What follows belongs to an exercise in optimizing a design on an open flow for small area; a production flow would make more cautious choices. The RTL was checked by simulation tests, not by an equivalence proof against the original design. The series may have gaps, and a smaller design here may also do less where the tests do not look.

**config.mk**
```make
export PLATFORM = sky130hd
export DESIGN_NAME = main
export DESIGN_NICKNAME = main
export VERILOG_FILES = /design/flow/design.v
export SDC_FILE = /design/flow/constraint.sdc
export NUM_CORES = 4
export LEC_CHECK = 0
export CAP_MARGIN = 20
export CORE_MARGIN = 2
export CORE_UTILIZATION = 40
export PLACE_DENSITY = 0.6
export SLEW_MARGIN = 20
```
**constraint.sdc**
```tcl
create_clock -name core_clock -period 20.0 [get_ports {clk}]
set_input_delay 4.0000 -clock core_clock [delete_from_list [all_inputs] [get_ports {clk}]]
set_output_delay 4.0000 -clock core_clock [all_outputs]
set_load 0.01 [all_outputs]
```
**design.v**
```verilog
module _8bitmultclk(clk,ca,auto,zap,hinib,x,lo,acu,cap);
	input clk;
	input [3:0]ca;
	input auto,zap,hinib;
	input [7:0]x,lo;
	output reg [7:0]acu;
	output reg [3:0]cap;
	reg bor;
	wire yraw=lo[ca[2:0]];
	wire ybit=yraw^bor;
	wire [7:0]xe=x&{8{ybit}};
	wire [8:0]cy;
	wire [8:0]acc;
	assign cy[0]=1'b0;
	genvar i;
	generate
		for(i=0;i<8;i=i+1)
		begin:rc
			assign acc[i]=acu[i]^xe[i]^cy[i];
			assign cy[i+1]=(acu[i]&xe[i])|(cy[i]&(acu[i]^xe[i]));
		end
	endgenerate
	assign acc[8]=cy[8];
	always@(posedge clk)
	begin
		bor<=~ca[3]&((bor&~yraw)|(auto&(ca[2:0]==3'd0)));
		acu<=(ca[3]|zap) ? 8'd0 : acc[8:1];
		if(zap)
			cap<=4'd0;
		else if(~ca[3]&(~ca[2]|hinib))
			cap<={acc[0],cap[3:1]};
	end
endmodule
module debounce(opt,ipt,clk,en,rst_n);
	input ipt;
	input clk,en,rst_n;
	output opt;
	reg [1:0]cnt;
	always@(posedge clk or negedge rst_n)
		if(~rst_n)
			cnt<=2'b00;
		else if(en)
			cnt<={ipt&(cnt[1]|cnt[0]),ipt&~cnt[1]};
	assign opt=cnt[1]&~cnt[0];
endmodule
module displayhex(clk,tick,krst,rst_n,times,nib,seg_leds,seg_nCS);
	input clk,tick,krst,rst_n;
	input [3:0]nib;
	output wire [2:0]times;
	output wire [7:0]seg_leds;
	output wire [5:0]seg_nCS;
	reg [2:0]s;
	reg g;
	reg [3:0]data;
	assign times=g ? {s[1],s[0],~s[2]} : 3'b000;
	always@(posedge clk or negedge rst_n)
		if(!rst_n)
			s<=3'b101;
		else if(krst&&tick)
			s<=times;
	always@(posedge clk)
	begin
		if(!krst)
		begin
			g<=0;
			data<=0;
		end
		else if(tick)
		begin
			g<=1;
			data<=nib;
		end
	end
	assign seg_nCS={s!=3'b000,s!=3'b001,s!=3'b011,s!=3'b111,s!=3'b110,s!=3'b100};
	wire [15:0]sg7=16'h2812,sg6=16'hd860,sg5=16'hd004,sg4=16'h8492,sg3=16'h02ba,sg2=16'h208e,sg1=16'h1083;
	assign seg_leds={sg7[data],sg6[data],sg5[data],sg4[data],sg3[data],sg2[data],sg1[data],1'b1};
endmodule
module frediv(clk,rst_n,ca,tk1k,tk100,tk10,tk2);
	input clk,rst_n;
	output reg [3:0]ca; 
	output wire tk1k,tk100,tk10,tk2;
	reg [3:0]cb; 
	reg [3:0]cc; 
	reg [2:0]cd; 
	wire a3=~ca[2]&ca[1]&ca[0];
	wire b9=cb[3]&cb[0];
	wire c9=cc[3]&cc[0];
	always@(posedge clk or negedge rst_n)
		if(!rst_n)
		begin
			ca<=4'd4;
			cb<=0;
			cc<=0;
			cd<=0;
		end
		else
		begin
			ca<=(ca[3]&ca[0]) ? 4'd0 : ca+1'b1;
			if(a3)
			begin
				cb<=b9 ? 4'd0 : cb+1'b1;
				if(b9)
				begin
					cc<=c9 ? 4'd0 : cc+1'b1;
					if(c9)
						cd<=cd[2] ? 3'd0 : cd+1'b1;
				end
			end
		end
	assign tk1k=ca[3]&~ca[0];
	assign tk100=a3&cb[2]&~cb[1]&~cb[0];
	assign tk10=a3&b9&cc[2]&~cc[1]&~cc[0];
	assign tk2=tk10&cd[1]&~cd[0];
endmodule
module ledshow(en,clk,tick,krst,rst_n,led);
	input en,clk,tick,krst,rst_n;
	output wire [7:0]led;
	reg [2:0]w;
	reg [2:0]l;
	always@(posedge clk)
		w<={3{krst}}&(w+(tick&en));
	always@(posedge clk or negedge rst_n)
		if(!rst_n)
			l<=3'd7;
		else if(krst&&tick)
			l<=en ? w : 3'd7;
	wire p0=(l==3'd0)|(l==3'd6);
	wire p1=(l==3'd1)|(l==3'd5);
	wire p2=(l==3'd2)|(l==3'd4);
	wire p3=(l==3'd3);
	assign led={p0,p1,p2,p3,p3,p2,p1,p0};
endmodule
module main(rst_n,clk,keys,leds,seg_nCS,seg_leds);
	input rst_n;
	input clk;
	input [7:0]keys;
	output wire [7:0]leds;
	output wire [5:0]seg_nCS;
	output wire [7:0]seg_leds;
	localparam [2:0]rststa=3'b000,dpysta=3'b001,atosta=3'b010,adpsta=3'b011,mulsta=3'b110,mdpsta=3'b111;
	wire [3:0]ca;
	wire tk1k,tk100,tk10,tk2;
	frediv tb0(clk,rst_n,ca,tk1k,tk100,tk10,tk2);
	wire krst,key1,key2,key3,key4,key5,key7;
	debounce k1(krst,keys[0],clk,tk100,rst_n);
	debounce k2(key1,keys[1],clk,tk100,rst_n);
	debounce k3(key2,keys[2],clk,tk100,rst_n);
	debounce k4(key3,keys[3],clk,tk100,rst_n);
	debounce k5(key4,keys[4],clk,tk100,rst_n);
	debounce k6(key5,keys[5],clk,tk100,rst_n);
	debounce k8(key7,keys[7],clk,tk100,rst_n);
	reg [2:0]crtsta,nxtsta;
	reg [1:0]nktsta; 
	reg folinic;
	reg flag1,flag2,flag3,flag4,flag5;
	reg [7:0]in1,in2,atoin1;
	always@(posedge clk)
		if(!krst)
			crtsta<=rststa;
		else if(tk1k)
		begin
			if(!key1||!key2||!key3||!key4)
				crtsta<=nxtsta;
			else if(!key5||folinic)
				crtsta<={1'b0,nktsta};
		end
	always@(posedge clk or negedge rst_n)
		if(!rst_n)
		begin
			flag1<=0;
			flag2<=0;
			flag3<=0;
			flag4<=0;
		end
		else if(krst&&tk1k)
		begin
			flag1<=!key1;
			flag2<=!key2;
			flag3<=!key3;
			flag4<=!key4;
		end
	wire mulnow=(crtsta==mulsta);
	wire inc1=tk1k&!key2&!flag2&mulnow;
	wire inc2=tk1k&!key3&!flag3&mulnow;
	always@(posedge clk)
	begin
		in1<={8{krst}}&(in1+inc1);
		in2<={8{krst}}&(in2+inc2);
	end
	always@(posedge clk)
	begin
		if(!krst)
			nxtsta<=rststa;
		else if(tk1k)
		begin
			if(!key4&&!flag4)
				nxtsta<=(crtsta==mdpsta) ? atosta : mdpsta;
			else if(!key3)
				nxtsta<=flag3 ? mulsta : mdpsta;
			else if(!key2)
				nxtsta<=flag2 ? mulsta : mdpsta;
			else if(!key1&&!flag1)
				nxtsta<=(crtsta==rststa) ? dpysta : rststa;
		end
	end
	always@(posedge clk or negedge rst_n)
		if(!rst_n)
			flag5<=0;
		else if(key7&&tk2)
			flag5<=!key5;
	wire atonow=(crtsta==atosta);
	wire [7:0]atoinc=atoin1+1'b1;
	wire inca=tk2&key5&atonow;
	always@(posedge clk)
		atoin1<=key7 ? atoin1+inca : 8'd1;
	always@(posedge clk)
	begin
		if(!key7)
		begin
			nktsta<=atosta[1:0];
			folinic<=0;
		end
		else if(tk2)
		begin
			if(key5)
			begin
				nktsta<=atonow ? adpsta[1:0] : atosta[1:0];
				if(atonow)
					folinic<=1;
			end
			else if(!flag5)
			begin
				if(crtsta==atosta||crtsta==adpsta)
				begin
					nktsta<=dpysta[1:0];
					folinic<=0;
				end
				else
					nktsta<=rststa[1:0];
			end
		end
	end
	wire [7:0]hi=crtsta[2] ? in1 : atoin1; 
	wire [7:0]lo=crtsta[2] ? in2 : atoinc; 
	wire [2:0]times;
	wire [7:0]acu;
	wire [3:0]cap;
	wire auto=!crtsta[2];
	_8bitmultclk mul0(clk,ca,auto,auto&!key7,times==3'b001,hi,lo,acu,cap);
	reg [3:0]nib;
	always@(*)
	begin
		nib=4'h0;
		if(!crtsta[1])
		begin
			if(crtsta[0]) 
				case(times)
					3'b000,3'b111: nib=4'h2;
					3'b110,3'b100: nib=4'h3;
					default: nib=4'h0;
				endcase
		end
		else if(crtsta[0]) 
			case(times)
				3'b000,3'b001: nib=cap;
				3'b011: nib=acu[3:0];
				3'b111: nib=acu[7:4];
				default: nib=4'h0;
			endcase
		else 
			case(times)
				3'b011: nib=lo[3:0];
				3'b111: nib=lo[7:4];
				3'b110: nib=hi[3:0];
				3'b100: nib=hi[7:4];
				default: nib=4'h0;
			endcase
	end
	displayhex magallan(clk,tk1k,krst,rst_n,times,nib,seg_leds,seg_nCS);
	ledshow slience(crtsta==dpysta,clk,tk10,krst,rst_n,leds);
endmodule
```
**run.sh**
```bash
#!/bin/bash
# synth_recipe.tcl (not shown) runs the flow's synth.tcl, then flattens the netlist and writes it again
# the make line also repeats each setting of config.mk as NAME=value (left out here)
make -C /OpenROAD-flow-scripts/flow DESIGN_CONFIG=/design/flow/config.mk WORK_HOME=/design/flow/orfs CLKGATE_MAP_FILE= SYNTH_SCRIPT=/design/flow/synth_recipe.tcl finish
```
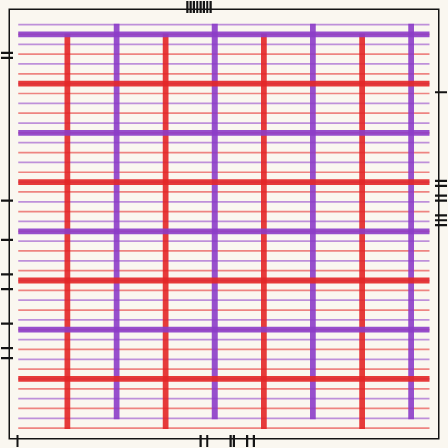
run_1/power_grid.png
Pins as bars on the die edge.
Key: purple = VDD; red = VSS
8 straps on met5. 32 signal pins sit on the boundary. 8 straps on met4.
Die Span Y: 118 um
die outline width: 118 um
core area: 12700 um2

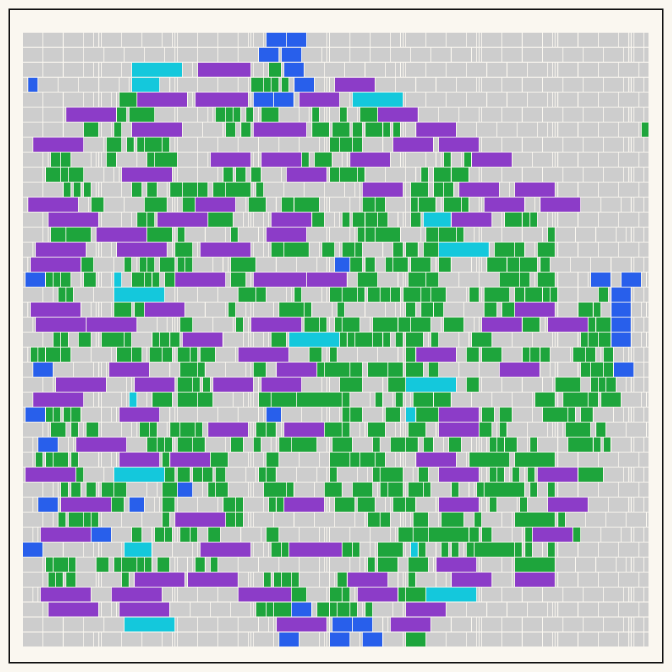
run_1/placement_by_type.png
Fill, decap, tap and diode cells in grey.
Key: purple = sequential cells [cells 94, share of their area 37%]; cyan = clock drivers and dummy loads [cells 16, share of their area 5.0%]; blue = remaining buffers and delay cells [cells 33, share of their area 5.6%]; green = combinational and other logic [cells 475, share of their area 52%]
Core Util, Final: 0.463
final standard cell area without fillers: 5860 um2

==> impl_results.html, run 1 <==
<table>
<tr><th>Metric</th><th>Value</th></tr>
<tr><th colspan="2">Routing</th></tr>
<tr><td>Number of vias in the routed layout</td><td>4182</td></tr>
<tr><td>Post-detailed-route via-to-cell ratio</td><td>around 5.3</td></tr>
<tr><td>First-pass detailed-route iteration total</td><td>4</td></tr>
<tr><td>Post-DRT Antenna Nets</td><td>0</td></tr>
<tr><td>Wirelength, routed</td><td>11500 um</td></tr>
<tr><td>WL per Instance</td><td>14.5 um</td></tr>
<tr><th colspan="2">Worst setup path</th></tr>
<tr><td>Crit path buf inv count</td><td>2</td></tr>
<tr><td>Start-to-end type of the worst setup path</td><td>reg2out</td></tr>
<tr><td>Arrival time of data at the critical path endpoint</td><td>roughly 2200 ps</td></tr>
<tr><td>Worst Setup SP</td><td>magallan.data[1]$_SDFFE_PN0P_</td></tr>
<tr><td>Endpoint of the most critical setup path</td><td>seg_leds[7]</td></tr>
<tr><td>Critical-path cell with the highest stage delay</td><td>sky130_fd_sc_hd__clkdlybuf4s50_1</td></tr>
<tr><td>Levels on crit path</td><td>6</td></tr>
<tr><td>Kind of cell with the highest combined delay on the critical path</td><td>buffers and inverters</td></tr>
<tr><td>R2r startpoint</td><td>crtsta[2]$_SDFFE_PN0P_</td></tr>
<tr><th colspan="2">Yosys</th></tr>
<tr><td>Register bit total from synthesis</td><td>94</td></tr>
<tr><td>Biggest area contributors in the synthesized netlist</td><td>sky130_fd_sc_hd__dfxtp_1 21%, sky130_fd_sc_hd__dfrtp_1 16%, sky130_fd_sc_hd__nor2_1 5.5%</td></tr>
<tr><td>Largest area contributor in the netlist</td><td>sky130_fd_sc_hd__dfxtp_1</td></tr>
<tr><td>Post-synthesis simple-gate area fraction</td><td>0.251</td></tr>
<tr><td>Number of different library cells in the post-synthesis netlist</td><td>59</td></tr>
<tr><td>Number of warnings issued by yosys</td><td>6</td></tr>
<tr><td>Adder-cell share of the synthesized area</td><td>0.0795</td></tr>
<tr><td>Area fraction in compound gates after synthesis</td><td>0.126</td></tr>
<tr><td>Largest family of logic cells by synthesized area</td><td>simple AND/OR/NAND/NOR gates</td></tr>
<tr><td>XOR/XNOR share of the synthesized area</td><td>0.0436</td></tr>
<tr><td>Sequential area share after synthesis</td><td>0.400</td></tr>
<tr><td>Ys flop type</td><td>sky130_fd_sc_hd__dfxtp_1</td></tr>
<tr><td>Async set-reset flop share out of synthesis</td><td>0.426</td></tr>
<tr><th colspan="2">Finish</th></tr>
<tr><td>Leading cell type in the layout, fill and taps excluded</td><td>sky130_fd_sc_hd__nor2_1</td></tr>
<tr><td>Fraction of area in multi-input gates</td><td>0.489</td></tr>
<tr><td>Count of non-CTS inverters in the layout</td><td>24</td></tr>
<tr><td># fillers</td><td>between 1000 and 1500</td></tr>
<tr><td>Register share of the cell area</td><td>0.357</td></tr>
<tr><td>Fraction of layout cells with a size suffix above 1</td><td>0.0728</td></tr>
<tr><td>Commonest cells after routing, fill and taps aside</td><td>77 x sky130_fd_sc_hd__nor2_1, 69 x sky130_fd_sc_hd__nand2_1, 54 x sky130_fd_sc_hd__dfxtp_1, 34 x sky130_fd_sc_hd__dfrtp_1, 29 x sky130_fd_sc_hd__a21oi_1</td></tr>
<tr><td>Antenna Diode Count</td><td>0</td></tr>
<tr><td>Largest cell class by area</td><td>multi-input gates</td></tr>
<tr><td>CLK BUF</td><td>15</td></tr>
<tr><td>Storage element area</td><td>2090 um2</td></tr>
<tr><td>Sequential cell count</td><td>94</td></tr>
<tr><th colspan="2">GRT</th></tr>
<tr><td>First-pass GRT wire length</td><td>~20000 um</td></tr>
<tr><td>Maximum number of pins on one net before global-route repair</td><td>about 40</td></tr>
<tr><td>Global routing usage summed across all routing layers</td><td>0.176</td></tr>
<tr><th colspan="2">Clocking</th></tr>
<tr><td>Depth of the CTS H-tree</td><td>3</td></tr>
<tr><td>Number of CTS-inserted buffers</td><td>9</td></tr>
<tr><td>Count of instances resized after the clock tree is built</td><td>0</td></tr>
<tr><td>Clock transition at the registers of the reported paths</td><td>60 ps</td></tr>
<tr><td>Number of sinks driven by the clock tree</td><td>between 90 and 100</td></tr>
<tr><td>Total of hold buffers inserted after clock tree synthesis</td><td>0</td></tr>
<tr><td>Cell chosen for the clock root</td><td>sky130_fd_sc_hd__clkbuf_16</td></tr>
<tr><th colspan="2">Floorplan</th></tr>
<tr><td>Boundary pin count</td><td>32</td></tr>
<tr><td>Number of well taps</td><td>~170</td></tr>
<tr><td>Starting utilization of the core area</td><td>0.412</td></tr>
<tr><td>Number of core rows</td><td>41</td></tr>
<tr><td>Die ar.</td><td>14000 um2</td></tr>
<tr><th colspan="2">Timing</th></tr>
<tr><td>Count of final max-slew check failures</td><td>0</td></tr>
<tr><td>Relative slew slack</td><td>0.360</td></tr>
<tr><td>Slew @ Worst Pin</td><td>947 ps</td></tr>
<tr><td>Final hold violation count</td><td>0</td></tr>
<tr><td>Setup tns final</td><td>0 ps</td></tr>
<tr><td>Final-layout worst hold slack</td><td>roughly 460 ps</td></tr>
<tr><td>Number of setup violations in the final report</td><td>0</td></tr>
<tr><td>Worst clock skew on the final layout</td><td>about 6.5 ps</td></tr>
<tr><td>Setup repair after global routing missed its margin</td><td>no</td></tr>
<tr><td>Ratio of final minimum period to clock period</td><td>0.309</td></tr>
<tr><th colspan="2">Place</th></tr>
<tr><td>Worst setup slack after placement</td><td>between 10000 and 15000 ps</td></tr>
<tr><td>PortBufs</td><td>29</td></tr>
<tr><td>Final HPWL from detailed placement</td><td>about 8300 um</td></tr>
<tr><td>GPL Wtd Cong</td><td>approximately 0.83</td></tr>
<tr><th colspan="2">Worst hold path</th></tr>
<tr><td>Hold Crit Class</td><td>reg2reg</td></tr>
<tr><td>Hold path startpoint</td><td>nxtsta[1]$_SDFFE_PN0P_</td></tr>
<tr><td>Worst hold path depth</td><td>2</td></tr>
<tr><th colspan="2">Status</th></tr>
<tr><td>Status</td><td>timing/DRC/antenna clean</td></tr>
</table>
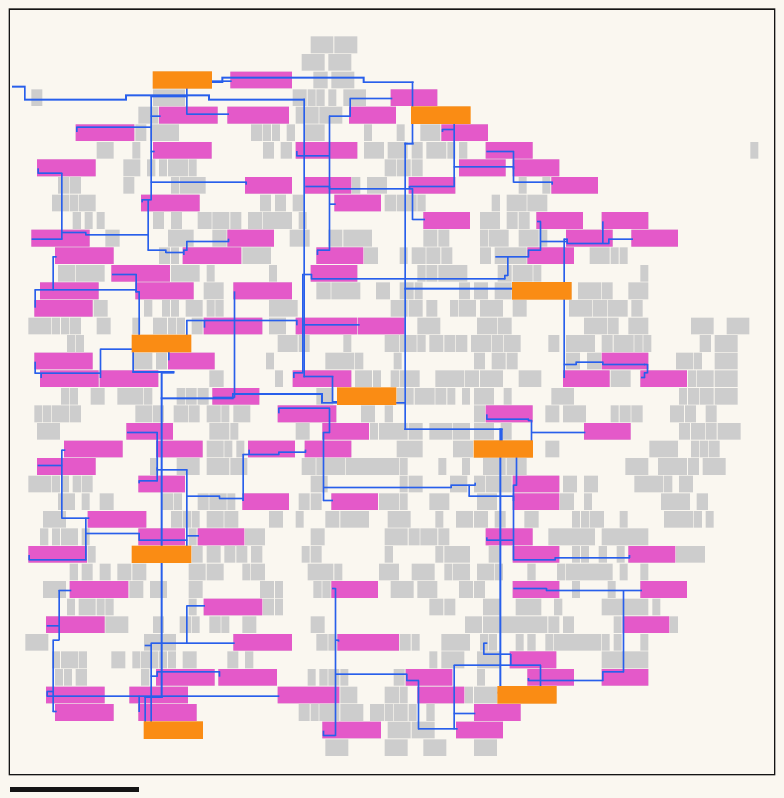
run_1/clk_routes.png
Scale bar: 20 um.
Key: orange = clock drivers [count 9]; magenta = flip-flops [count 94]; blue = clock wires [length 1370 um]
There are 10 routed clock nets. Position of the flops: widely spread.
clock network latency to the later pin of the worst-skew pair: 360 ps

[run 1: cells by family (layout without fill, tap and decap cells)]
group | Yosys count | count (layout)
compound gates | 104 | 104
xor+xnor | 26 | 26
fa+ha+maj | 29 | 29
buf+inv | 61 | 73
flops | 94 | 94
mux | 23 | 23
other cells | 1 | 1
simple gates | 268 | 268
[run 1: synthesized netlist by cell type (all sizes together), types with 16 or more instances]
cell / count
nor2: 77
o21ai: 27
nand2: 69
a21oi: 29
inv: 24
mux2i: 18
dfrtp: 34
clkbuf: 23
nand3: 20
dfxtp: 54
ha: 22
xor2: 16
[run 1: flip-flops by register name (all words and copies together) (netlist names), 3 cells and up]
signal	flops
slience.w	3
slience.l	3
crtsta	3
nxtsta	3
magallan.s	3
in1	8
tb0.ca	4
in2	8
mul0.cap	4
tb0.cd	3
tb0.cc	4
tb0.cb	4
magallan.data	4
mul0.acu	8
atoin1	8
[run 1: layer usage]
layer | vias to the layer above | wire length, um | share of wire | global-route usage
li1 | 2088 | - | - | -
met1 | 1969 | 5060 | 0.44 | 0.212
met2 | 92 | 5420 | 0.47 | 0.286
met3 | 33 | 544 | 0.047 | 0.0420
met4 | 0 | 437 | 0.038 | 0.0986
met5 | - | 0 | 0 | 0
==> run 2, diff against run 1 <==
--- a/config.mk
+++ b/config.mk
@@ -8,5 +8,6 @@
 export CAP_MARGIN = 20
 export CORE_MARGIN = 2
 export CORE_UTILIZATION = 40
+export CTS_BUF_LIST = sky130_fd_sc_hd__clkbuf_4 sky130_fd_sc_hd__clkbuf_8
 export PLACE_DENSITY = 0.6
 export SLEW_MARGIN = 20
==> run 2 against run 1 <==
Net effect: still clean on timing, DRC and antenna; register-to-register slack about the same; sequential share of layout area is 0.56 points higher; hold slack improved by 4.7 ps; critical path type unchanged; highest routed layer unchanged.
==> impl_results.html, run 2 <==
<table>
<tr><th>Metric</th><th>Value</th></tr>
<tr><th colspan="2">Worst setup path</th></tr>
<tr><td>Arrival time of data at the critical path endpoint</td><td>roughly 2200 ps</td></tr>
<tr><td>R2r startpoint</td><td>crtsta[2]$_SDFFE_PN0P_</td></tr>
<tr><td>Kind of cell with the highest combined delay on the critical path</td><td>buffers and inverters</td></tr>
<tr><td>Start-to-end type of the worst setup path</td><td>reg2out</td></tr>
<tr><td>Levels on crit path</td><td>6</td></tr>
<tr><td>Critical-path cell with the highest stage delay</td><td>sky130_fd_sc_hd__clkdlybuf4s50_1</td></tr>
<tr><th colspan="2">Yosys</th></tr>
<tr><td>Ys flop type</td><td>sky130_fd_sc_hd__dfxtp_1</td></tr>
<tr><td>Largest family of logic cells by synthesized area</td><td>simple AND/OR/NAND/NOR gates</td></tr>
<tr><td>Area fraction in compound gates after synthesis</td><td>0.126</td></tr>
<tr><td>Sequential area share after synthesis</td><td>0.400</td></tr>
<tr><td>Number of different library cells in the post-synthesis netlist</td><td>59</td></tr>
<tr><td>Leading cell types by count after synthesis</td><td>77 x sky130_fd_sc_hd__nor2_1, 69 x sky130_fd_sc_hd__nand2_1, 54 x sky130_fd_sc_hd__dfxtp_1</td></tr>
<tr><td>Number of warnings issued by yosys</td><td>6</td></tr>
<tr><td>Post-synthesis simple-gate area fraction</td><td>0.251</td></tr>
<tr><td>Register bit total from synthesis</td><td>94</td></tr>
<tr><td>Largest area contributor in the netlist</td><td>sky130_fd_sc_hd__dfxtp_1</td></tr>
<tr><th colspan="2">Routing</th></tr>
<tr><td>Post-DRT Antenna Nets</td><td>0</td></tr>
<tr><td>M1 wire length</td><td>5080 um</td></tr>
<tr><td>Met2 Wirelength</td><td>~5400 um</td></tr>
<tr><td>Wire length on met3</td><td>466 um</td></tr>
<tr><th colspan="2">GRT</th></tr>
<tr><td>Global routing's busiest layer</td><td>met2</td></tr>
<tr><td>First-pass GRT wire length</td><td>19500 um</td></tr>
<tr><td>Global routing met1 resource utilization</td><td>0.207</td></tr>
<tr><td>Maximum number of pins on one net before global-route repair</td><td>between 40 and 50</td></tr>
<tr><td>Met2 track demand over resource in global routing</td><td>0.284</td></tr>
<tr><th colspan="2">Finish</th></tr>
<tr><td>Commonest cells after routing, fill and taps aside</td><td>77 x sky130_fd_sc_hd__nor2_1, 69 x sky130_fd_sc_hd__nand2_1, 54 x sky130_fd_sc_hd__dfxtp_1, 34 x sky130_fd_sc_hd__dfrtp_1, 29 x sky130_fd_sc_hd__a21oi_1</td></tr>
<tr><td>Fraction of layout cells with a size suffix above 1</td><td>0.0777</td></tr>
<tr><td>Leading cell type in the layout, fill and taps excluded</td><td>sky130_fd_sc_hd__nor2_1</td></tr>
<tr><td>Antenna Diode Count</td><td>0</td></tr>
<tr><th colspan="2">Clocking</th></tr>
<tr><td>Depth of the CTS H-tree</td><td>3</td></tr>
<tr><td>Total of hold buffers inserted after clock tree synthesis</td><td>0</td></tr>
<tr><td>Clock transition at the registers of the reported paths</td><td>90 ps</td></tr>
<tr><td>Number of CTS-inserted buffers</td><td>9</td></tr>
<tr><td>Number of sinks driven by the clock tree</td><td>between 90 and 100</td></tr>
<tr><td>Count of instances resized after the clock tree is built</td><td>0</td></tr>
<tr><th colspan="2">Floorplan</th></tr>
<tr><td>Die ar.</td><td>roughly 14000 um2</td></tr>
<tr><td>Die Span Y</td><td>118 um</td></tr>
<tr><td>Boundary pin count</td><td>32</td></tr>
<tr><td>Starting utilization of the core area</td><td>0.412</td></tr>
<tr><td>Core area</td><td>~13000 um2</td></tr>
<tr><th colspan="2">Timing</th></tr>
<tr><td>Final-layout worst hold slack</td><td>between 400 and 500 ps</td></tr>
<tr><td>Number of setup violations in the final report</td><td>0</td></tr>
<tr><td>Setup tns final</td><td>0 ps</td></tr>
<tr><td>Relative slew slack</td><td>0.358</td></tr>
<tr><td>Setup repair after global routing missed its margin</td><td>no</td></tr>
<tr><td>Count of final max-slew check failures</td><td>0</td></tr>
<tr><td>Ratio of final minimum period to clock period</td><td>0.310</td></tr>
<tr><td>Slew @ Worst Pin</td><td>~950 ps</td></tr>
<tr><th colspan="2">Place</th></tr>
<tr><td>Worst setup slack after placement</td><td>14190 ps</td></tr>
<tr><td>GPL Wtd Cong</td><td>between 0.8 and 0.9</td></tr>
<tr><td>Final HPWL from detailed placement</td><td>between 8000 and 9000 um</td></tr>
<tr><td>PortBufs</td><td>29</td></tr>
<tr><th colspan="2">Worst hold path</th></tr>
<tr><td>Hold Crit Class</td><td>reg2reg</td></tr>
<tr><th colspan="2">Status</th></tr>
<tr><td>Status</td><td>timing/DRC/antenna clean</td></tr>
</table>
## run 2: cell counts after synthesis
No cell type changed its count.
## run 2: how the worst min path moves through the flow
stage / startpoint / endpoint / slack (ps) / cells after the start
after CTS: nxtsta[1]$_SDFFE_PN0P_ / nxtsta[1]$_SDFFE_PN0P_ / 460 / 2
after detailed placement: nxtsta[2]$_SDFFE_PN0P_ / nxtsta[2]$_SDFFE_PN0P_ / 450 / 2
after global routing: nxtsta[1]$_SDFFE_PN0P_ / nxtsta[1]$_SDFFE_PN0P_ / 500 / 2
after floorplan: nxtsta[2]$_SDFFE_PN0P_ / nxtsta[2]$_SDFFE_PN0P_ / 430 / 2
after global placement: nxtsta[2]$_SDFFE_PN0P_ / nxtsta[2]$_SDFFE_PN0P_ / 450 / 2
final: nxtsta[1]$_SDFFE_PN0P_ / nxtsta[1]$_SDFFE_PN0P_ / 460 / 2
## run 2: layout make-up
cell class / count / area, um2
Multi-Input combinational cell: 451 / 2870
Timing Repair Buffer: 33 / 315
Fill cell: 1266 / 6900
Sequential cell: 94 / 2090
Clock buffer: 15 / 188
Tap cell: 172 / 215
Inverter: 24 / 90.1
Clock inverter: 1 / 5.00
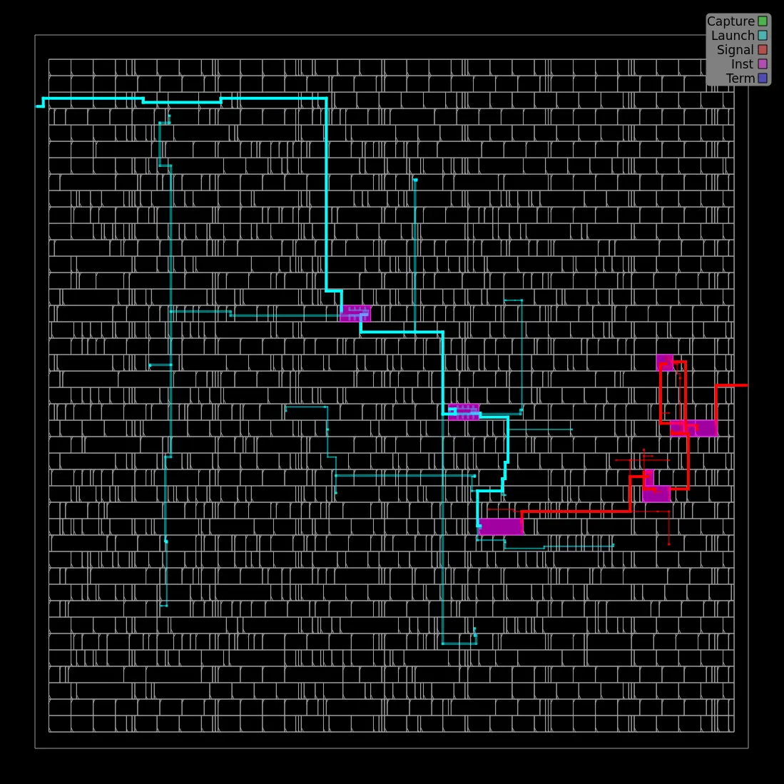
run_2/worst_path.png
number of standard cells in the final layout excluding fillers: 790
shortest period the worst path allows: 6200 ps
crit path setup slack, layout: 13800 ps
Core Util, Final: 0.455

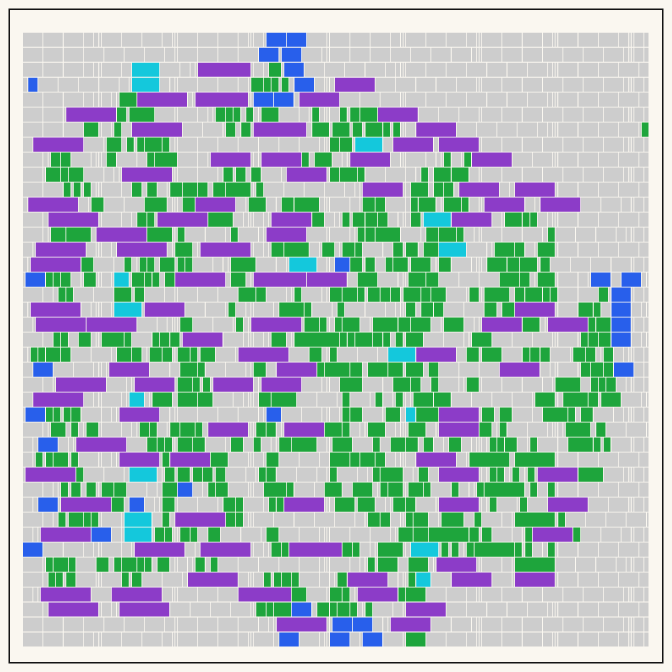
run_2/placement_by_type.png
Fill, decap, tap and diode cells in grey.
Key: purple = sequential cells [cells 94, share of their area 38%]; blue = remaining buffers and delay cells [cells 33, share of their area 5.7%]; cyan = clock drivers and dummy loads [cells 16, share of their area 3.5%]; green = combinational and other logic [cells 475, share of their area 53%]
final standard cell area without fillers: 5770 um2
number of core rows: 41
register share of the cell area: 0.362

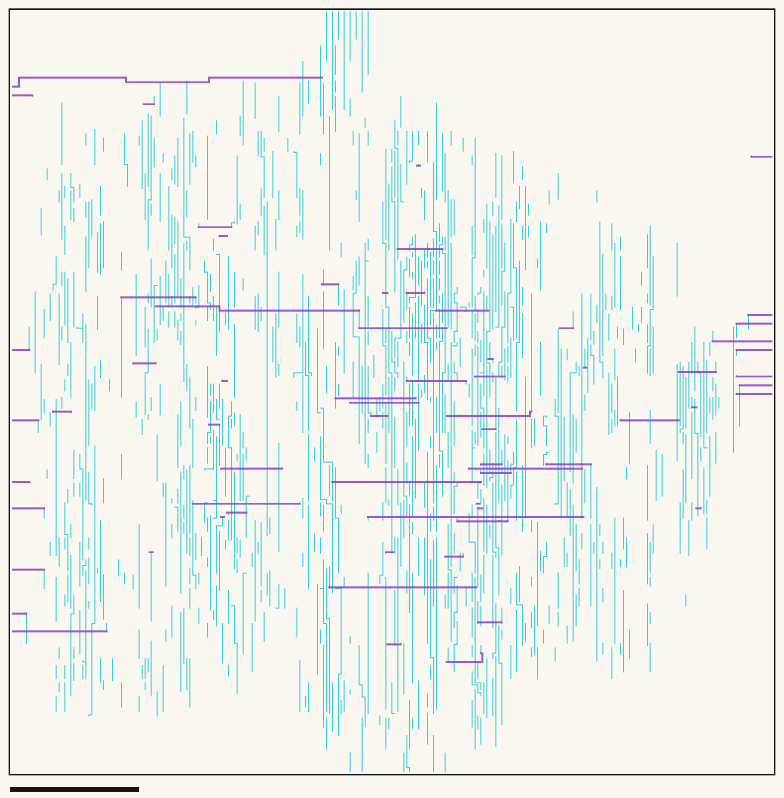
run_2/wires.png
Scale bar: 20 um. Only two layers are drawn.
Key: purple = metal 3 [wire length 466 um]; cyan = metal 2 [wire length 5400 um]
number of vias in the routed layout: 4186
WL per Instance: 14.4 um
global routing usage summed across all routing layers: 0.171
wirelength, routed: 11400 um

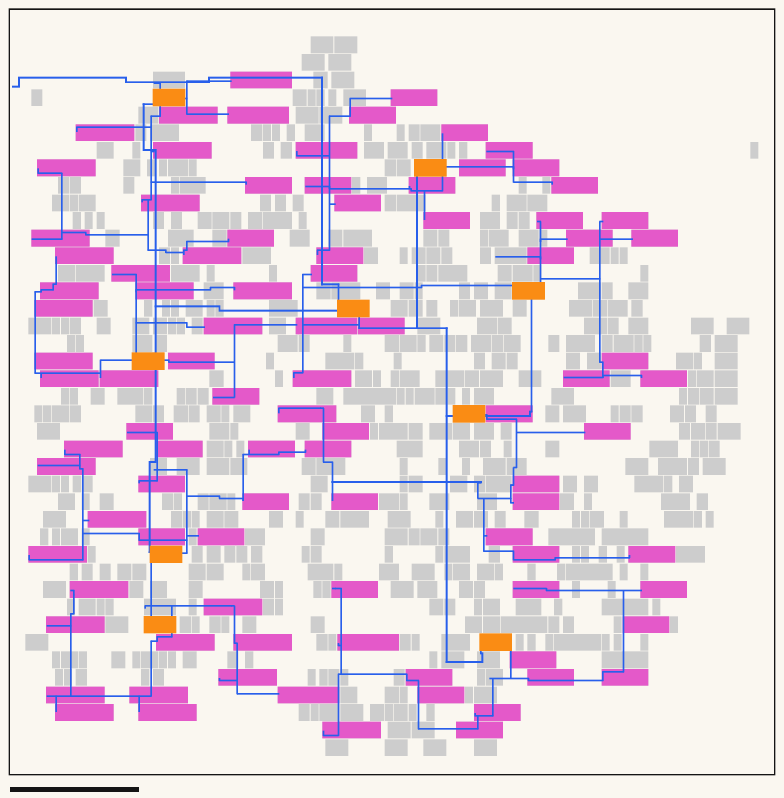
run_2/clk_routes.png
Scale bar: 20 um.
Key: magenta = flip-flops [count 94]; orange = clock drivers [count 9]; blue = clock wires [length 1310 um]
Position of the flops: widely spread. There are 10 routed clock nets.
clock network latency to the later pin of the worst-skew pair: 380 ps
worst clock skew on the final layout: 13.1 ps

==> run 3, diff against run 2 <==
--- a/design.v
+++ b/design.v
@@ -8,19 +8,7 @@
 	reg bor;
 	wire yraw=lo[ca[2:0]];
 	wire ybit=yraw^bor;
-	wire [7:0]xe=x&{8{ybit}};
-	wire [8:0]cy;
-	wire [8:0]acc;
-	assign cy[0]=1'b0;
-	genvar i;
-	generate
-		for(i=0;i<8;i=i+1)
-		begin:rc
-			assign acc[i]=acu[i]^xe[i]^cy[i];
-			assign cy[i+1]=(acu[i]&xe[i])|(cy[i]&(acu[i]^xe[i]));
-		end
-	endgenerate
-	assign acc[8]=cy[8];
+	wire [8:0]acc={1'b0,acu}+(ybit ? x : 8'd0);
 	always@(posedge clk)
 	begin
 		bor<=~ca[3]&((bor&~yraw)|(auto&(ca[2:0]==3'd0)));
==> flow/run.sh (new file) <==
#!/bin/bash
# Own layout flow: the standard flow (standard.sh) with
#  - the standard synthesis, except that ABC maps the combinational logic
#    with flow/area.abc (own_synth.tcl); registers are mapped before ABC and
#    so are exactly the standard synthesis's;
#  - port buffers of the smallest buffer cell instead of the flow's default;
#  - power recovery (downsizing of cells off the critical paths) after
#    global routing.
set -euo pipefail
W=$(pwd)
bash "$W/standard.sh" \
  "SYNTH_SCRIPT=$W/flow/own_synth.tcl" \
  "BUFFER_PORTS_ARGS=-buffer_cell sky130_fd_sc_hd__buf_1" \
  "RECOVER_POWER=100" \
  finish > "$W/orfs_make.log" 2>&1
==> flow/area.abc (new file) <==
strash
ifraig
scorr
dc2
strash
&get -n
&dch -f
&nf -R 1000
&put
==> flow/own_synth.tcl (new file) <==
# Standard synthesis (synth_recipe.tcl) with one change: the ABC pass that maps
# the combinational logic uses area.abc instead of ORFS's script. Registers
# are mapped before ABC runs, so they are the standard synthesis's.
set ::own_abc_script [file join [file dirname [file normalize [info script]]] area.abc]
proc abc {args} {
  set i [lsearch -exact $args -script]
  if { $i >= 0 } {
    set args [lreplace $args [expr {$i + 1}] [expr {$i + 1}] $::own_abc_script]
  }
  yosys abc {*}$args
}
source [file join [file dirname [file dirname $::own_abc_script]] synth_recipe.tcl]
==> standard.sh (new file) <==
#!/bin/bash
# synth_recipe.tcl (not shown) runs the flow's synth.tcl, then flattens the netlist and writes it again
# the make line also repeats each setting of config.mk as NAME=value (left out here)
make -C /OpenROAD-flow-scripts/flow DESIGN_CONFIG=/design/flow/config.mk WORK_HOME=/design/flow/orfs CLKGATE_MAP_FILE= SYNTH_SCRIPT=/design/flow/synth_recipe.tcl "${@:-finish}"
--- a/config.mk
+++ b/config.mk
@@ -8,6 +8,5 @@
 export CAP_MARGIN = 20
 export CORE_MARGIN = 2
 export CORE_UTILIZATION = 40
-export CTS_BUF_LIST = sky130_fd_sc_hd__clkbuf_4 sky130_fd_sc_hd__clkbuf_8
 export PLACE_DENSITY = 0.6
 export SLEW_MARGIN = 20
removed: run.sh
==> run 3 against run 2 <==
Net effect: fmax is 4.4% higher; largest cell class unchanged; area after synthesis shrank 6.7%; critical endpoint is now seg_leds[4]; global-route usage is 0.32 points higher; the layout now fails its checks (max-capacitance violations, max-slew violations); sequential share of layout area is 2.7 points higher.
==> impl_results.html, run 3 <==
<table>
<tr><th>Metric</th><th>Value</th></tr>
<tr><th colspan="2">Worst setup path</th></tr>
<tr><td>Start-to-end type of the worst setup path</td><td>reg2out</td></tr>
<tr><td>Crit path buf inv count</td><td>3</td></tr>
<tr><td>Arrival time of data at the critical path endpoint</td><td>~1900 ps</td></tr>
<tr><th colspan="2">Place</th></tr>
<tr><td>PortBufs</td><td>29</td></tr>
<tr><td>GPL Wtd Cong</td><td>slightly below 0.9</td></tr>
<tr><td>Worst setup slack after placement</td><td>between 10000 and 15000 ps</td></tr>
<tr><th colspan="2">Floorplan</th></tr>
<tr><td>Boundary pin count</td><td>32</td></tr>
<tr><th colspan="2">Routing</th></tr>
<tr><td>Post-DRT Antenna Nets</td><td>0</td></tr>
<tr><td>Wire length on met3</td><td>352 um</td></tr>
<tr><td>Post-detailed-route via-to-cell ratio</td><td>5.49</td></tr>
<tr><td>First-pass detailed-route iteration total</td><td>5</td></tr>
<tr><th colspan="2">Yosys</th></tr>
<tr><td>Largest area contributor in the netlist</td><td>sky130_fd_sc_hd__dfxtp_1</td></tr>
<tr><td>Area fraction in compound gates after synthesis</td><td>0.168</td></tr>
<tr><td>Number of different library cells in the post-synthesis netlist</td><td>47</td></tr>
<tr><td>Leading cell types by count after synthesis</td><td>75 x sky130_fd_sc_hd__nor2_1, 60 x sky130_fd_sc_hd__a21oi_1, 54 x sky130_fd_sc_hd__dfxtp_1</td></tr>
<tr><td>Number of warnings issued by yosys</td><td>6</td></tr>
<tr><td>Adder-cell share of the synthesized area</td><td>0.0786</td></tr>
<tr><td>Biggest area contributors in the synthesized netlist</td><td>sky130_fd_sc_hd__dfxtp_1 22%, sky130_fd_sc_hd__dfrtp_1 17%, sky130_fd_sc_hd__ha_1 7.4%</td></tr>
<tr><td>Leading cell type by number of instances after synthesis</td><td>sky130_fd_sc_hd__nor2_1</td></tr>
<tr><th colspan="2">Flow run</th></tr>
<tr><td>Max_cap viols</td><td>1</td></tr>
<tr><th colspan="2">GRT</th></tr>
<tr><td>Global routing's busiest layer</td><td>met2</td></tr>
<tr><td>Met3 GRT Util</td><td>0.0281</td></tr>
<tr><td>Maximum number of pins on one net before global-route repair</td><td>a little over 40</td></tr>
<tr><th colspan="2">Clocking</th></tr>
<tr><td>Total of hold buffers inserted after clock tree synthesis</td><td>0</td></tr>
<tr><td>Number of sinks driven by the clock tree</td><td>94</td></tr>
<tr><td>Number of CTS-inserted buffers</td><td>9</td></tr>
<tr><td>Clock network latency to the later pin of the worst-skew pair</td><td>approximately 350 ps</td></tr>
<tr><th colspan="2">Timing</th></tr>
<tr><td>Setup repair after global routing missed its margin</td><td>no</td></tr>
<tr><td>Setup tns final</td><td>0 ps</td></tr>
<tr><td>Relative slew slack</td><td>-0.436</td></tr>
<tr><td>Count of final max-slew check failures</td><td>just over 40</td></tr>
<tr><td>Number of setup violations in the final report</td><td>0</td></tr>
<tr><th colspan="2">Worst hold path</th></tr>
<tr><td>Worst hold path depth</td><td>2</td></tr>
<tr><td>Hold Crit Class</td><td>reg2reg</td></tr>
<tr><th colspan="2">Finish</th></tr>
<tr><td>Antenna Diode Count</td><td>0</td></tr>
<tr><td>Leading cell type in the layout, fill and taps excluded</td><td>sky130_fd_sc_hd__nor2_1</td></tr>
<tr><td>Commonest cells after routing, fill and taps aside</td><td>75 x sky130_fd_sc_hd__nor2_1, 60 x sky130_fd_sc_hd__a21oi_1, 54 x sky130_fd_sc_hd__dfxtp_1, 51 x sky130_fd_sc_hd__nand2_1, 36 x sky130_fd_sc_hd__o21ai_0</td></tr>
<tr><th colspan="2">Status</th></tr>
<tr><td>Status</td><td>finished with violations</td></tr>
<tr><td>Layout Check Failures</td><td>max-capacitance violations, max-slew violations</td></tr>
</table>
==> run 3: worst paths after layout <==
kind,start,endpoint,slack [ps]
max reg2reg,atoin1[2]$_SDFF_PN0_,mul0.acu[6]$_SDFF_PP0_,15680
min,in1[7]$_DFF_P_,in1[7]$_DFF_P_,450
min reg2reg,in1[7]$_DFF_P_,in1[7]$_DFF_P_,450
max in group asynchronous,rst_n,tb0.cd[1]$_DFFE_PN0P_,14490
min in group asynchronous,rst_n,k4.cnt[1]$_DFFE_PN0P_,4270
max,magallan.data[0]$_SDFFE_PN0P_,seg_leds[4],14060
==> run 3: cell type report <==
type,count,area (um2)
inverter,11,41.3
clock buffer,15,258
timing repair buffer,31,124
multi-input combinational,439,2680
fill,1163,6590
tap,147,184
clock inverter,1,5.00
sequential,94,2090
==> run 3: metrics by stage <==
stage               hold WS, ps  utilization
detailed placement          444        0.428
finish                      452        0.449
CTS                         458        0.450
global placement            439        0.428
global route                485        0.449
floorplan                   428            -
==> run 3: kinds of logic after synthesis <==
group	Yosys count
fa+ha+maj	30
buf+inv	20
compound gates	140
xor+xnor	9
flops	94
simple gates	240
other cells	1
mux	19
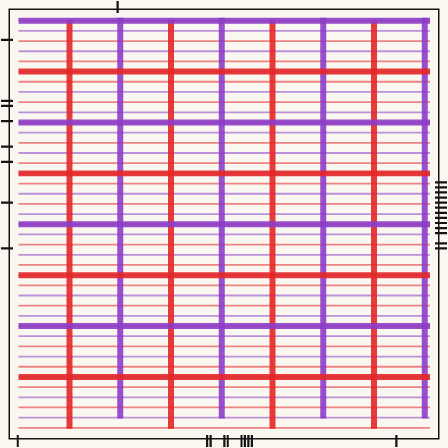
run_3/power_grid.png
Pins as bars on the die edge.
Key: red = VSS; purple = VDD
32 signal pins sit on the boundary. The core has 40 rows. 41 met1 rails follow the rows. 8 straps on met4.
die outline width: 114 um
core area: 12000 um2
Die Span Y: 114 um

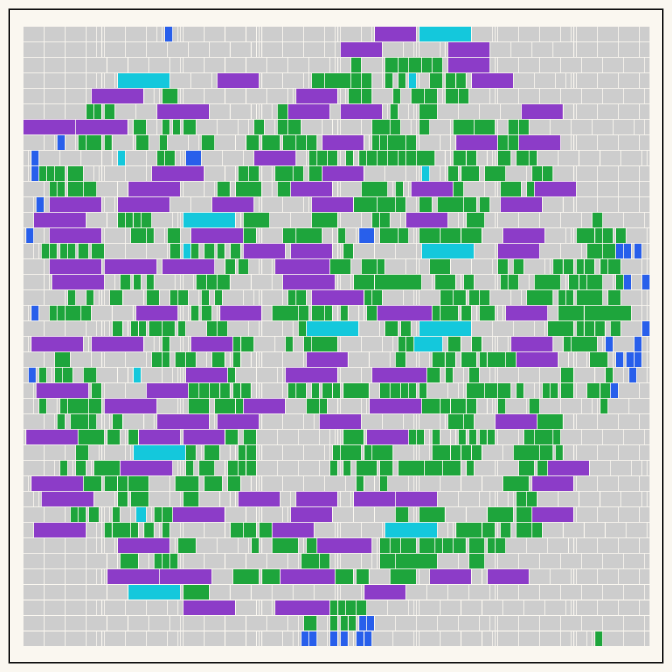
run_3/placement_by_type.png
Fill, decap, tap and diode cells in grey.
Key: cyan = clock drivers and dummy loads [cells 16, share of their area 5.1%]; blue = remaining buffers and delay cells [cells 31, share of their area 2.4%]; green = combinational and other logic [cells 450, share of their area 52%]; purple = sequential cells [cells 94, share of their area 40%]
final standard cell area without fillers: 5380 um2
register share of the cell area: 0.389
number of core rows: 40
Core Util, Final: 0.449

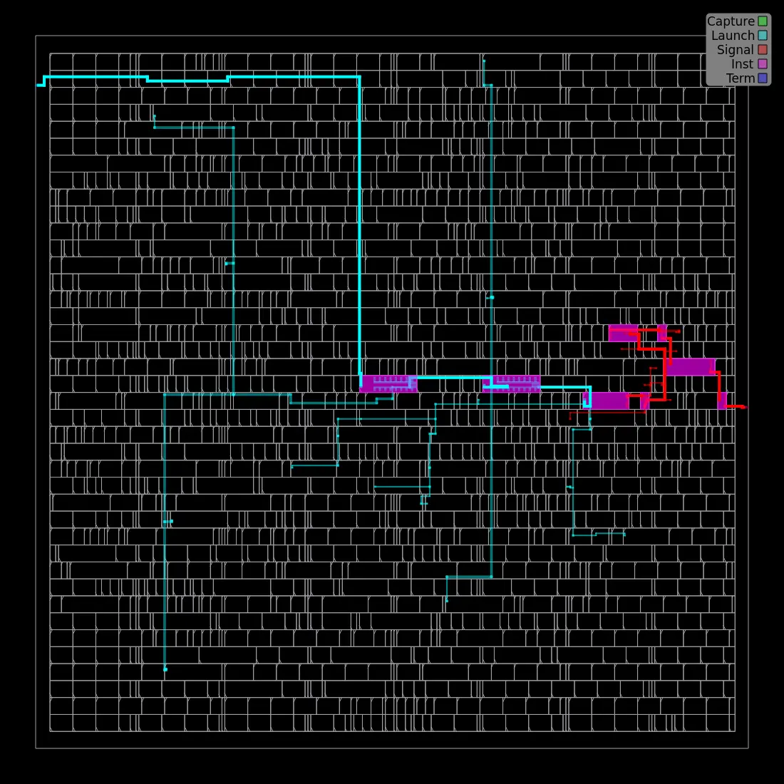
run_3/worst_path.png
number of standard cells in the final layout excluding fillers: 738
crit path setup slack, layout: 14060 ps
shortest period the worst path allows: 5940 ps

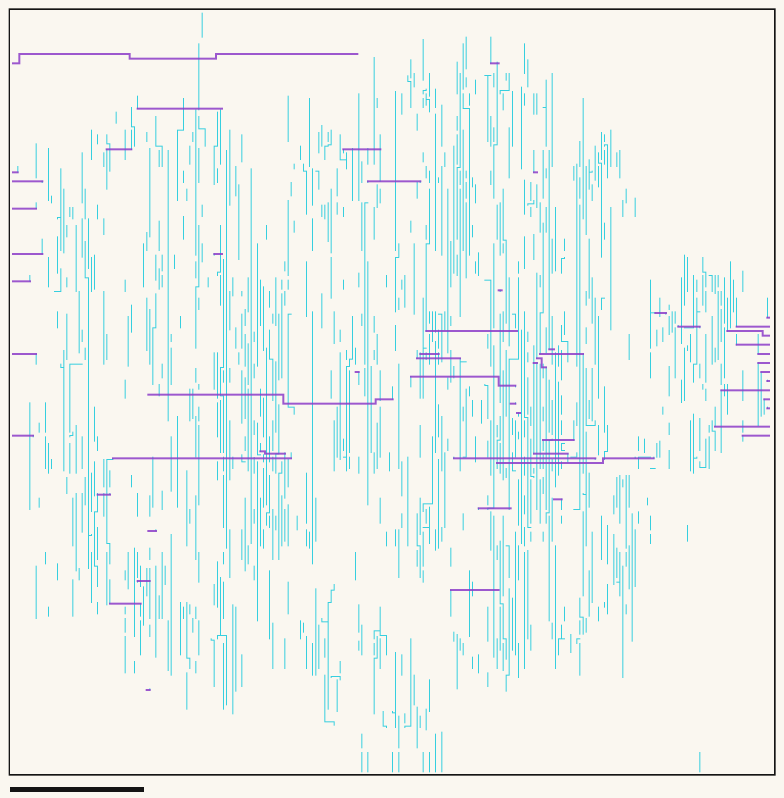
run_3/wires.png
Scale bar: 20 um. Only two layers are drawn.
Key: cyan = metal 2 [wire length 4900 um]; purple = metal 3 [wire length 353 um]
wirelength, routed: 10700 um
WL per Instance: 14.4 um
number of vias in the routed layout: 4048

==> run 4, diff against run 3 <==
==> flow/run.sh (replaced) <==
#!/bin/bash
# Own layout flow: the standard flow (standard.sh) with
#  - the standard synthesis, except that ABC maps the combinational logic
#    with flow/area.abc (own_synth.tcl); registers are mapped before ABC and
#    so are exactly the standard synthesis's; full-adder extraction is
#    skipped so that ABC sees all of the logic;
#  - port buffers of the smallest buffer cell instead of the flow's default.
set -euo pipefail
W=$(pwd)
bash "$W/standard.sh" \
  "SYNTH_SCRIPT=$W/flow/own_synth.tcl" \
  "BUFFER_PORTS_ARGS=-buffer_cell sky130_fd_sc_hd__buf_1" \
  finish > "$W/orfs_make.log" 2>&1
--- a/flow/own_synth.tcl
+++ b/flow/own_synth.tcl
@@ -9,4 +9,5 @@
   }
   yosys abc {*}$args
 }
+proc extract_fa {args} { puts "own flow: extract_fa skipped" }
 source [file join [file dirname [file dirname $::own_abc_script]] synth_recipe.tcl]
==> run 4 against run 3 <==
Net effect: the run now finishes clean; highest routed layer unchanged; largest cell class unchanged; register-to-register slack worse by 700 ps; synthesized cell count is 0.90% lower; critical path type unchanged; via count is 2.9% lower.
==> impl_results.html, run 4 <==
<table>
<tr><th>Metric</th><th>Value</th></tr>
<tr><th colspan="2">Status</th></tr>
<tr><td>Status</td><td>timing/DRC/antenna clean</td></tr>
<tr><th colspan="2">Timing</th></tr>
<tr><td>Slew @ Worst Pin</td><td>944 ps</td></tr>
<tr><td>Number of setup violations in the final report</td><td>0</td></tr>
<tr><td>Max Freq</td><td>between 0.15 and 0.2 GHz</td></tr>
<tr><td>Final-layout worst hold slack</td><td>about 450 ps</td></tr>
<tr><td>Final hold violation count</td><td>0</td></tr>
<tr><td>Ratio of final minimum period to clock period</td><td>0.288</td></tr>
<tr><td>Relative slew slack</td><td>0.366</td></tr>
<tr><td>Setup repair after global routing missed its margin</td><td>no</td></tr>
<tr><td>Count of final max-slew check failures</td><td>0</td></tr>
<tr><th colspan="2">Worst setup path</th></tr>
<tr><td>Data required, critical path</td><td>between 15000 and 20000 ps</td></tr>
<tr><td>CP Launch Type</td><td>flop</td></tr>
<tr><td>Worst-path maximum fanout</td><td>6</td></tr>
<tr><td>Start-to-end type of the worst setup path</td><td>reg2out</td></tr>
<tr><td>Arrival time of data at the critical path endpoint</td><td>1750 ps</td></tr>
<tr><td>Setup crit end kind</td><td>output pin</td></tr>
<tr><th colspan="2">Routing</th></tr>
<tr><td>M1 wire length</td><td>about 4900 um</td></tr>
<tr><td>First-pass detailed-route iteration total</td><td>7</td></tr>
<tr><td>Initial DRC count</td><td>258</td></tr>
<tr><td>Met2 Wirelength</td><td>4950 um</td></tr>
<tr><td>Wire length on met3</td><td>400 um</td></tr>
<tr><td>Top sig layer</td><td>met4</td></tr>
<tr><td>DR DRC count</td><td>0</td></tr>
<tr><td>Post-detailed-route via-to-cell ratio</td><td>approximately 5.4</td></tr>
<tr><td>Post-DRT Antenna Nets</td><td>0</td></tr>
<tr><th colspan="2">GRT</th></tr>
<tr><td>Number of antenna violations at the first check in global routing</td><td>0</td></tr>
<tr><td>Met3 GRT Util</td><td>0.0246</td></tr>
<tr><td>Met2 track demand over resource in global routing</td><td>0.286</td></tr>
<tr><td>First-pass GRT wire length</td><td>between 15000 and 20000 um</td></tr>
<tr><td>Maximum number of pins on one net before global-route repair</td><td>41</td></tr>
<tr><td>Via count of the first global-routing pass</td><td>between 3000 and 4000</td></tr>
<tr><td>Global routing's busiest layer</td><td>met2</td></tr>
<tr><td>Global routing met1 resource utilization</td><td>0.238</td></tr>
<tr><td>Remaining global-route overflow</td><td>0</td></tr>
<tr><th colspan="2">Floorplan</th></tr>
<tr><td>Starting utilization of the core area</td><td>0.405</td></tr>
<tr><td>Number of core rows</td><td>39</td></tr>
<tr><td>Boundary pin count</td><td>32</td></tr>
<tr><td>Die ar.</td><td>roughly 12000 um2</td></tr>
<tr><th colspan="2">Clocking</th></tr>
<tr><td>Clock network latency to the later pin of the worst-skew pair</td><td>340 ps</td></tr>
<tr><td>Post-CTS Setup Bufs</td><td>0</td></tr>
<tr><td>Count of instances resized after the clock tree is built</td><td>0</td></tr>
<tr><td>Clock tree from TritonCTS</td><td>built</td></tr>
<tr><td>Number of sinks driven by the clock tree</td><td>94</td></tr>
<tr><td>Cell chosen for the clock root</td><td>sky130_fd_sc_hd__clkbuf_16</td></tr>
<tr><td>Total of hold buffers inserted after clock tree synthesis</td><td>0</td></tr>
<tr><td>Depth of the CTS H-tree</td><td>3</td></tr>
<tr><td>Clock transition at the registers of the reported paths</td><td>around 70 ps</td></tr>
<tr><td>Number of CTS-inserted buffers</td><td>9</td></tr>
<tr><th colspan="2">Worst hold path</th></tr>
<tr><td>Worst hold path depth</td><td>1</td></tr>
<tr><td>Hold Crit Class</td><td>reg2reg</td></tr>
<tr><th colspan="2">Yosys</th></tr>
<tr><td>Largest family of logic cells by synthesized area</td><td>simple AND/OR/NAND/NOR gates</td></tr>
<tr><td>Nets in the synthesized netlist</td><td>558</td></tr>
<tr><td>XOR/XNOR share of the synthesized area</td><td>0.0288</td></tr>
<tr><td>Adder-cell share of the synthesized area</td><td>0</td></tr>
<tr><td>Biggest area contributors in the synthesized netlist</td><td>sky130_fd_sc_hd__dfxtp_1 24%, sky130_fd_sc_hd__dfrtp_1 19%, sky130_fd_sc_hd__a21oi_1 7.9%</td></tr>
<tr><td>Synth Cell Area</td><td>roughly 4600 um2</td></tr>
<tr><td>Number of different library cells in the post-synthesis netlist</td><td>48</td></tr>
<tr><td>Post-synthesis simple-gate area fraction</td><td>0.255</td></tr>
<tr><td>Gate count of the mapped netlist</td><td>between 500 and 600</td></tr>
<tr><td>Area fraction in compound gates after synthesis</td><td>0.202</td></tr>
<tr><td>Number of warnings issued by yosys</td><td>6</td></tr>
<tr><td>Portion of synthesized cell area occupied by the leading cell type</td><td>0.237</td></tr>
<tr><td>Register bit total from synthesis</td><td>between 90 and 100</td></tr>
<tr><td>Ys flop type</td><td>sky130_fd_sc_hd__dfxtp_1</td></tr>
<tr><td>Leading cell types by count after synthesis</td><td>76 x sky130_fd_sc_hd__nand2_1, 72 x sky130_fd_sc_hd__a21oi_1, 71 x sky130_fd_sc_hd__nor2_1</td></tr>
<tr><td>Sequential area share after synthesis</td><td>0.457</td></tr>
<tr><td>Post-synth EDFFs</td><td>0</td></tr>
<tr><td>Share of synthesized area spent on multiplexers</td><td>0.0350</td></tr>
<tr><td>Leading cell type by number of instances after synthesis</td><td>sky130_fd_sc_hd__nand2_1</td></tr>
<tr><td>Average footprint of a synthesized cell</td><td>between 8 and 9 um2</td></tr>
<tr><td>Async set-reset flop share out of synthesis</td><td>0.426</td></tr>
<tr><td>Largest area contributor in the netlist</td><td>sky130_fd_sc_hd__dfxtp_1</td></tr>
<tr><th colspan="2">Finish</th></tr>
<tr><td>Core Util, Final</td><td>0.453</td></tr>
<tr><td>Final standard cell area without fillers</td><td>approximately 5100 um2</td></tr>
<tr><td>Fraction of layout cells with a size suffix above 1</td><td>0.0427</td></tr>
<tr><td>Leading cell type in the layout, fill and taps excluded</td><td>sky130_fd_sc_hd__nand2_1</td></tr>
<tr><td>Commonest cells after routing, fill and taps aside</td><td>76 x sky130_fd_sc_hd__nand2_1, 72 x sky130_fd_sc_hd__a21oi_1, 71 x sky130_fd_sc_hd__nor2_1, 54 x sky130_fd_sc_hd__dfxtp_1, 35 x sky130_fd_sc_hd__o21ai_0</td></tr>
<tr><td>Antenna Diode Count</td><td>0</td></tr>
<tr><td>Post-layout net count</td><td>591</td></tr>
<tr><td>Area of combinational cells with multiple inputs</td><td>~2400 um2</td></tr>
<tr><td>Storage element area</td><td>~2100 um2</td></tr>
<tr><td># fillers</td><td>1125</td></tr>
<tr><td>Area delta synth-&gt;final</td><td>11.7%</td></tr>
<tr><th colspan="2">Place</th></tr>
<tr><td>Placement Cell Area</td><td>about 4800 um2</td></tr>
<tr><td>Worst setup slack after placement</td><td>roughly 15000 ps</td></tr>
<tr><td>GPL Wtd Cong</td><td>between 0.8 and 0.9</td></tr>
<tr><td>Final HPWL from detailed placement</td><td>7510 um</td></tr>
<tr><td>PortBufs</td><td>29</td></tr>
<tr><th colspan="2">Flow run</th></tr>
<tr><td>Max_cap viols</td><td>0</td></tr>
</table>
-- run 4: worst max-delay path: stages, from the launching register on --
cell and delay, ps:
sky130_fd_sc_hd__dfxtp_1 410, sky130_fd_sc_hd__clkinv_1 160, sky130_fd_sc_hd__nor2_1 240, sky130_fd_sc_hd__nor2_1 90, sky130_fd_sc_hd__a211o_1 290, sky130_fd_sc_hd__nand3_1 80
sky130_fd_sc_hd__buf_1 150
-- run 4: cell type report --
class	instances	area share
timing repair buffer	31	0.0245
clock inverter	6	0.0137
sequential	94	0.409
tap	143	0.0350
clock buffer	10	0.0449
multi-input combinational	437	0.467
inverter	8	0.00588
-- run 4: path summary, 6_finish.rpt --
kind	slack, ps	end	from
max	14250	seg_leds[4]	magallan.data[2]$_SDFFE_PN0P_
min	450	in1[7]$_DFF_P_	in1[7]$_DFF_P_
max reg2reg	14980	mul0.acu[7]$_SDFF_PP0_	atoin1[0]$_SDFF_PN1_
min reg2reg	450	in1[7]$_DFF_P_	in1[7]$_DFF_P_
max in group asynchronous	15680	tb0.ca[0]$_DFF_PN0_	rst_n
min in group asynchronous	3770	k2.cnt[1]$_DFFE_PN0P_	rst_n
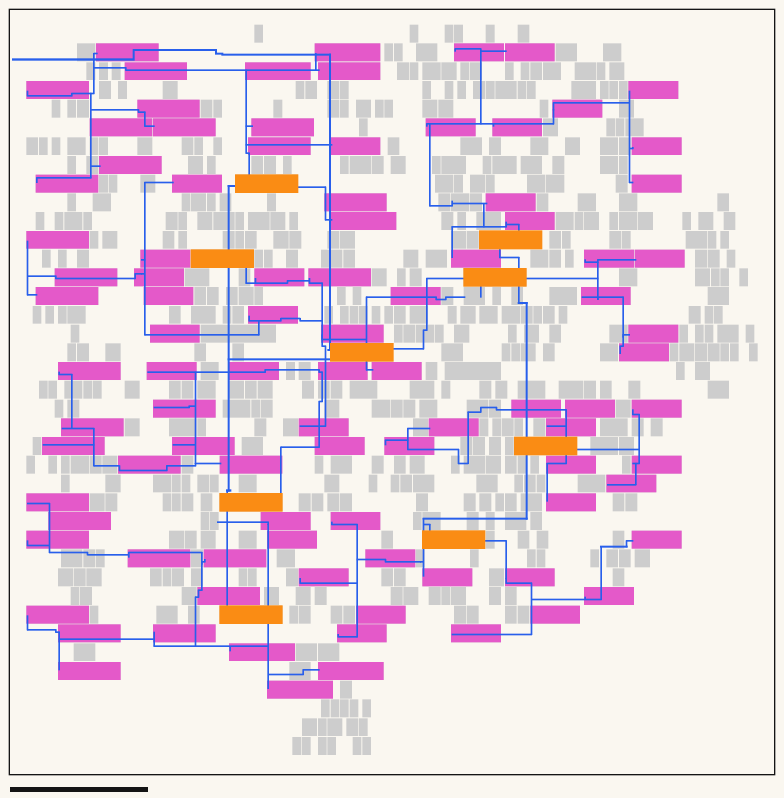
run_4/clk_routes.png
Scale bar: 20 um.
Key: magenta = flip-flops [count 94]; blue = clock wires [length 1190 um]; orange = clock drivers [count 9]
Position of the flops: widely spread.
worst clock skew on the final layout: 8.32 ps

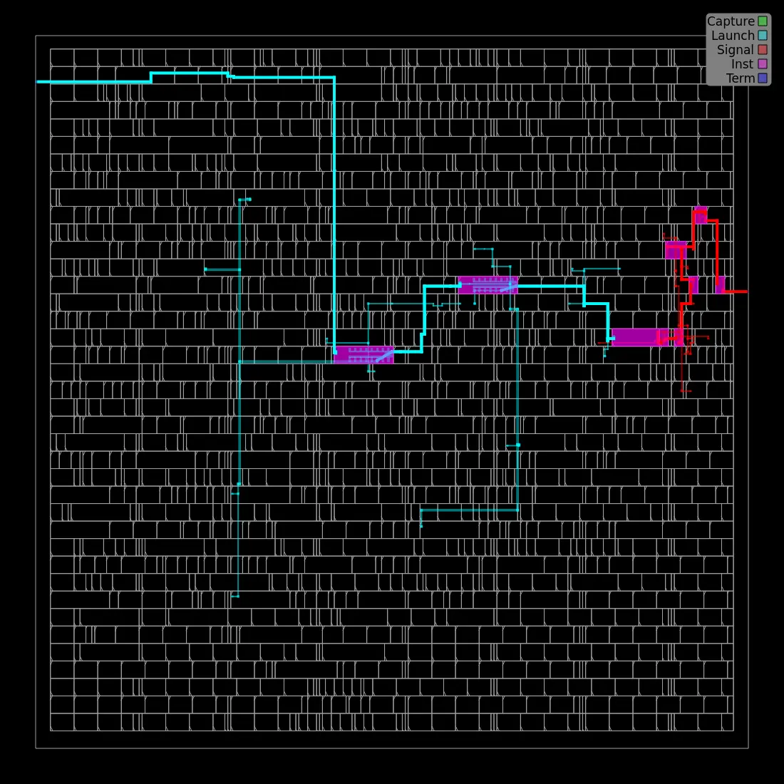
run_4/worst_path.png
setup tns final: 0 ps
number of standard cells in the final layout excluding fillers: 729
crit path setup slack, layout: 14250 ps
shortest period the worst path allows: 5750 ps

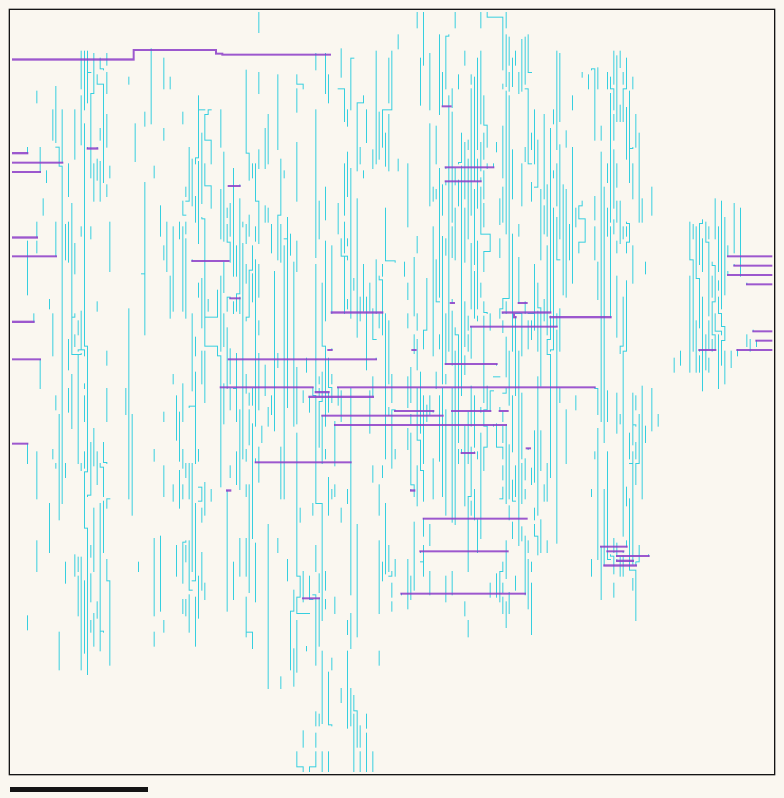
run_4/wires.png
Scale bar: 20 um. Only two layers are drawn.
Key: cyan = metal 2 [wire length 4950 um]; purple = metal 3 [wire length 401 um]
wirelength, routed: 10400 um
number of vias in the routed layout: 3930
global routing usage summed across all routing layers: 0.176
WL per Instance: 14.3 um

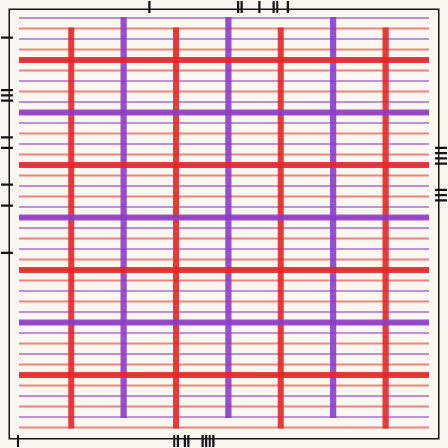
run_4/power_grid.png
Pins as bars on the die edge.
Key: purple = VDD; red = VSS
The core has 39 rows. 32 signal pins sit on the boundary. 7 straps on met4. 7 straps on met5.
die outline width: 111 um
core area: 11300 um2
Die Span Y: 111 um

==> run 5, diff against run 4 <==
--- a/flow/run.sh
+++ b/flow/run.sh
@@ -10,4 +10,5 @@
 bash "$W/standard.sh" \
   "SYNTH_SCRIPT=$W/flow/own_synth.tcl" \
   "BUFFER_PORTS_ARGS=-buffer_cell sky130_fd_sc_hd__buf_1" \
+  "CTS_ARGS=-sink_clustering_enable -repair_clock_nets -dont_use_dummy_load -buf_list {sky130_fd_sc_hd__clkbuf_4 sky130_fd_sc_hd__clkbuf_8}" \
   finish > "$W/orfs_make.log" 2>&1
--- a/config.mk
+++ b/config.mk
@@ -8,5 +8,6 @@
 export CAP_MARGIN = 20
 export CORE_MARGIN = 2
 export CORE_UTILIZATION = 40
+export GPL_TIMING_DRIVEN = 0
 export PLACE_DENSITY = 0.6
 export SLEW_MARGIN = 20
==> run 5 against run 4 <==
Net effect: still clean; area after synthesis did not move; die area did not move; global-route usage fell by 0.11 points; first-iteration DRC count fell by 24%; clock skew rose by 26 ps; design area fell by 1.8%; hold slack got worse by 4.2 ps; register-to-register slack got worse by 100 ps; fmax fell by 0.43%; critical endpoint unchanged.
==> impl_results.html, run 5 <==
<table>
<tr><th>Metric</th><th>Value</th></tr>
<tr><th colspan="2">Finish</th></tr>
<tr><td>Number of multi-input combinational cells</td><td>437</td></tr>
<tr><td>Antenna Diode Count</td><td>0</td></tr>
<tr><td>Area delta synth-&gt;final</td><td>9.72%</td></tr>
<tr><td>Post-layout net count</td><td>approximately 600</td></tr>
<tr><td>Fraction of area in multi-input gates</td><td>0.476</td></tr>
<tr><td>NonClk Buf Share</td><td>0.0409</td></tr>
<tr><td>CLK BUF</td><td>9</td></tr>
<tr><td>Sequential cell count</td><td>94</td></tr>
<tr><td>Commonest cells after routing, fill and taps aside</td><td>76 x sky130_fd_sc_hd__nand2_1, 72 x sky130_fd_sc_hd__a21oi_1, 71 x sky130_fd_sc_hd__nor2_1, 53 x sky130_fd_sc_hd__dfxtp_1, 35 x sky130_fd_sc_hd__o21ai_0</td></tr>
<tr><th colspan="2">Routing</th></tr>
<tr><td>M1 wire length</td><td>4920 um</td></tr>
<tr><td>Post-DRT Antenna Nets</td><td>0</td></tr>
<tr><td>Wirelength, routed</td><td>~10000 um</td></tr>
<tr><th colspan="2">Timing</th></tr>
<tr><td>Setup repair after global routing missed its margin</td><td>no</td></tr>
<tr><td>Slew @ Worst Pin</td><td>roughly 920 ps</td></tr>
<tr><td>Final hold violation count</td><td>0</td></tr>
<tr><td>Number of setup violations in the final report</td><td>0</td></tr>
<tr><td>Final-layout worst hold slack</td><td>approximately 450 ps</td></tr>
<tr><th colspan="2">Yosys</th></tr>
<tr><td>Biggest area contributors in the synthesized netlist</td><td>sky130_fd_sc_hd__dfxtp_1 24%, sky130_fd_sc_hd__dfrtp_1 19%, sky130_fd_sc_hd__a21oi_1 7.9%</td></tr>
<tr><td>Gate count of the mapped netlist</td><td>approximately 550</td></tr>
<tr><td>Sequential area share after synthesis</td><td>0.457</td></tr>
<tr><td>Post-synth EDFFs</td><td>0</td></tr>
<tr><td>Nets in the synthesized netlist</td><td>558</td></tr>
<tr><th colspan="2">Worst hold path</th></tr>
<tr><td>Hold Crit Class</td><td>reg2reg</td></tr>
<tr><td>Worst hold path depth</td><td>1</td></tr>
<tr><th colspan="2">GRT</th></tr>
<tr><td>Remaining global-route overflow</td><td>0</td></tr>
<tr><td>First-pass GRT wire length</td><td>between 15000 and 20000 um</td></tr>
<tr><td>Global routing's busiest layer</td><td>met2</td></tr>
<tr><td>Maximum number of pins on one net before global-route repair</td><td>36</td></tr>
<tr><td>Number of antenna violations at the first check in global routing</td><td>0</td></tr>
<tr><td>Global routing usage summed across all routing layers</td><td>0.175</td></tr>
<tr><td>Met2 track demand over resource in global routing</td><td>0.292</td></tr>
<tr><th colspan="2">Worst setup path</th></tr>
<tr><td>Setup slack of the most critical reg-to-reg path</td><td>between 10000 and 15000 ps</td></tr>
<tr><td>Capturing point of the worst reg2reg path</td><td>mul0.acu[7]$_SDFF_PP0_</td></tr>
<tr><td>CP Launch Type</td><td>flop</td></tr>
<tr><td>Worst-path maximum fanout</td><td>6</td></tr>
<tr><th colspan="2">Place</th></tr>
<tr><td>Worst setup slack after placement</td><td>between 10000 and 15000 ps</td></tr>
<tr><td>PortBufs</td><td>29</td></tr>
<tr><td>Placement Cell Area</td><td>4890 um2</td></tr>
<tr><td>Final HPWL from detailed placement</td><td>~7600 um</td></tr>
<tr><td>GPL Wtd Cong</td><td>roughly 0.86</td></tr>
<tr><th colspan="2">Status</th></tr>
<tr><td>Status</td><td>timing/DRC/antenna clean</td></tr>
<tr><th colspan="2">Clocking</th></tr>
<tr><td>Cell chosen for the clock root</td><td>sky130_fd_sc_hd__clkbuf_8</td></tr>
<tr><td>Number of CTS-inserted buffers</td><td>9</td></tr>
<tr><td>Clock network latency to the later pin of the worst-skew pair</td><td>roughly 380 ps</td></tr>
<tr><td>Number of sinks driven by the clock tree</td><td>94</td></tr>
<tr><td>Clock transition at the registers of the reported paths</td><td>110 ps</td></tr>
<tr><td>Post-CTS Setup Bufs</td><td>0</td></tr>
<tr><th colspan="2">Floorplan</th></tr>
<tr><td>Die outline width</td><td>111 um</td></tr>
<tr><td>Starting utilization of the core area</td><td>0.405</td></tr>
<tr><td>Die ar.</td><td>~12000 um2</td></tr>
<tr><th colspan="2">Flow run</th></tr>
<tr><td>Max_cap viols</td><td>0</td></tr>
</table>
[run 5: worst max path at each step]
stage                             startpoint                     to  slack (ps)
2_1_floorplan  magallan.data[0]$_SDFFE_PN0P_            seg_leds[6]       14830
3_3_place_gp                           rst_n  tb0.cc[1]$_DFFE_PN0N_       14010
3_5_place_dp   magallan.data[2]$_SDFFE_PN0P_            seg_leds[4]       14590
4_1_cts        magallan.data[2]$_SDFFE_PN0P_            seg_leds[4]       14200
5_1_grt        magallan.data[2]$_SDFFE_PN0P_            seg_leds[4]       14080
6_report       magallan.data[2]$_SDFFE_PN0P_            seg_leds[4]       14220
[run 5: kinds of logic after synthesis]
kind of cell	after synthesis	synth area share
simple gates	250	0.255
compound gates	157	0.202
flops	94	0.457
buf+inv	17	0.0214
xor+xnor	15	0.0288
mux	14	0.0350
other cells	1	0.000821
[run 5: critical path, cell delays in order (launching register included)]
cell,delay (ps)
sky130_fd_sc_hd__dfxtp_1,420
sky130_fd_sc_hd__clkinv_1,160
sky130_fd_sc_hd__nor2_1,240
sky130_fd_sc_hd__nor2_1,90
sky130_fd_sc_hd__a211o_1,290
sky130_fd_sc_hd__nand3_1,70
sky130_fd_sc_hd__buf_1,150
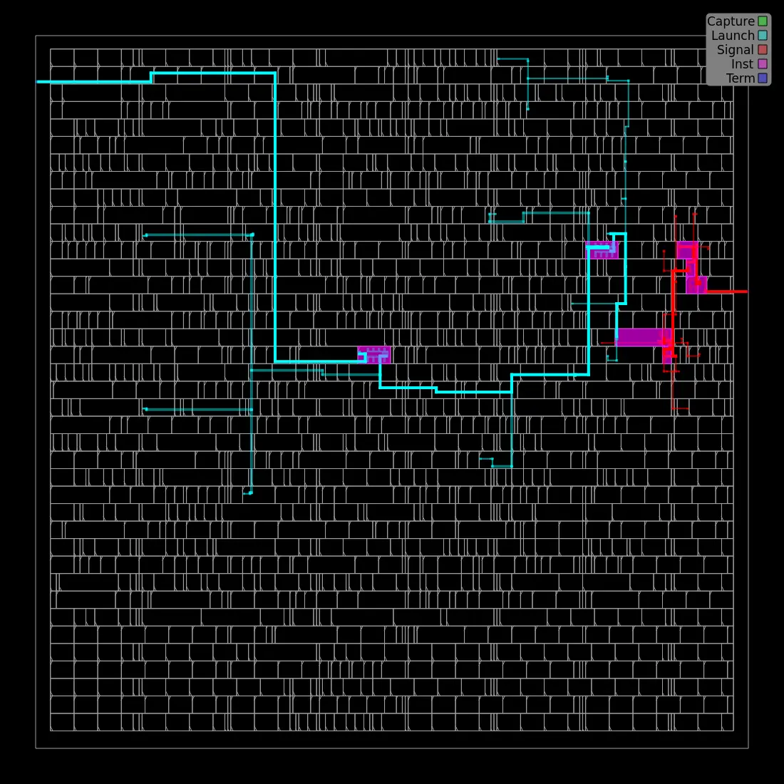
run_5/worst_path.png
number of standard cells in the final layout excluding fillers: 730
crit path setup slack, layout: 14220 ps
Core Util, Final: 0.445
shortest period the worst path allows: 5780 ps

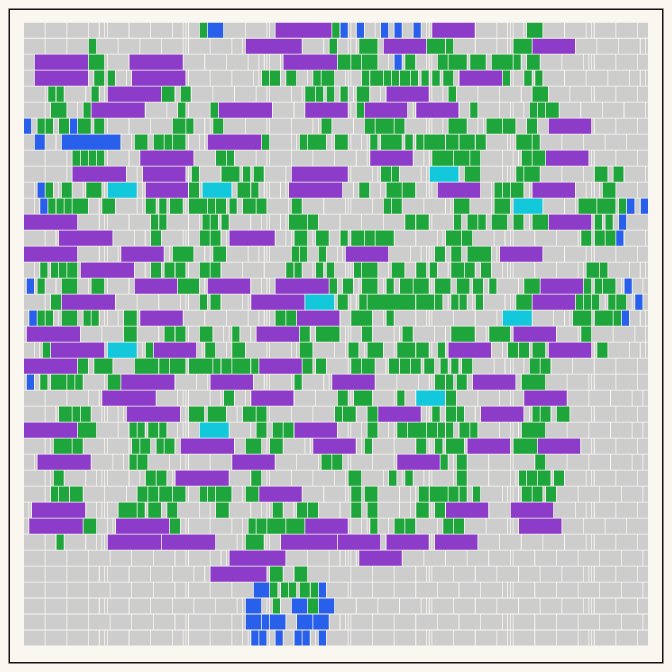
run_5/placement_by_type.png
Fill, decap, tap and diode cells in grey.
Key: green = combinational and other logic [cells 445, share of their area 50%]; blue = remaining buffers and delay cells [cells 39, share of their area 4.2%]; cyan = clock drivers [cells 9, share of their area 2.6%]; purple = sequential cells [cells 94, share of their area 43%]
number of core rows: 39
final standard cell area without fillers: 5010 um2
register share of the cell area: 0.417

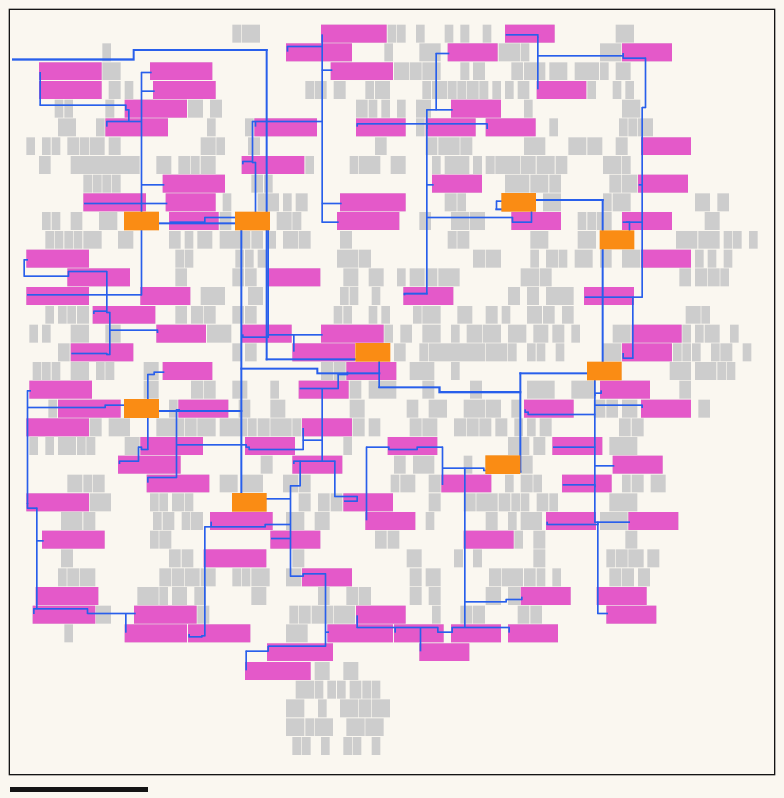
run_5/clk_routes.png
Scale bar: 20 um.
Key: orange = clock drivers [count 9]; blue = clock wires [length 1170 um]; magenta = flip-flops [count 94]
Position of the flops: widely spread. There are 10 routed clock nets.
worst clock skew on the final layout: 34.3 ps

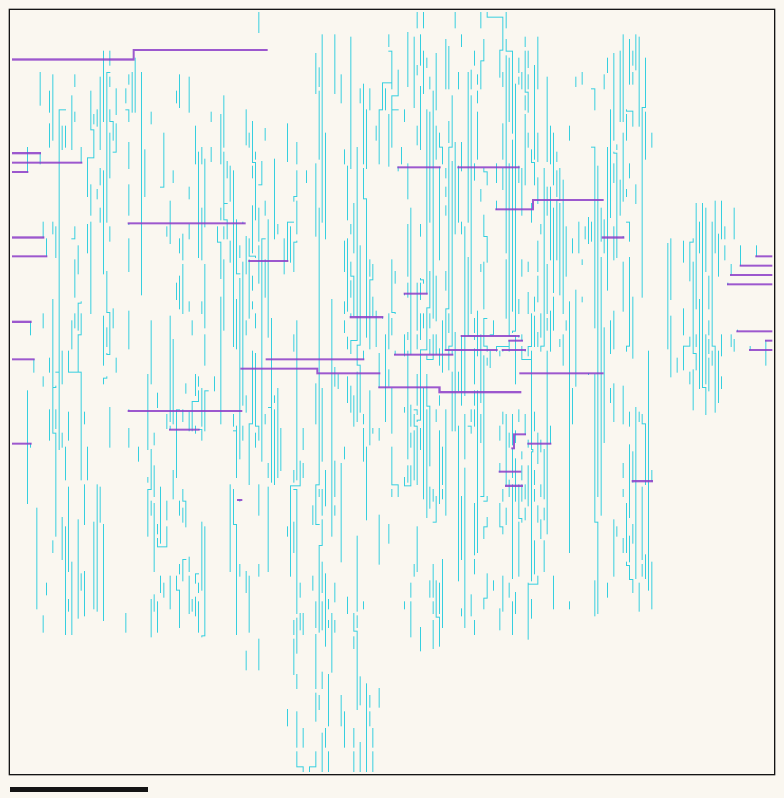
run_5/wires.png
Scale bar: 20 um. Only two layers are drawn.
Key: cyan = metal 2 [wire length 4980 um]; purple = metal 3 [wire length 296 um]
number of vias in the routed layout: 3958
WL per Instance: 14.1 um

==> run 6, diff against run 5 <==
--- a/config.mk
+++ b/config.mk
@@ -8,6 +8,5 @@
 export CAP_MARGIN = 20
 export CORE_MARGIN = 2
 export CORE_UTILIZATION = 40
-export GPL_TIMING_DRIVEN = 0
 export PLACE_DENSITY = 0.6
 export SLEW_MARGIN = 20
==> run 6 against run 5 <==
Net effect: critical path depth unchanged; clock-buffer cell count stayed put; non-clock buffer count is 8 lower; first-iteration DRC count increased by 6.1%; setup slack improved by 18 ps; die area is the same; routed wire length grew 0.70%; area after synthesis is the same.
==> impl_results.html, run 6 <==
<table>
<tr><th>Metric</th><th>Value</th></tr>
<tr><th colspan="2">Status</th></tr>
<tr><td>Status</td><td>timing/DRC/antenna clean</td></tr>
<tr><th colspan="2">GRT</th></tr>
<tr><td>Global routing met1 resource utilization</td><td>0.234</td></tr>
<tr><td>Number of antenna violations at the first check in global routing</td><td>0</td></tr>
<tr><td>First-pass GRT wire length</td><td>between 15000 and 20000 um</td></tr>
<tr><td>Remaining global-route overflow</td><td>0</td></tr>
<tr><td>Met2 track demand over resource in global routing</td><td>0.288</td></tr>
<tr><td>Global routing's busiest layer</td><td>met2</td></tr>
<tr><th colspan="2">Yosys</th></tr>
<tr><td>Area fraction in compound gates after synthesis</td><td>0.202</td></tr>
<tr><td>Biggest area contributors in the synthesized netlist</td><td>sky130_fd_sc_hd__dfxtp_1 24%, sky130_fd_sc_hd__dfrtp_1 19%, sky130_fd_sc_hd__a21oi_1 7.9%</td></tr>
<tr><td>Adder-cell share of the synthesized area</td><td>0</td></tr>
<tr><td>Post-synth EDFFs</td><td>0</td></tr>
<tr><td>Nets in the synthesized netlist</td><td>roughly 560</td></tr>
<tr><td>Number of different library cells in the post-synthesis netlist</td><td>48</td></tr>
<tr><td>Async set-reset flop share out of synthesis</td><td>0.426</td></tr>
<tr><td>Share of synthesized area spent on multiplexers</td><td>0.0350</td></tr>
<tr><td>Leading cell types by count after synthesis</td><td>76 x sky130_fd_sc_hd__nand2_1, 72 x sky130_fd_sc_hd__a21oi_1, 71 x sky130_fd_sc_hd__nor2_1</td></tr>
<tr><td>Synth Cell Area</td><td>4570 um2</td></tr>
<tr><td>Largest area contributor in the netlist</td><td>sky130_fd_sc_hd__dfxtp_1</td></tr>
<tr><td>Ys flop type</td><td>sky130_fd_sc_hd__dfxtp_1</td></tr>
<tr><td>Post-synthesis simple-gate area fraction</td><td>0.255</td></tr>
<tr><td>Leading cell type by number of instances after synthesis</td><td>sky130_fd_sc_hd__nand2_1</td></tr>
<tr><td>XOR/XNOR share of the synthesized area</td><td>0.0288</td></tr>
<tr><th colspan="2">Clocking</th></tr>
<tr><td>Depth of the CTS H-tree</td><td>3</td></tr>
<tr><td>Number of CTS-inserted buffers</td><td>9</td></tr>
<tr><td>Clock tree from TritonCTS</td><td>built</td></tr>
<tr><td>Post-CTS Setup Bufs</td><td>0</td></tr>
<tr><td>Cell chosen for the clock root</td><td>sky130_fd_sc_hd__clkbuf_8</td></tr>
<tr><td>Total of hold buffers inserted after clock tree synthesis</td><td>0</td></tr>
<tr><td>Count of instances resized after the clock tree is built</td><td>0</td></tr>
<tr><td>Clock transition at the registers of the reported paths</td><td>80 ps</td></tr>
<tr><th colspan="2">Worst setup path</th></tr>
<tr><td>Start-to-end type of the worst setup path</td><td>reg2out</td></tr>
<tr><td>Capturing point of the worst reg2reg path</td><td>mul0.acu[7]$_SDFF_PP0_</td></tr>
<tr><td>Setup slack of the most critical reg-to-reg path</td><td>approximately 15000 ps</td></tr>
<tr><td>Setup crit end kind</td><td>output pin</td></tr>
<tr><td>Data required, critical path</td><td>between 15000 and 20000 ps</td></tr>
<tr><td>Worst-path maximum fanout</td><td>6</td></tr>
<tr><td>R2r startpoint</td><td>atoin1[0]$_SDFF_PN1_</td></tr>
<tr><td>Endpoint of the most critical setup path</td><td>seg_leds[4]</td></tr>
<tr><td>Worst Setup SP</td><td>magallan.data[2]$_SDFFE_PN0P_</td></tr>
<tr><th colspan="2">Worst hold path</th></tr>
<tr><td>Worst hold path depth</td><td>1</td></tr>
<tr><td>Hold path startpoint</td><td>in1[7]$_DFF_P_</td></tr>
<tr><td>Hold worst-path end</td><td>in1[7]$_DFF_P_</td></tr>
<tr><td>Hold Crit Class</td><td>reg2reg</td></tr>
<tr><th colspan="2">Finish</th></tr>
<tr><td>Storage element area</td><td>2090 um2</td></tr>
<tr><td>Fraction of layout cells with a size suffix above 1</td><td>0.0328</td></tr>
<tr><td>Antenna Diode Count</td><td>0</td></tr>
<tr><td>Core Util, Final</td><td>0.437</td></tr>
<tr><td>Leading cell type in the layout, fill and taps excluded</td><td>sky130_fd_sc_hd__nand2_1</td></tr>
<tr><td>Post-layout net count</td><td>a little under 600</td></tr>
<tr><td># fillers</td><td>1147</td></tr>
<tr><td>Commonest cells after routing, fill and taps aside</td><td>76 x sky130_fd_sc_hd__nand2_1, 72 x sky130_fd_sc_hd__a21oi_1, 71 x sky130_fd_sc_hd__nor2_1, 54 x sky130_fd_sc_hd__dfxtp_1, 35 x sky130_fd_sc_hd__o21ai_0</td></tr>
<tr><th colspan="2">Place</th></tr>
<tr><td>GPL Wtd Cong</td><td>between 0.8 and 0.9</td></tr>
<tr><td>PortBufs</td><td>29</td></tr>
<tr><th colspan="2">Floorplan</th></tr>
<tr><td>Core area</td><td>roughly 11000 um2</td></tr>
<tr><td>Number of core rows</td><td>39</td></tr>
<tr><td>Starting utilization of the core area</td><td>0.405</td></tr>
<tr><td>Boundary pin count</td><td>32</td></tr>
<tr><td>Die outline width</td><td>approximately 110 um</td></tr>
<tr><td>Die ar.</td><td>roughly 12000 um2</td></tr>
<tr><td>Die Span Y</td><td>around 110 um</td></tr>
<tr><th colspan="2">Timing</th></tr>
<tr><td>Count of final max-slew check failures</td><td>0</td></tr>
<tr><td>Final hold violation count</td><td>0</td></tr>
<tr><td>Max Freq</td><td>between 0.15 and 0.2 GHz</td></tr>
<tr><td>Number of setup violations in the final report</td><td>0</td></tr>
<tr><td>Final-layout worst hold slack</td><td>between 400 and 500 ps</td></tr>
<tr><td>Ratio of final minimum period to clock period</td><td>0.288</td></tr>
<tr><th colspan="2">Routing</th></tr>
<tr><td>Met2 Wirelength</td><td>4850 um</td></tr>
<tr><td>First-pass detailed-route iteration total</td><td>4</td></tr>
<tr><td>DR DRC count</td><td>0</td></tr>
<tr><td>Wire length on met3</td><td>slightly below 400 um</td></tr>
<tr><td>Post-detailed-route via-to-cell ratio</td><td>roughly 5.4</td></tr>
<tr><td>Initial DRC count</td><td>between 200 and 250</td></tr>
<tr><td>M1 wire length</td><td>4940 um</td></tr>
<tr><th colspan="2">Flow run</th></tr>
<tr><td>Max_cap viols</td><td>0</td></tr>
</table>
run 6: cell counts after synthesis:
No cell type changed its count.
run 6: logic make-up after synthesis:
kind of cell,Yosys count
other,1
multiplexers,14
XOR/XNOR,15
buffers and inverters,17
AND/OR/NAND/NOR,250
AO/OA/AOI/OAI,157
flip-flops,94
run 6: worst max-delay path, cell delays in order, from the launching register on:
cell                       delay (ps)
sky130_fd_sc_hd__dfxtp_1          420
sky130_fd_sc_hd__clkinv_1         160
sky130_fd_sc_hd__nor2_1           240
sky130_fd_sc_hd__nor2_1            90
sky130_fd_sc_hd__a211o_1          290
sky130_fd_sc_hd__nand3_1           80
sky130_fd_sc_hd__buf_1            150
run 6: layout make-up:
cell class | count | share of cell area
inverter | 8 | 0.00609
multi-input combinational | 437 | 0.483
tap | 143 | 0.0363
timing repair buffer | 31 | 0.0254
sequential | 94 | 0.424
clock buffer | 9 | 0.0251
run 6: stage by stage:
step	cells
3_3_place_gp	713
3_5_place_dp	713
4_1_cts	722
2_1_floorplan	548
5_1_grt	722
6_report	722
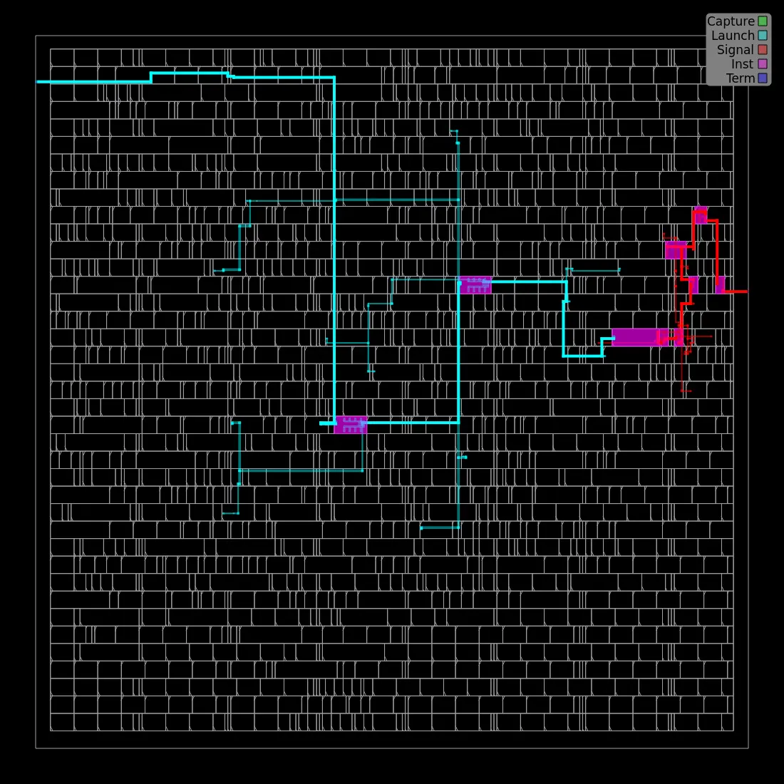
run_6/worst_path.png
shortest period the worst path allows: 5760 ps
crit path setup slack, layout: 14240 ps
number of standard cells in the final layout excluding fillers: 722

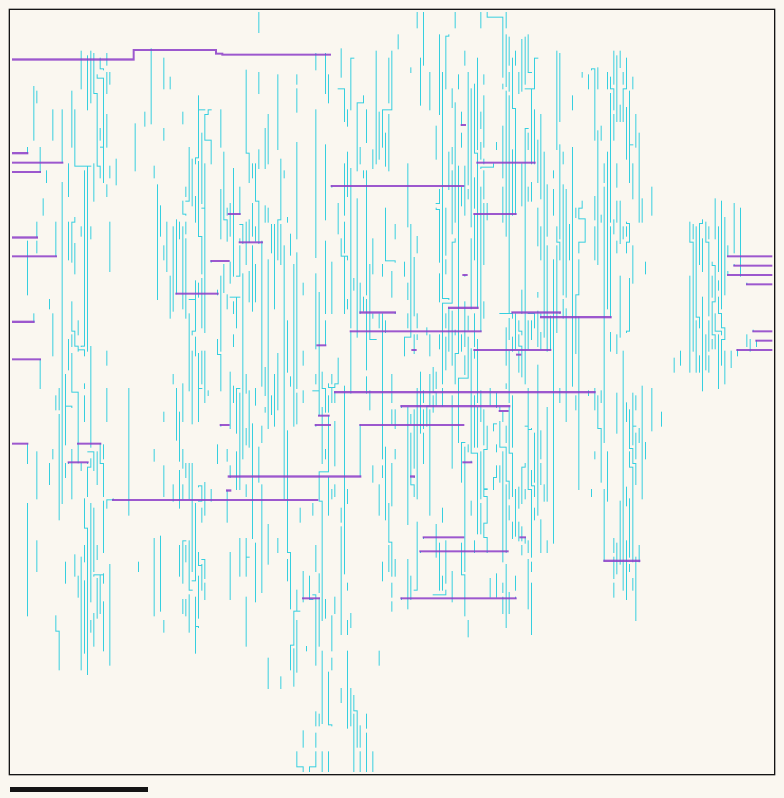
run_6/wires.png
Scale bar: 20 um. Only two layers are drawn.
Key: purple = metal 3 [wire length 389 um]; cyan = metal 2 [wire length 4850 um]
global routing usage summed across all routing layers: 0.176
WL per Instance: 14.4 um
wirelength, routed: 10400 um
number of vias in the routed layout: 3897

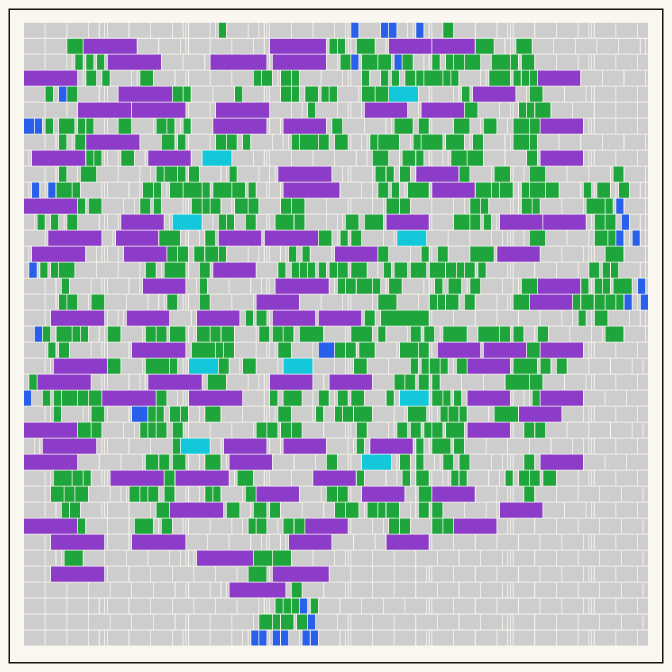
run_6/placement_by_type.png
Fill, decap, tap and diode cells in grey.
Key: cyan = clock drivers [cells 9, share of their area 2.6%]; green = combinational and other logic [cells 445, share of their area 51%]; blue = remaining buffers and delay cells [cells 31, share of their area 2.6%]; purple = sequential cells [cells 94, share of their area 44%]
register share of the cell area: 0.424
final standard cell area without fillers: 4930 um2

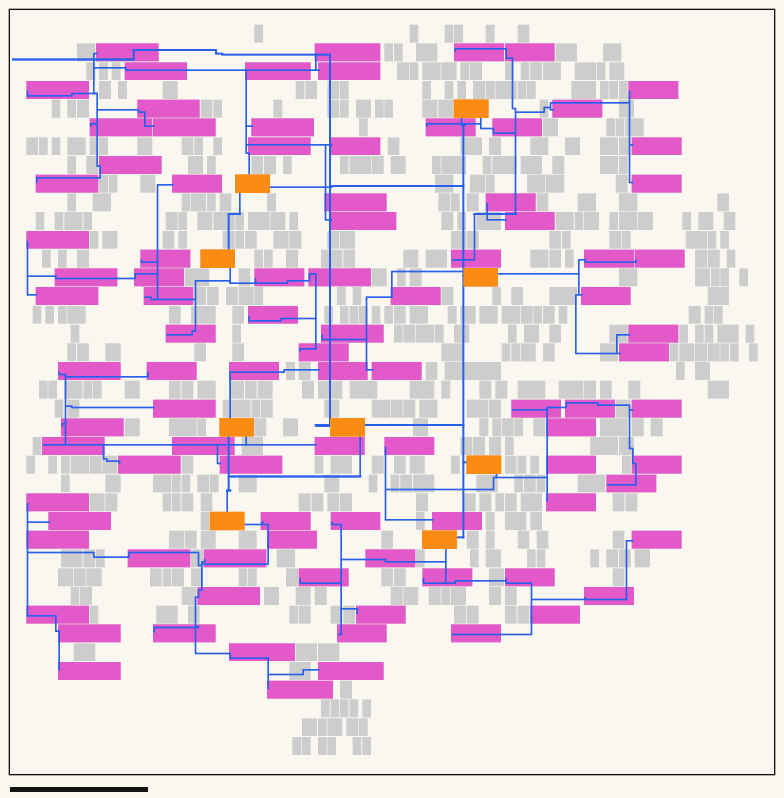
run_6/clk_routes.png
Scale bar: 20 um.
Key: blue = clock wires [length 1170 um]; magenta = flip-flops [count 94]; orange = clock drivers [count 9]
Position of the flops: widely spread. There are 10 routed clock nets.
clock network latency to the later pin of the worst-skew pair: 360 ps
worst clock skew on the final layout: 24.2 ps

==> run 7, diff against run 6 <==
--- a/flow/run.sh
+++ b/flow/run.sh
@@ -10,5 +10,5 @@
 bash "$W/standard.sh" \
   "SYNTH_SCRIPT=$W/flow/own_synth.tcl" \
   "BUFFER_PORTS_ARGS=-buffer_cell sky130_fd_sc_hd__buf_1" \
-  "CTS_ARGS=-sink_clustering_enable -repair_clock_nets -dont_use_dummy_load -buf_list {sky130_fd_sc_hd__clkbuf_4 sky130_fd_sc_hd__clkbuf_8}" \
+  "CTS_ARGS=-sink_clustering_enable -repair_clock_nets -dont_use_dummy_load -buf_list {sky130_fd_sc_hd__clkbuf_2 sky130_fd_sc_hd__clkbuf_4 sky130_fd_sc_hd__clkbuf_8} -sink_clustering_size 16" \
   finish > "$W/orfs_make.log" 2>&1
--- a/config.mk
+++ b/config.mk
@@ -8,5 +8,6 @@
 export CAP_MARGIN = 20
 export CORE_MARGIN = 2
 export CORE_UTILIZATION = 40
+export GPL_TIMING_DRIVEN = 0
 export PLACE_DENSITY = 0.6
 export SLEW_MARGIN = 20
==> run 7 against run 6 <==
Net effect: still clean on timing, DRC and antenna; area after synthesis is the same; sequential share of layout area shrank 0.68 points; critical path type unchanged; largest cell class unchanged; highest routed layer unchanged.
==> impl_results.html, run 7 <==
<table>
<tr><th>Metric</th><th>Value</th></tr>
<tr><th colspan="2">Floorplan</th></tr>
<tr><td>Core area</td><td>approximately 11000 um2</td></tr>
<tr><td>Starting utilization of the core area</td><td>0.405</td></tr>
<tr><td>Number of core rows</td><td>39</td></tr>
<tr><td>Die Span Y</td><td>about 110 um</td></tr>
<tr><td>Die ar.</td><td>12300 um2</td></tr>
<tr><td>Die outline width</td><td>111 um</td></tr>
<tr><th colspan="2">Timing</th></tr>
<tr><td>Max Freq</td><td>between 0.15 and 0.2 GHz</td></tr>
<tr><td>Shortest period the worst path allows</td><td>slightly below 6000 ps</td></tr>
<tr><td>Setup repair after global routing missed its margin</td><td>no</td></tr>
<tr><td>Count of final max-slew check failures</td><td>0</td></tr>
<tr><td>Number of setup violations in the final report</td><td>0</td></tr>
<tr><td>Final hold violation count</td><td>0</td></tr>
<tr><td>Crit path setup slack, layout</td><td>14220 ps</td></tr>
<tr><td>Setup tns final</td><td>0 ps</td></tr>
<tr><th colspan="2">Yosys</th></tr>
<tr><td>Leading cell types by count after synthesis</td><td>76 x sky130_fd_sc_hd__nand2_1, 72 x sky130_fd_sc_hd__a21oi_1, 71 x sky130_fd_sc_hd__nor2_1</td></tr>
<tr><td>Adder-cell share of the synthesized area</td><td>0</td></tr>
<tr><td>Average footprint of a synthesized cell</td><td>~8.3 um2</td></tr>
<tr><td>Number of different library cells in the post-synthesis netlist</td><td>48</td></tr>
<tr><td>Post-synth EDFFs</td><td>0</td></tr>
<tr><td>Area fraction in compound gates after synthesis</td><td>0.202</td></tr>
<tr><td>Portion of synthesized cell area occupied by the leading cell type</td><td>0.237</td></tr>
<tr><td>Ys flop type</td><td>sky130_fd_sc_hd__dfxtp_1</td></tr>
<tr><td>Register bit total from synthesis</td><td>between 90 and 100</td></tr>
<tr><td>Nets in the synthesized netlist</td><td>~560</td></tr>
<tr><td>Biggest area contributors in the synthesized netlist</td><td>sky130_fd_sc_hd__dfxtp_1 24%, sky130_fd_sc_hd__dfrtp_1 19%, sky130_fd_sc_hd__a21oi_1 7.9%</td></tr>
<tr><td>Post-synthesis simple-gate area fraction</td><td>0.255</td></tr>
<tr><td>XOR/XNOR share of the synthesized area</td><td>0.0288</td></tr>
<tr><td>Leading cell type by number of instances after synthesis</td><td>sky130_fd_sc_hd__nand2_1</td></tr>
<tr><td>Number of warnings issued by yosys</td><td>6</td></tr>
<tr><th colspan="2">Worst setup path</th></tr>
<tr><td>Setup crit end kind</td><td>output pin</td></tr>
<tr><td>Capturing point of the worst reg2reg path</td><td>mul0.acu[7]$_SDFF_PP0_</td></tr>
<tr><td>Setup slack of the most critical reg-to-reg path</td><td>roughly 15000 ps</td></tr>
<tr><td>Critical-path cell with the highest stage delay</td><td>sky130_fd_sc_hd__dfxtp_1</td></tr>
<tr><td>CP Launch Type</td><td>flop</td></tr>
<tr><td>Worst-path maximum fanout</td><td>6</td></tr>
<tr><td>Max stage delay on crit path</td><td>roughly 420 ps</td></tr>
<tr><td>Ordered list of cells on the worst path</td><td>clkinv_1 &gt; nor2_1 &gt; nor2_1 &gt; a211o_1 &gt; nand3_1 &gt; buf_1</td></tr>
<tr><td>Kind of cell with the highest combined delay on the critical path</td><td>flip-flops</td></tr>
<tr><td>R2r startpoint</td><td>atoin1[0]$_SDFF_PN1_</td></tr>
<tr><td>Crit path buf inv count</td><td>2</td></tr>
<tr><td>Most numerous cell on the critical path</td><td>sky130_fd_sc_hd__nor2_1</td></tr>
<tr><th colspan="2">Place</th></tr>
<tr><td>Number of placed cells counting well taps</td><td>a little over 700</td></tr>
<tr><td>Worst setup slack after placement</td><td>14590 ps</td></tr>
<tr><td>PortBufs</td><td>29</td></tr>
<tr><td>GPL Wtd Cong</td><td>about 0.86</td></tr>
<tr><td>Final HPWL from detailed placement</td><td>between 7000 and 8000 um</td></tr>
<tr><th colspan="2">Finish</th></tr>
<tr><td>Post-layout net count</td><td>599</td></tr>
<tr><td>Number of standard cells in the final layout excluding fillers</td><td>between 700 and 800</td></tr>
<tr><td>Commonest cells after routing, fill and taps aside</td><td>76 x sky130_fd_sc_hd__nand2_1, 72 x sky130_fd_sc_hd__a21oi_1, 71 x sky130_fd_sc_hd__nor2_1, 53 x sky130_fd_sc_hd__dfxtp_1, 35 x sky130_fd_sc_hd__o21ai_0</td></tr>
<tr><td>Final standard cell area without fillers</td><td>between 5000 and 6000 um2</td></tr>
<tr><td>Antenna Diode Count</td><td>0</td></tr>
<tr><td>Area delta synth-&gt;final</td><td>9.72%</td></tr>
<tr><td>Fraction of layout cells with a size suffix above 1</td><td>0.0494</td></tr>
<tr><td>Leading cell type in the layout, fill and taps excluded</td><td>sky130_fd_sc_hd__nand2_1</td></tr>
<tr><th colspan="2">Routing</th></tr>
<tr><td>Post-DRT Antenna Nets</td><td>0</td></tr>
<tr><td>Post-detailed-route via-to-cell ratio</td><td>between 5 and 6</td></tr>
<tr><td>Initial DRC count</td><td>just under 200</td></tr>
<tr><td>Met2 Wirelength</td><td>approximately 5000 um</td></tr>
<tr><td>M1 wire length</td><td>around 4900 um</td></tr>
<tr><td>Top sig layer</td><td>met4</td></tr>
<tr><td>DR DRC count</td><td>0</td></tr>
<tr><td>Number of vias in the routed layout</td><td>just under 4000</td></tr>
<tr><td>Wire length on met3</td><td>between 200 and 300 um</td></tr>
<tr><td>Wirelength, routed</td><td>between 10000 and 15000 um</td></tr>
<tr><th colspan="2">GRT</th></tr>
<tr><td>Remaining global-route overflow</td><td>0</td></tr>
<tr><td>Global routing met1 resource utilization</td><td>0.232</td></tr>
<tr><td>First-pass GRT wire length</td><td>between 15000 and 20000 um</td></tr>
<tr><td>Maximum number of pins on one net before global-route repair</td><td>36</td></tr>
<tr><td>Met3 GRT Util</td><td>0.0350</td></tr>
<tr><td>Via count of the first global-routing pass</td><td>approximately 3600</td></tr>
<tr><td>Global routing usage summed across all routing layers</td><td>0.175</td></tr>
<tr><th colspan="2">Worst hold path</th></tr>
<tr><td>Worst hold path depth</td><td>1</td></tr>
<tr><td>Hold path startpoint</td><td>slience.w[2]$_DFF_P_</td></tr>
<tr><th colspan="2">Clocking</th></tr>
<tr><td>Clock transition at the registers of the reported paths</td><td>roughly 110 ps</td></tr>
<tr><td>Depth of the CTS H-tree</td><td>3</td></tr>
<tr><td>Number of sinks driven by the clock tree</td><td>94</td></tr>
<tr><td>Number of CTS-inserted buffers</td><td>9</td></tr>
<tr><td>Clock tree from TritonCTS</td><td>built</td></tr>
<tr><td>Post-CTS Setup Bufs</td><td>0</td></tr>
<tr><td>Cell chosen for the clock root</td><td>sky130_fd_sc_hd__clkbuf_8</td></tr>
<tr><th colspan="2">Flow run</th></tr>
<tr><td>Max_cap viols</td><td>0</td></tr>
<tr><th colspan="2">Status</th></tr>
<tr><td>Status</td><td>timing/DRC/antenna clean</td></tr>
</table>
## run 7: cell count changes in the layout (fill, tap and decap cells not counted), sizes merged
| cell | previous run | this run |
|---|---|---|
| buf | 31 | 39 |
## run 7: through the flow
step                hold WS [ps]  utilization
floorplan                    423            -
global placement             442        0.431
finish                       448        0.445
global route                 463        0.445
CTS                          445        0.445
detailed placement           444        0.434
## run 7: worst max path at each step
stage / from / end / slack [ps] / depth (start not counted)
6_report: magallan.data[2]$_SDFFE_PN0P_ / seg_leds[4] / 14220 / 6
5_1_grt: magallan.data[2]$_SDFFE_PN0P_ / seg_leds[4] / 14080 / 6
4_1_cts: magallan.data[2]$_SDFFE_PN0P_ / seg_leds[4] / 14200 / 6
3_5_place_dp: magallan.data[2]$_SDFFE_PN0P_ / seg_leds[4] / 14590 / 6
3_3_place_gp: rst_n / tb0.cc[1]$_DFFE_PN0N_ / 14010 / 1
2_1_floorplan: magallan.data[0]$_SDFFE_PN0P_ / seg_leds[6] / 14830 / 3
## run 7: layout make-up
cell class,instances,area [um2]
plain buffers,9,67.6
clock buffers,9,124
fillers,1135,6260
inverters,8,30.0
multi-input cells,437,2380
flip-flops and latches,94,2090
well taps,143,179
repair buffers,30,138
==> run 8, diff against run 7 <==
==> flow/run.sh (replaced) <==
#!/bin/bash
# Own layout flow: the standard flow (standard.sh) with
#  - the standard synthesis, except that ABC maps the combinational logic
#    with flow/area.abc (own_synth.tcl); registers are mapped before ABC and
#    so are exactly the standard synthesis's; full-adder extraction is
#    skipped so that ABC sees all of the logic;
#  - port buffers of the smallest buffer cell instead of the flow's default;
#  - a clock tree of clkbuf_4/clkbuf_8 without dummy loads.
set -euo pipefail
W=$(pwd)
bash "$W/standard.sh" \
  "SYNTH_SCRIPT=$W/flow/own_synth.tcl" \
  "BUFFER_PORTS_ARGS=-buffer_cell sky130_fd_sc_hd__buf_1" \
  "CTS_ARGS=-sink_clustering_enable -repair_clock_nets -dont_use_dummy_load -buf_list {sky130_fd_sc_hd__clkbuf_4} -root_buf sky130_fd_sc_hd__clkbuf_8 -sink_clustering_size 8" \
  finish > "$W/orfs_make.log" 2>&1
==> flow/area.abc (replaced) <==
strash
ifraig
scorr
dc2
strash
&get -n
&dch -f
&nf -R 1000 -C 32 -F 4 -A 4
&put
--- a/config.mk
+++ b/config.mk
@@ -8,6 +8,5 @@
 export CAP_MARGIN = 20
 export CORE_MARGIN = 2
 export CORE_UTILIZATION = 40
-export GPL_TIMING_DRIVEN = 0
 export PLACE_DENSITY = 0.6
 export SLEW_MARGIN = 20
==> run 8 against run 7 <==
Net effect: still clean on timing, DRC and antenna; synthesized cell count is 1.8% lower; global-route usage is 0.40 points lower; via count is 0.96% lower; routed wire length is 0.75% lower; core utilization is 0.22 points higher; hold slack better by 9.2 ps; clock skew is 16 ps lower; register-to-register slack better by 470 ps; critical endpoint unchanged; largest cell class unchanged.
==> impl_results.html, run 8 <==
<table>
<tr><th>Metric</th><th>Value</th></tr>
<tr><th colspan="2">Clocking</th></tr>
<tr><td>Post-CTS Setup Bufs</td><td>0</td></tr>
<tr><td>Clock tree from TritonCTS</td><td>built</td></tr>
<tr><td>Clock network latency to the later pin of the worst-skew pair</td><td>360 ps</td></tr>
<tr><td>Cell chosen for the clock root</td><td>sky130_fd_sc_hd__clkbuf_8</td></tr>
<tr><td>Count of instances resized after the clock tree is built</td><td>0</td></tr>
<tr><td>Number of CTS-inserted buffers</td><td>9</td></tr>
<tr><td>Depth of the CTS H-tree</td><td>3</td></tr>
<tr><td>Number of sinks driven by the clock tree</td><td>94</td></tr>
<tr><th colspan="2">Place</th></tr>
<tr><td>Placement Cell Area</td><td>approximately 4800 um2</td></tr>
<tr><td>Worst setup slack after placement</td><td>roughly 15000 ps</td></tr>
<tr><td>Final HPWL from detailed placement</td><td>7480 um</td></tr>
<tr><td>GPL Wtd Cong</td><td>around 0.88</td></tr>
<tr><th colspan="2">Finish</th></tr>
<tr><td>Post-layout net count</td><td>581</td></tr>
<tr><td>CLK BUF</td><td>9</td></tr>
<tr><td>Buffers outside the clock class</td><td>31</td></tr>
<tr><td>Fraction of layout cells with a size suffix above 1</td><td>0.0351</td></tr>
<tr><td>Commonest cells after routing, fill and taps aside</td><td>76 x sky130_fd_sc_hd__a21oi_1, 73 x sky130_fd_sc_hd__nor2_1, 66 x sky130_fd_sc_hd__nand2_1, 54 x sky130_fd_sc_hd__dfxtp_1, 38 x sky130_fd_sc_hd__o21ai_0</td></tr>
<tr><td>Area delta synth-&gt;final</td><td>7.93%</td></tr>
<tr><td>Largest cell class by area</td><td>multi-input gates</td></tr>
<tr><td># fillers</td><td>1108</td></tr>
<tr><td>Clock buffer and inverter area fraction after layout</td><td>0.0253</td></tr>
<tr><td>Sequential cell count</td><td>94</td></tr>
<tr><td>Antenna Diode Count</td><td>0</td></tr>
<tr><td>Leading cell type in the layout, fill and taps excluded</td><td>sky130_fd_sc_hd__a21oi_1</td></tr>
<tr><td>Area of combinational cells with multiple inputs</td><td>around 2300 um2</td></tr>
<tr><td>Number of multi-input combinational cells</td><td>between 400 and 500</td></tr>
<tr><td>Count of non-CTS inverters in the layout</td><td>9</td></tr>
<tr><td>Fraction of area in multi-input gates</td><td>0.479</td></tr>
<tr><td>NonClk Buf Share</td><td>0.0256</td></tr>
<tr><th colspan="2">Routing</th></tr>
<tr><td>WL per Instance</td><td>14.5 um</td></tr>
<tr><td>Post-detailed-route via-to-cell ratio</td><td>5.53</td></tr>
<tr><td>Wirelength, routed</td><td>approximately 10000 um</td></tr>
<tr><td>Post-DRT Antenna Nets</td><td>0</td></tr>
<tr><td>Initial DRC count</td><td>216</td></tr>
<tr><td>First-pass detailed-route iteration total</td><td>5</td></tr>
<tr><td>DR DRC count</td><td>0</td></tr>
<tr><td>Number of vias in the routed layout</td><td>3920</td></tr>
<tr><th colspan="2">Worst setup path</th></tr>
<tr><td>Critical-path cell with the highest stage delay</td><td>sky130_fd_sc_hd__dfxtp_1</td></tr>
<tr><td>Ordered list of cells on the worst path</td><td>clkinv_1 &gt; nor2_1 &gt; nor2_1 &gt; a211o_1 &gt; nand3_1 &gt; buf_1</td></tr>
<tr><td>Start-to-end type of the worst setup path</td><td>reg2out</td></tr>
<tr><td>Worst-path maximum fanout</td><td>6</td></tr>
<tr><td>Worst Setup SP</td><td>magallan.data[2]$_SDFFE_PN0P_</td></tr>
<tr><td>Kind of cell with the highest combined delay on the critical path</td><td>flip-flops</td></tr>
<tr><td>Levels on crit path</td><td>6</td></tr>
<tr><td>R2r startpoint</td><td>atoin1[0]$_SDFF_PN1_</td></tr>
<tr><td>Crit path buf inv count</td><td>2</td></tr>
<tr><td>Most numerous cell on the critical path</td><td>sky130_fd_sc_hd__nor2_1</td></tr>
<tr><td>Setup crit end kind</td><td>output pin</td></tr>
<tr><th colspan="2">Floorplan</th></tr>
<tr><td>Die ar.</td><td>between 10000 and 15000 um2</td></tr>
<tr><td>Number of well taps</td><td>140</td></tr>
<tr><td>Number of core rows</td><td>38</td></tr>
<tr><td>Starting utilization of the core area</td><td>0.414</td></tr>
<tr><td>Boundary pin count</td><td>32</td></tr>
<tr><th colspan="2">Timing</th></tr>
<tr><td>Count of final max-slew check failures</td><td>0</td></tr>
<tr><td>Final-layout worst hold slack</td><td>around 460 ps</td></tr>
<tr><td>Slew @ Worst Pin</td><td>between 900 and 1000 ps</td></tr>
<tr><td>Setup repair after global routing missed its margin</td><td>no</td></tr>
<tr><td>Final hold violation count</td><td>0</td></tr>
<tr><td>Setup tns final</td><td>0 ps</td></tr>
<tr><td>Crit path setup slack, layout</td><td>14240 ps</td></tr>
<tr><td>Relative slew slack</td><td>0.397</td></tr>
<tr><td>Max Freq</td><td>about 0.17 GHz</td></tr>
<tr><td>Number of setup violations in the final report</td><td>0</td></tr>
<tr><th colspan="2">Yosys</th></tr>
<tr><td>Average footprint of a synthesized cell</td><td>8.42 um2</td></tr>
<tr><td>Synth Cell Area</td><td>4530 um2</td></tr>
<tr><td>Largest area contributor in the netlist</td><td>sky130_fd_sc_hd__dfxtp_1</td></tr>
<tr><td>Gate count of the mapped netlist</td><td>538</td></tr>
<tr><td>Post-synth EDFFs</td><td>0</td></tr>
<tr><td>XOR/XNOR share of the synthesized area</td><td>0.0329</td></tr>
<tr><td>Area fraction in compound gates after synthesis</td><td>0.208</td></tr>
<tr><td>Nets in the synthesized netlist</td><td>548</td></tr>
<tr><td>Biggest area contributors in the synthesized netlist</td><td>sky130_fd_sc_hd__dfxtp_1 24%, sky130_fd_sc_hd__dfrtp_1 19%, sky130_fd_sc_hd__a21oi_1 8.4%</td></tr>
<tr><td>Ys flop type</td><td>sky130_fd_sc_hd__dfxtp_1</td></tr>
<tr><td>Share of synthesized area spent on multiplexers</td><td>0.0348</td></tr>
<tr><td>Async set-reset flop share out of synthesis</td><td>0.426</td></tr>
<tr><td>Adder-cell share of the synthesized area</td><td>0</td></tr>
<tr><td>Number of different library cells in the post-synthesis netlist</td><td>47</td></tr>
<tr><td>Number of warnings issued by yosys</td><td>6</td></tr>
<tr><td>Post-synthesis simple-gate area fraction</td><td>0.240</td></tr>
<tr><td>Largest family of logic cells by synthesized area</td><td>simple AND/OR/NAND/NOR gates</td></tr>
<tr><th colspan="2">GRT</th></tr>
<tr><td>Number of antenna violations at the first check in global routing</td><td>0</td></tr>
<tr><td>Maximum number of pins on one net before global-route repair</td><td>between 40 and 50</td></tr>
<tr><td>First-pass GRT wire length</td><td>17300 um</td></tr>
<tr><td>Global routing usage summed across all routing layers</td><td>0.171</td></tr>
<tr><td>Remaining global-route overflow</td><td>0</td></tr>
<tr><td>Via count of the first global-routing pass</td><td>between 3000 and 4000</td></tr>
<tr><th colspan="2">Worst hold path</th></tr>
<tr><td>Hold path startpoint</td><td>in2[7]$_DFF_P_</td></tr>
<tr><td>Worst hold path depth</td><td>1</td></tr>
<tr><td>Hold worst-path end</td><td>in2[7]$_DFF_P_</td></tr>
<tr><th colspan="2">Status</th></tr>
<tr><td>Status</td><td>timing/DRC/antenna clean</td></tr>
</table>
-- run 8: changes by cell type after synthesis, moves of 3 or more --
cell                       previous run  this run
sky130_fd_sc_hd__a21oi_1             72        76
sky130_fd_sc_hd__a31oi_1              9         6
sky130_fd_sc_hd__a222oi_1             0         5
sky130_fd_sc_hd__nand2_1             76        66
sky130_fd_sc_hd__o21ai_0             35        38
sky130_fd_sc_hd__a22oi_1              5         0
-- run 8: logic make-up after synthesis --
family,count (synthesis)
xor gates and xnor gates,17
DFF,94
and+or+nand+nor,234
AOI/OAI and AO/OA,160
muxes,14
other,1
buffers and inverters,18
-- run 8: layer usage --
metal	part of all wire	track usage	vias to the layer above
met5	0	0	-
met4	0.016	0.0642	0
met3	0.041	0.0291	12
met2	0.46	0.272	91
met1	0.48	0.235	1820
li1	-	-	1997
-- run 8: worst register-to-register path: cells and delay by family (launching register included) --
kind,cells,cell delay (ps)
AO/OA/AOI/OAI,9,1770
XOR/XNOR,3,700
flip-flops,1,460
multiplexers,1,520
AND/OR/NAND/NOR,6,1120
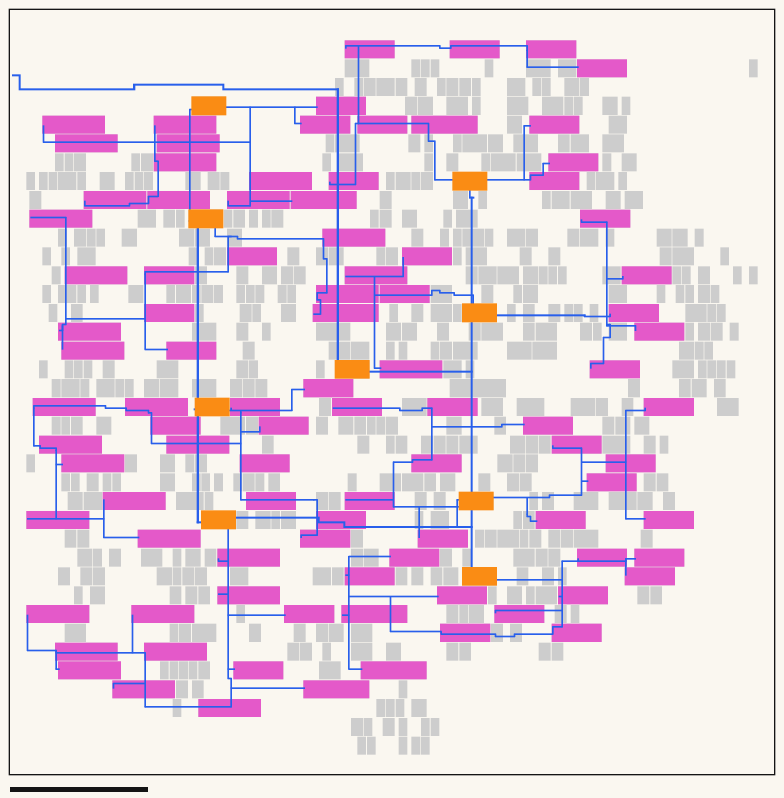
run_8/clk_routes.png
Scale bar: 20 um.
Key: magenta = flip-flops [count 94]; blue = clock wires [length 1170 um]; orange = clock drivers [count 9]
Position of the flops: widely spread.
worst clock skew on the final layout: 18.2 ps

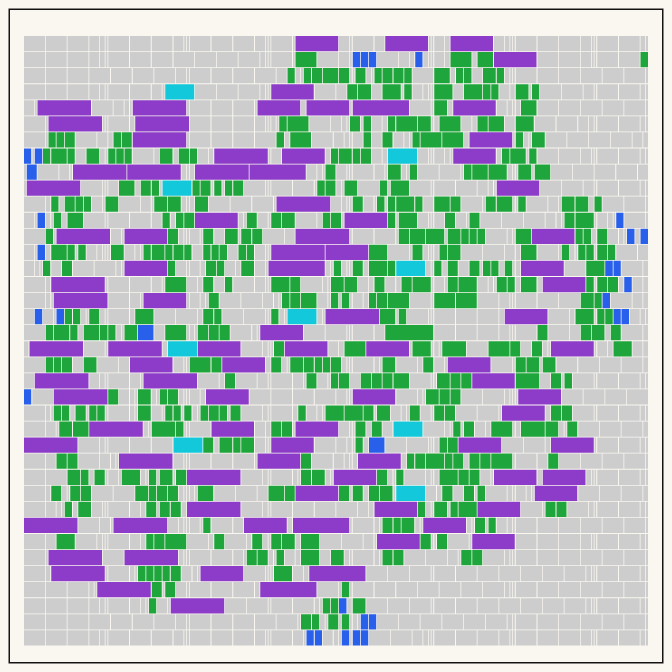
run_8/placement_by_type.png
Fill, decap, tap and diode cells in grey.
Key: cyan = clock drivers [cells 9, share of their area 2.6%]; purple = sequential cells [cells 94, share of their area 44%]; green = combinational and other logic [cells 435, share of their area 50%]; blue = remaining buffers and delay cells [cells 31, share of their area 2.7%]
register share of the cell area: 0.427
core area: 10900 um2
Core Util, Final: 0.447

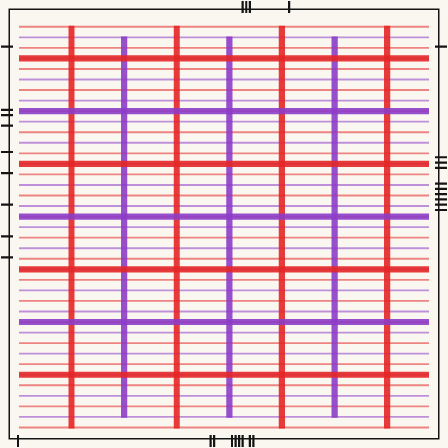
run_8/power_grid.png
Pins as bars on the die edge.
Key: purple = VDD; red = VSS
39 met1 rails follow the rows. The core has 38 rows. 32 signal pins sit on the boundary.
Die Span Y: 110 um
die outline width: 110 um

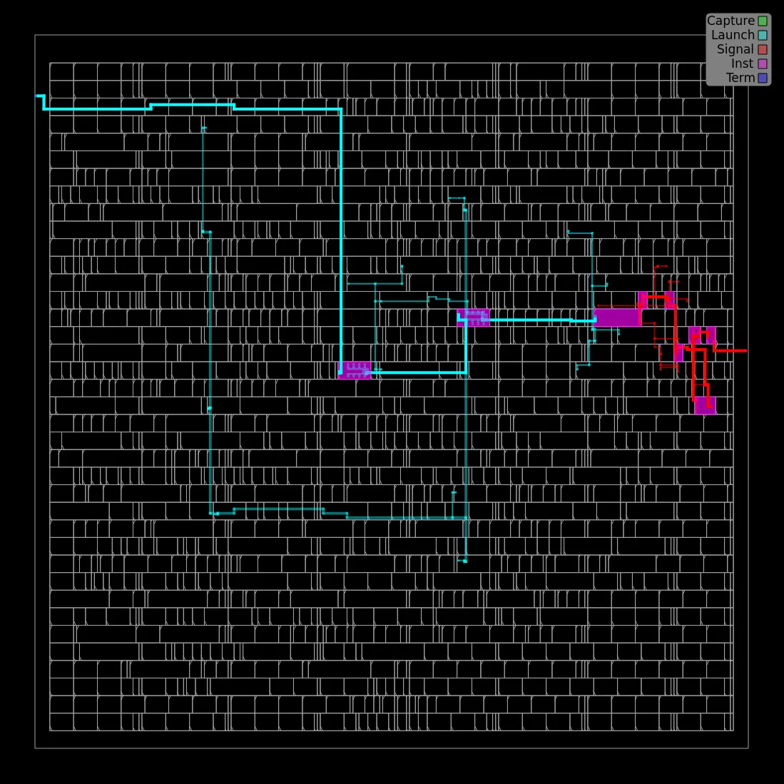
run_8/worst_path.png
shortest period the worst path allows: 5760 ps
number of standard cells in the final layout excluding fillers: 709

## static timing again, ports no longer ideal
How much do the figures lean on ideal ports? The routed layouts below were timed once more, with nothing changed but the port constraints.
Step 1, drivers: a clkbuf_16 drives clk and a buf_2 each remaining input, both assumed.
Step 2, shift: input delay + t, output delay - t, t = (earliest + latest rising clock arrival at the registers) / 2. This alone moves slack from input paths to output paths.
Slacks: ideal / step 1 / step 2; pairs: ideal / step 1.
run | shift t [ns] | setup WS [ns] | slew at the worst register clock pin (ns)
run 1 | 0.391 | 13.830 / 13.792 / 14.183 | 0.07 / 0.07
run 2 | 0.405 | 13.802 / 13.772 / 14.178 | 0.09 / 0.09
run 3 | 0.387 | 14.063 / 14.026 / 14.103 | 0.06 / 0.06
run 4 | 0.374 | 14.246 / 14.210 / 14.584 | 0.07 / 0.07
run 5 | 0.397 | 14.222 / 14.189 / 14.587 | 0.11 / 0.11
run 6 | 0.385 | 14.239 / 14.205 / 14.590 | 0.09 / 0.09
run 7 | 0.397 | 14.222 / 14.189 / 14.587 | 0.11 / 0.11
run 8 | 0.385 | 14.240 / 14.208 / 14.593 | 0.09 / 0.09
Setup slack includes reset recovery checks.
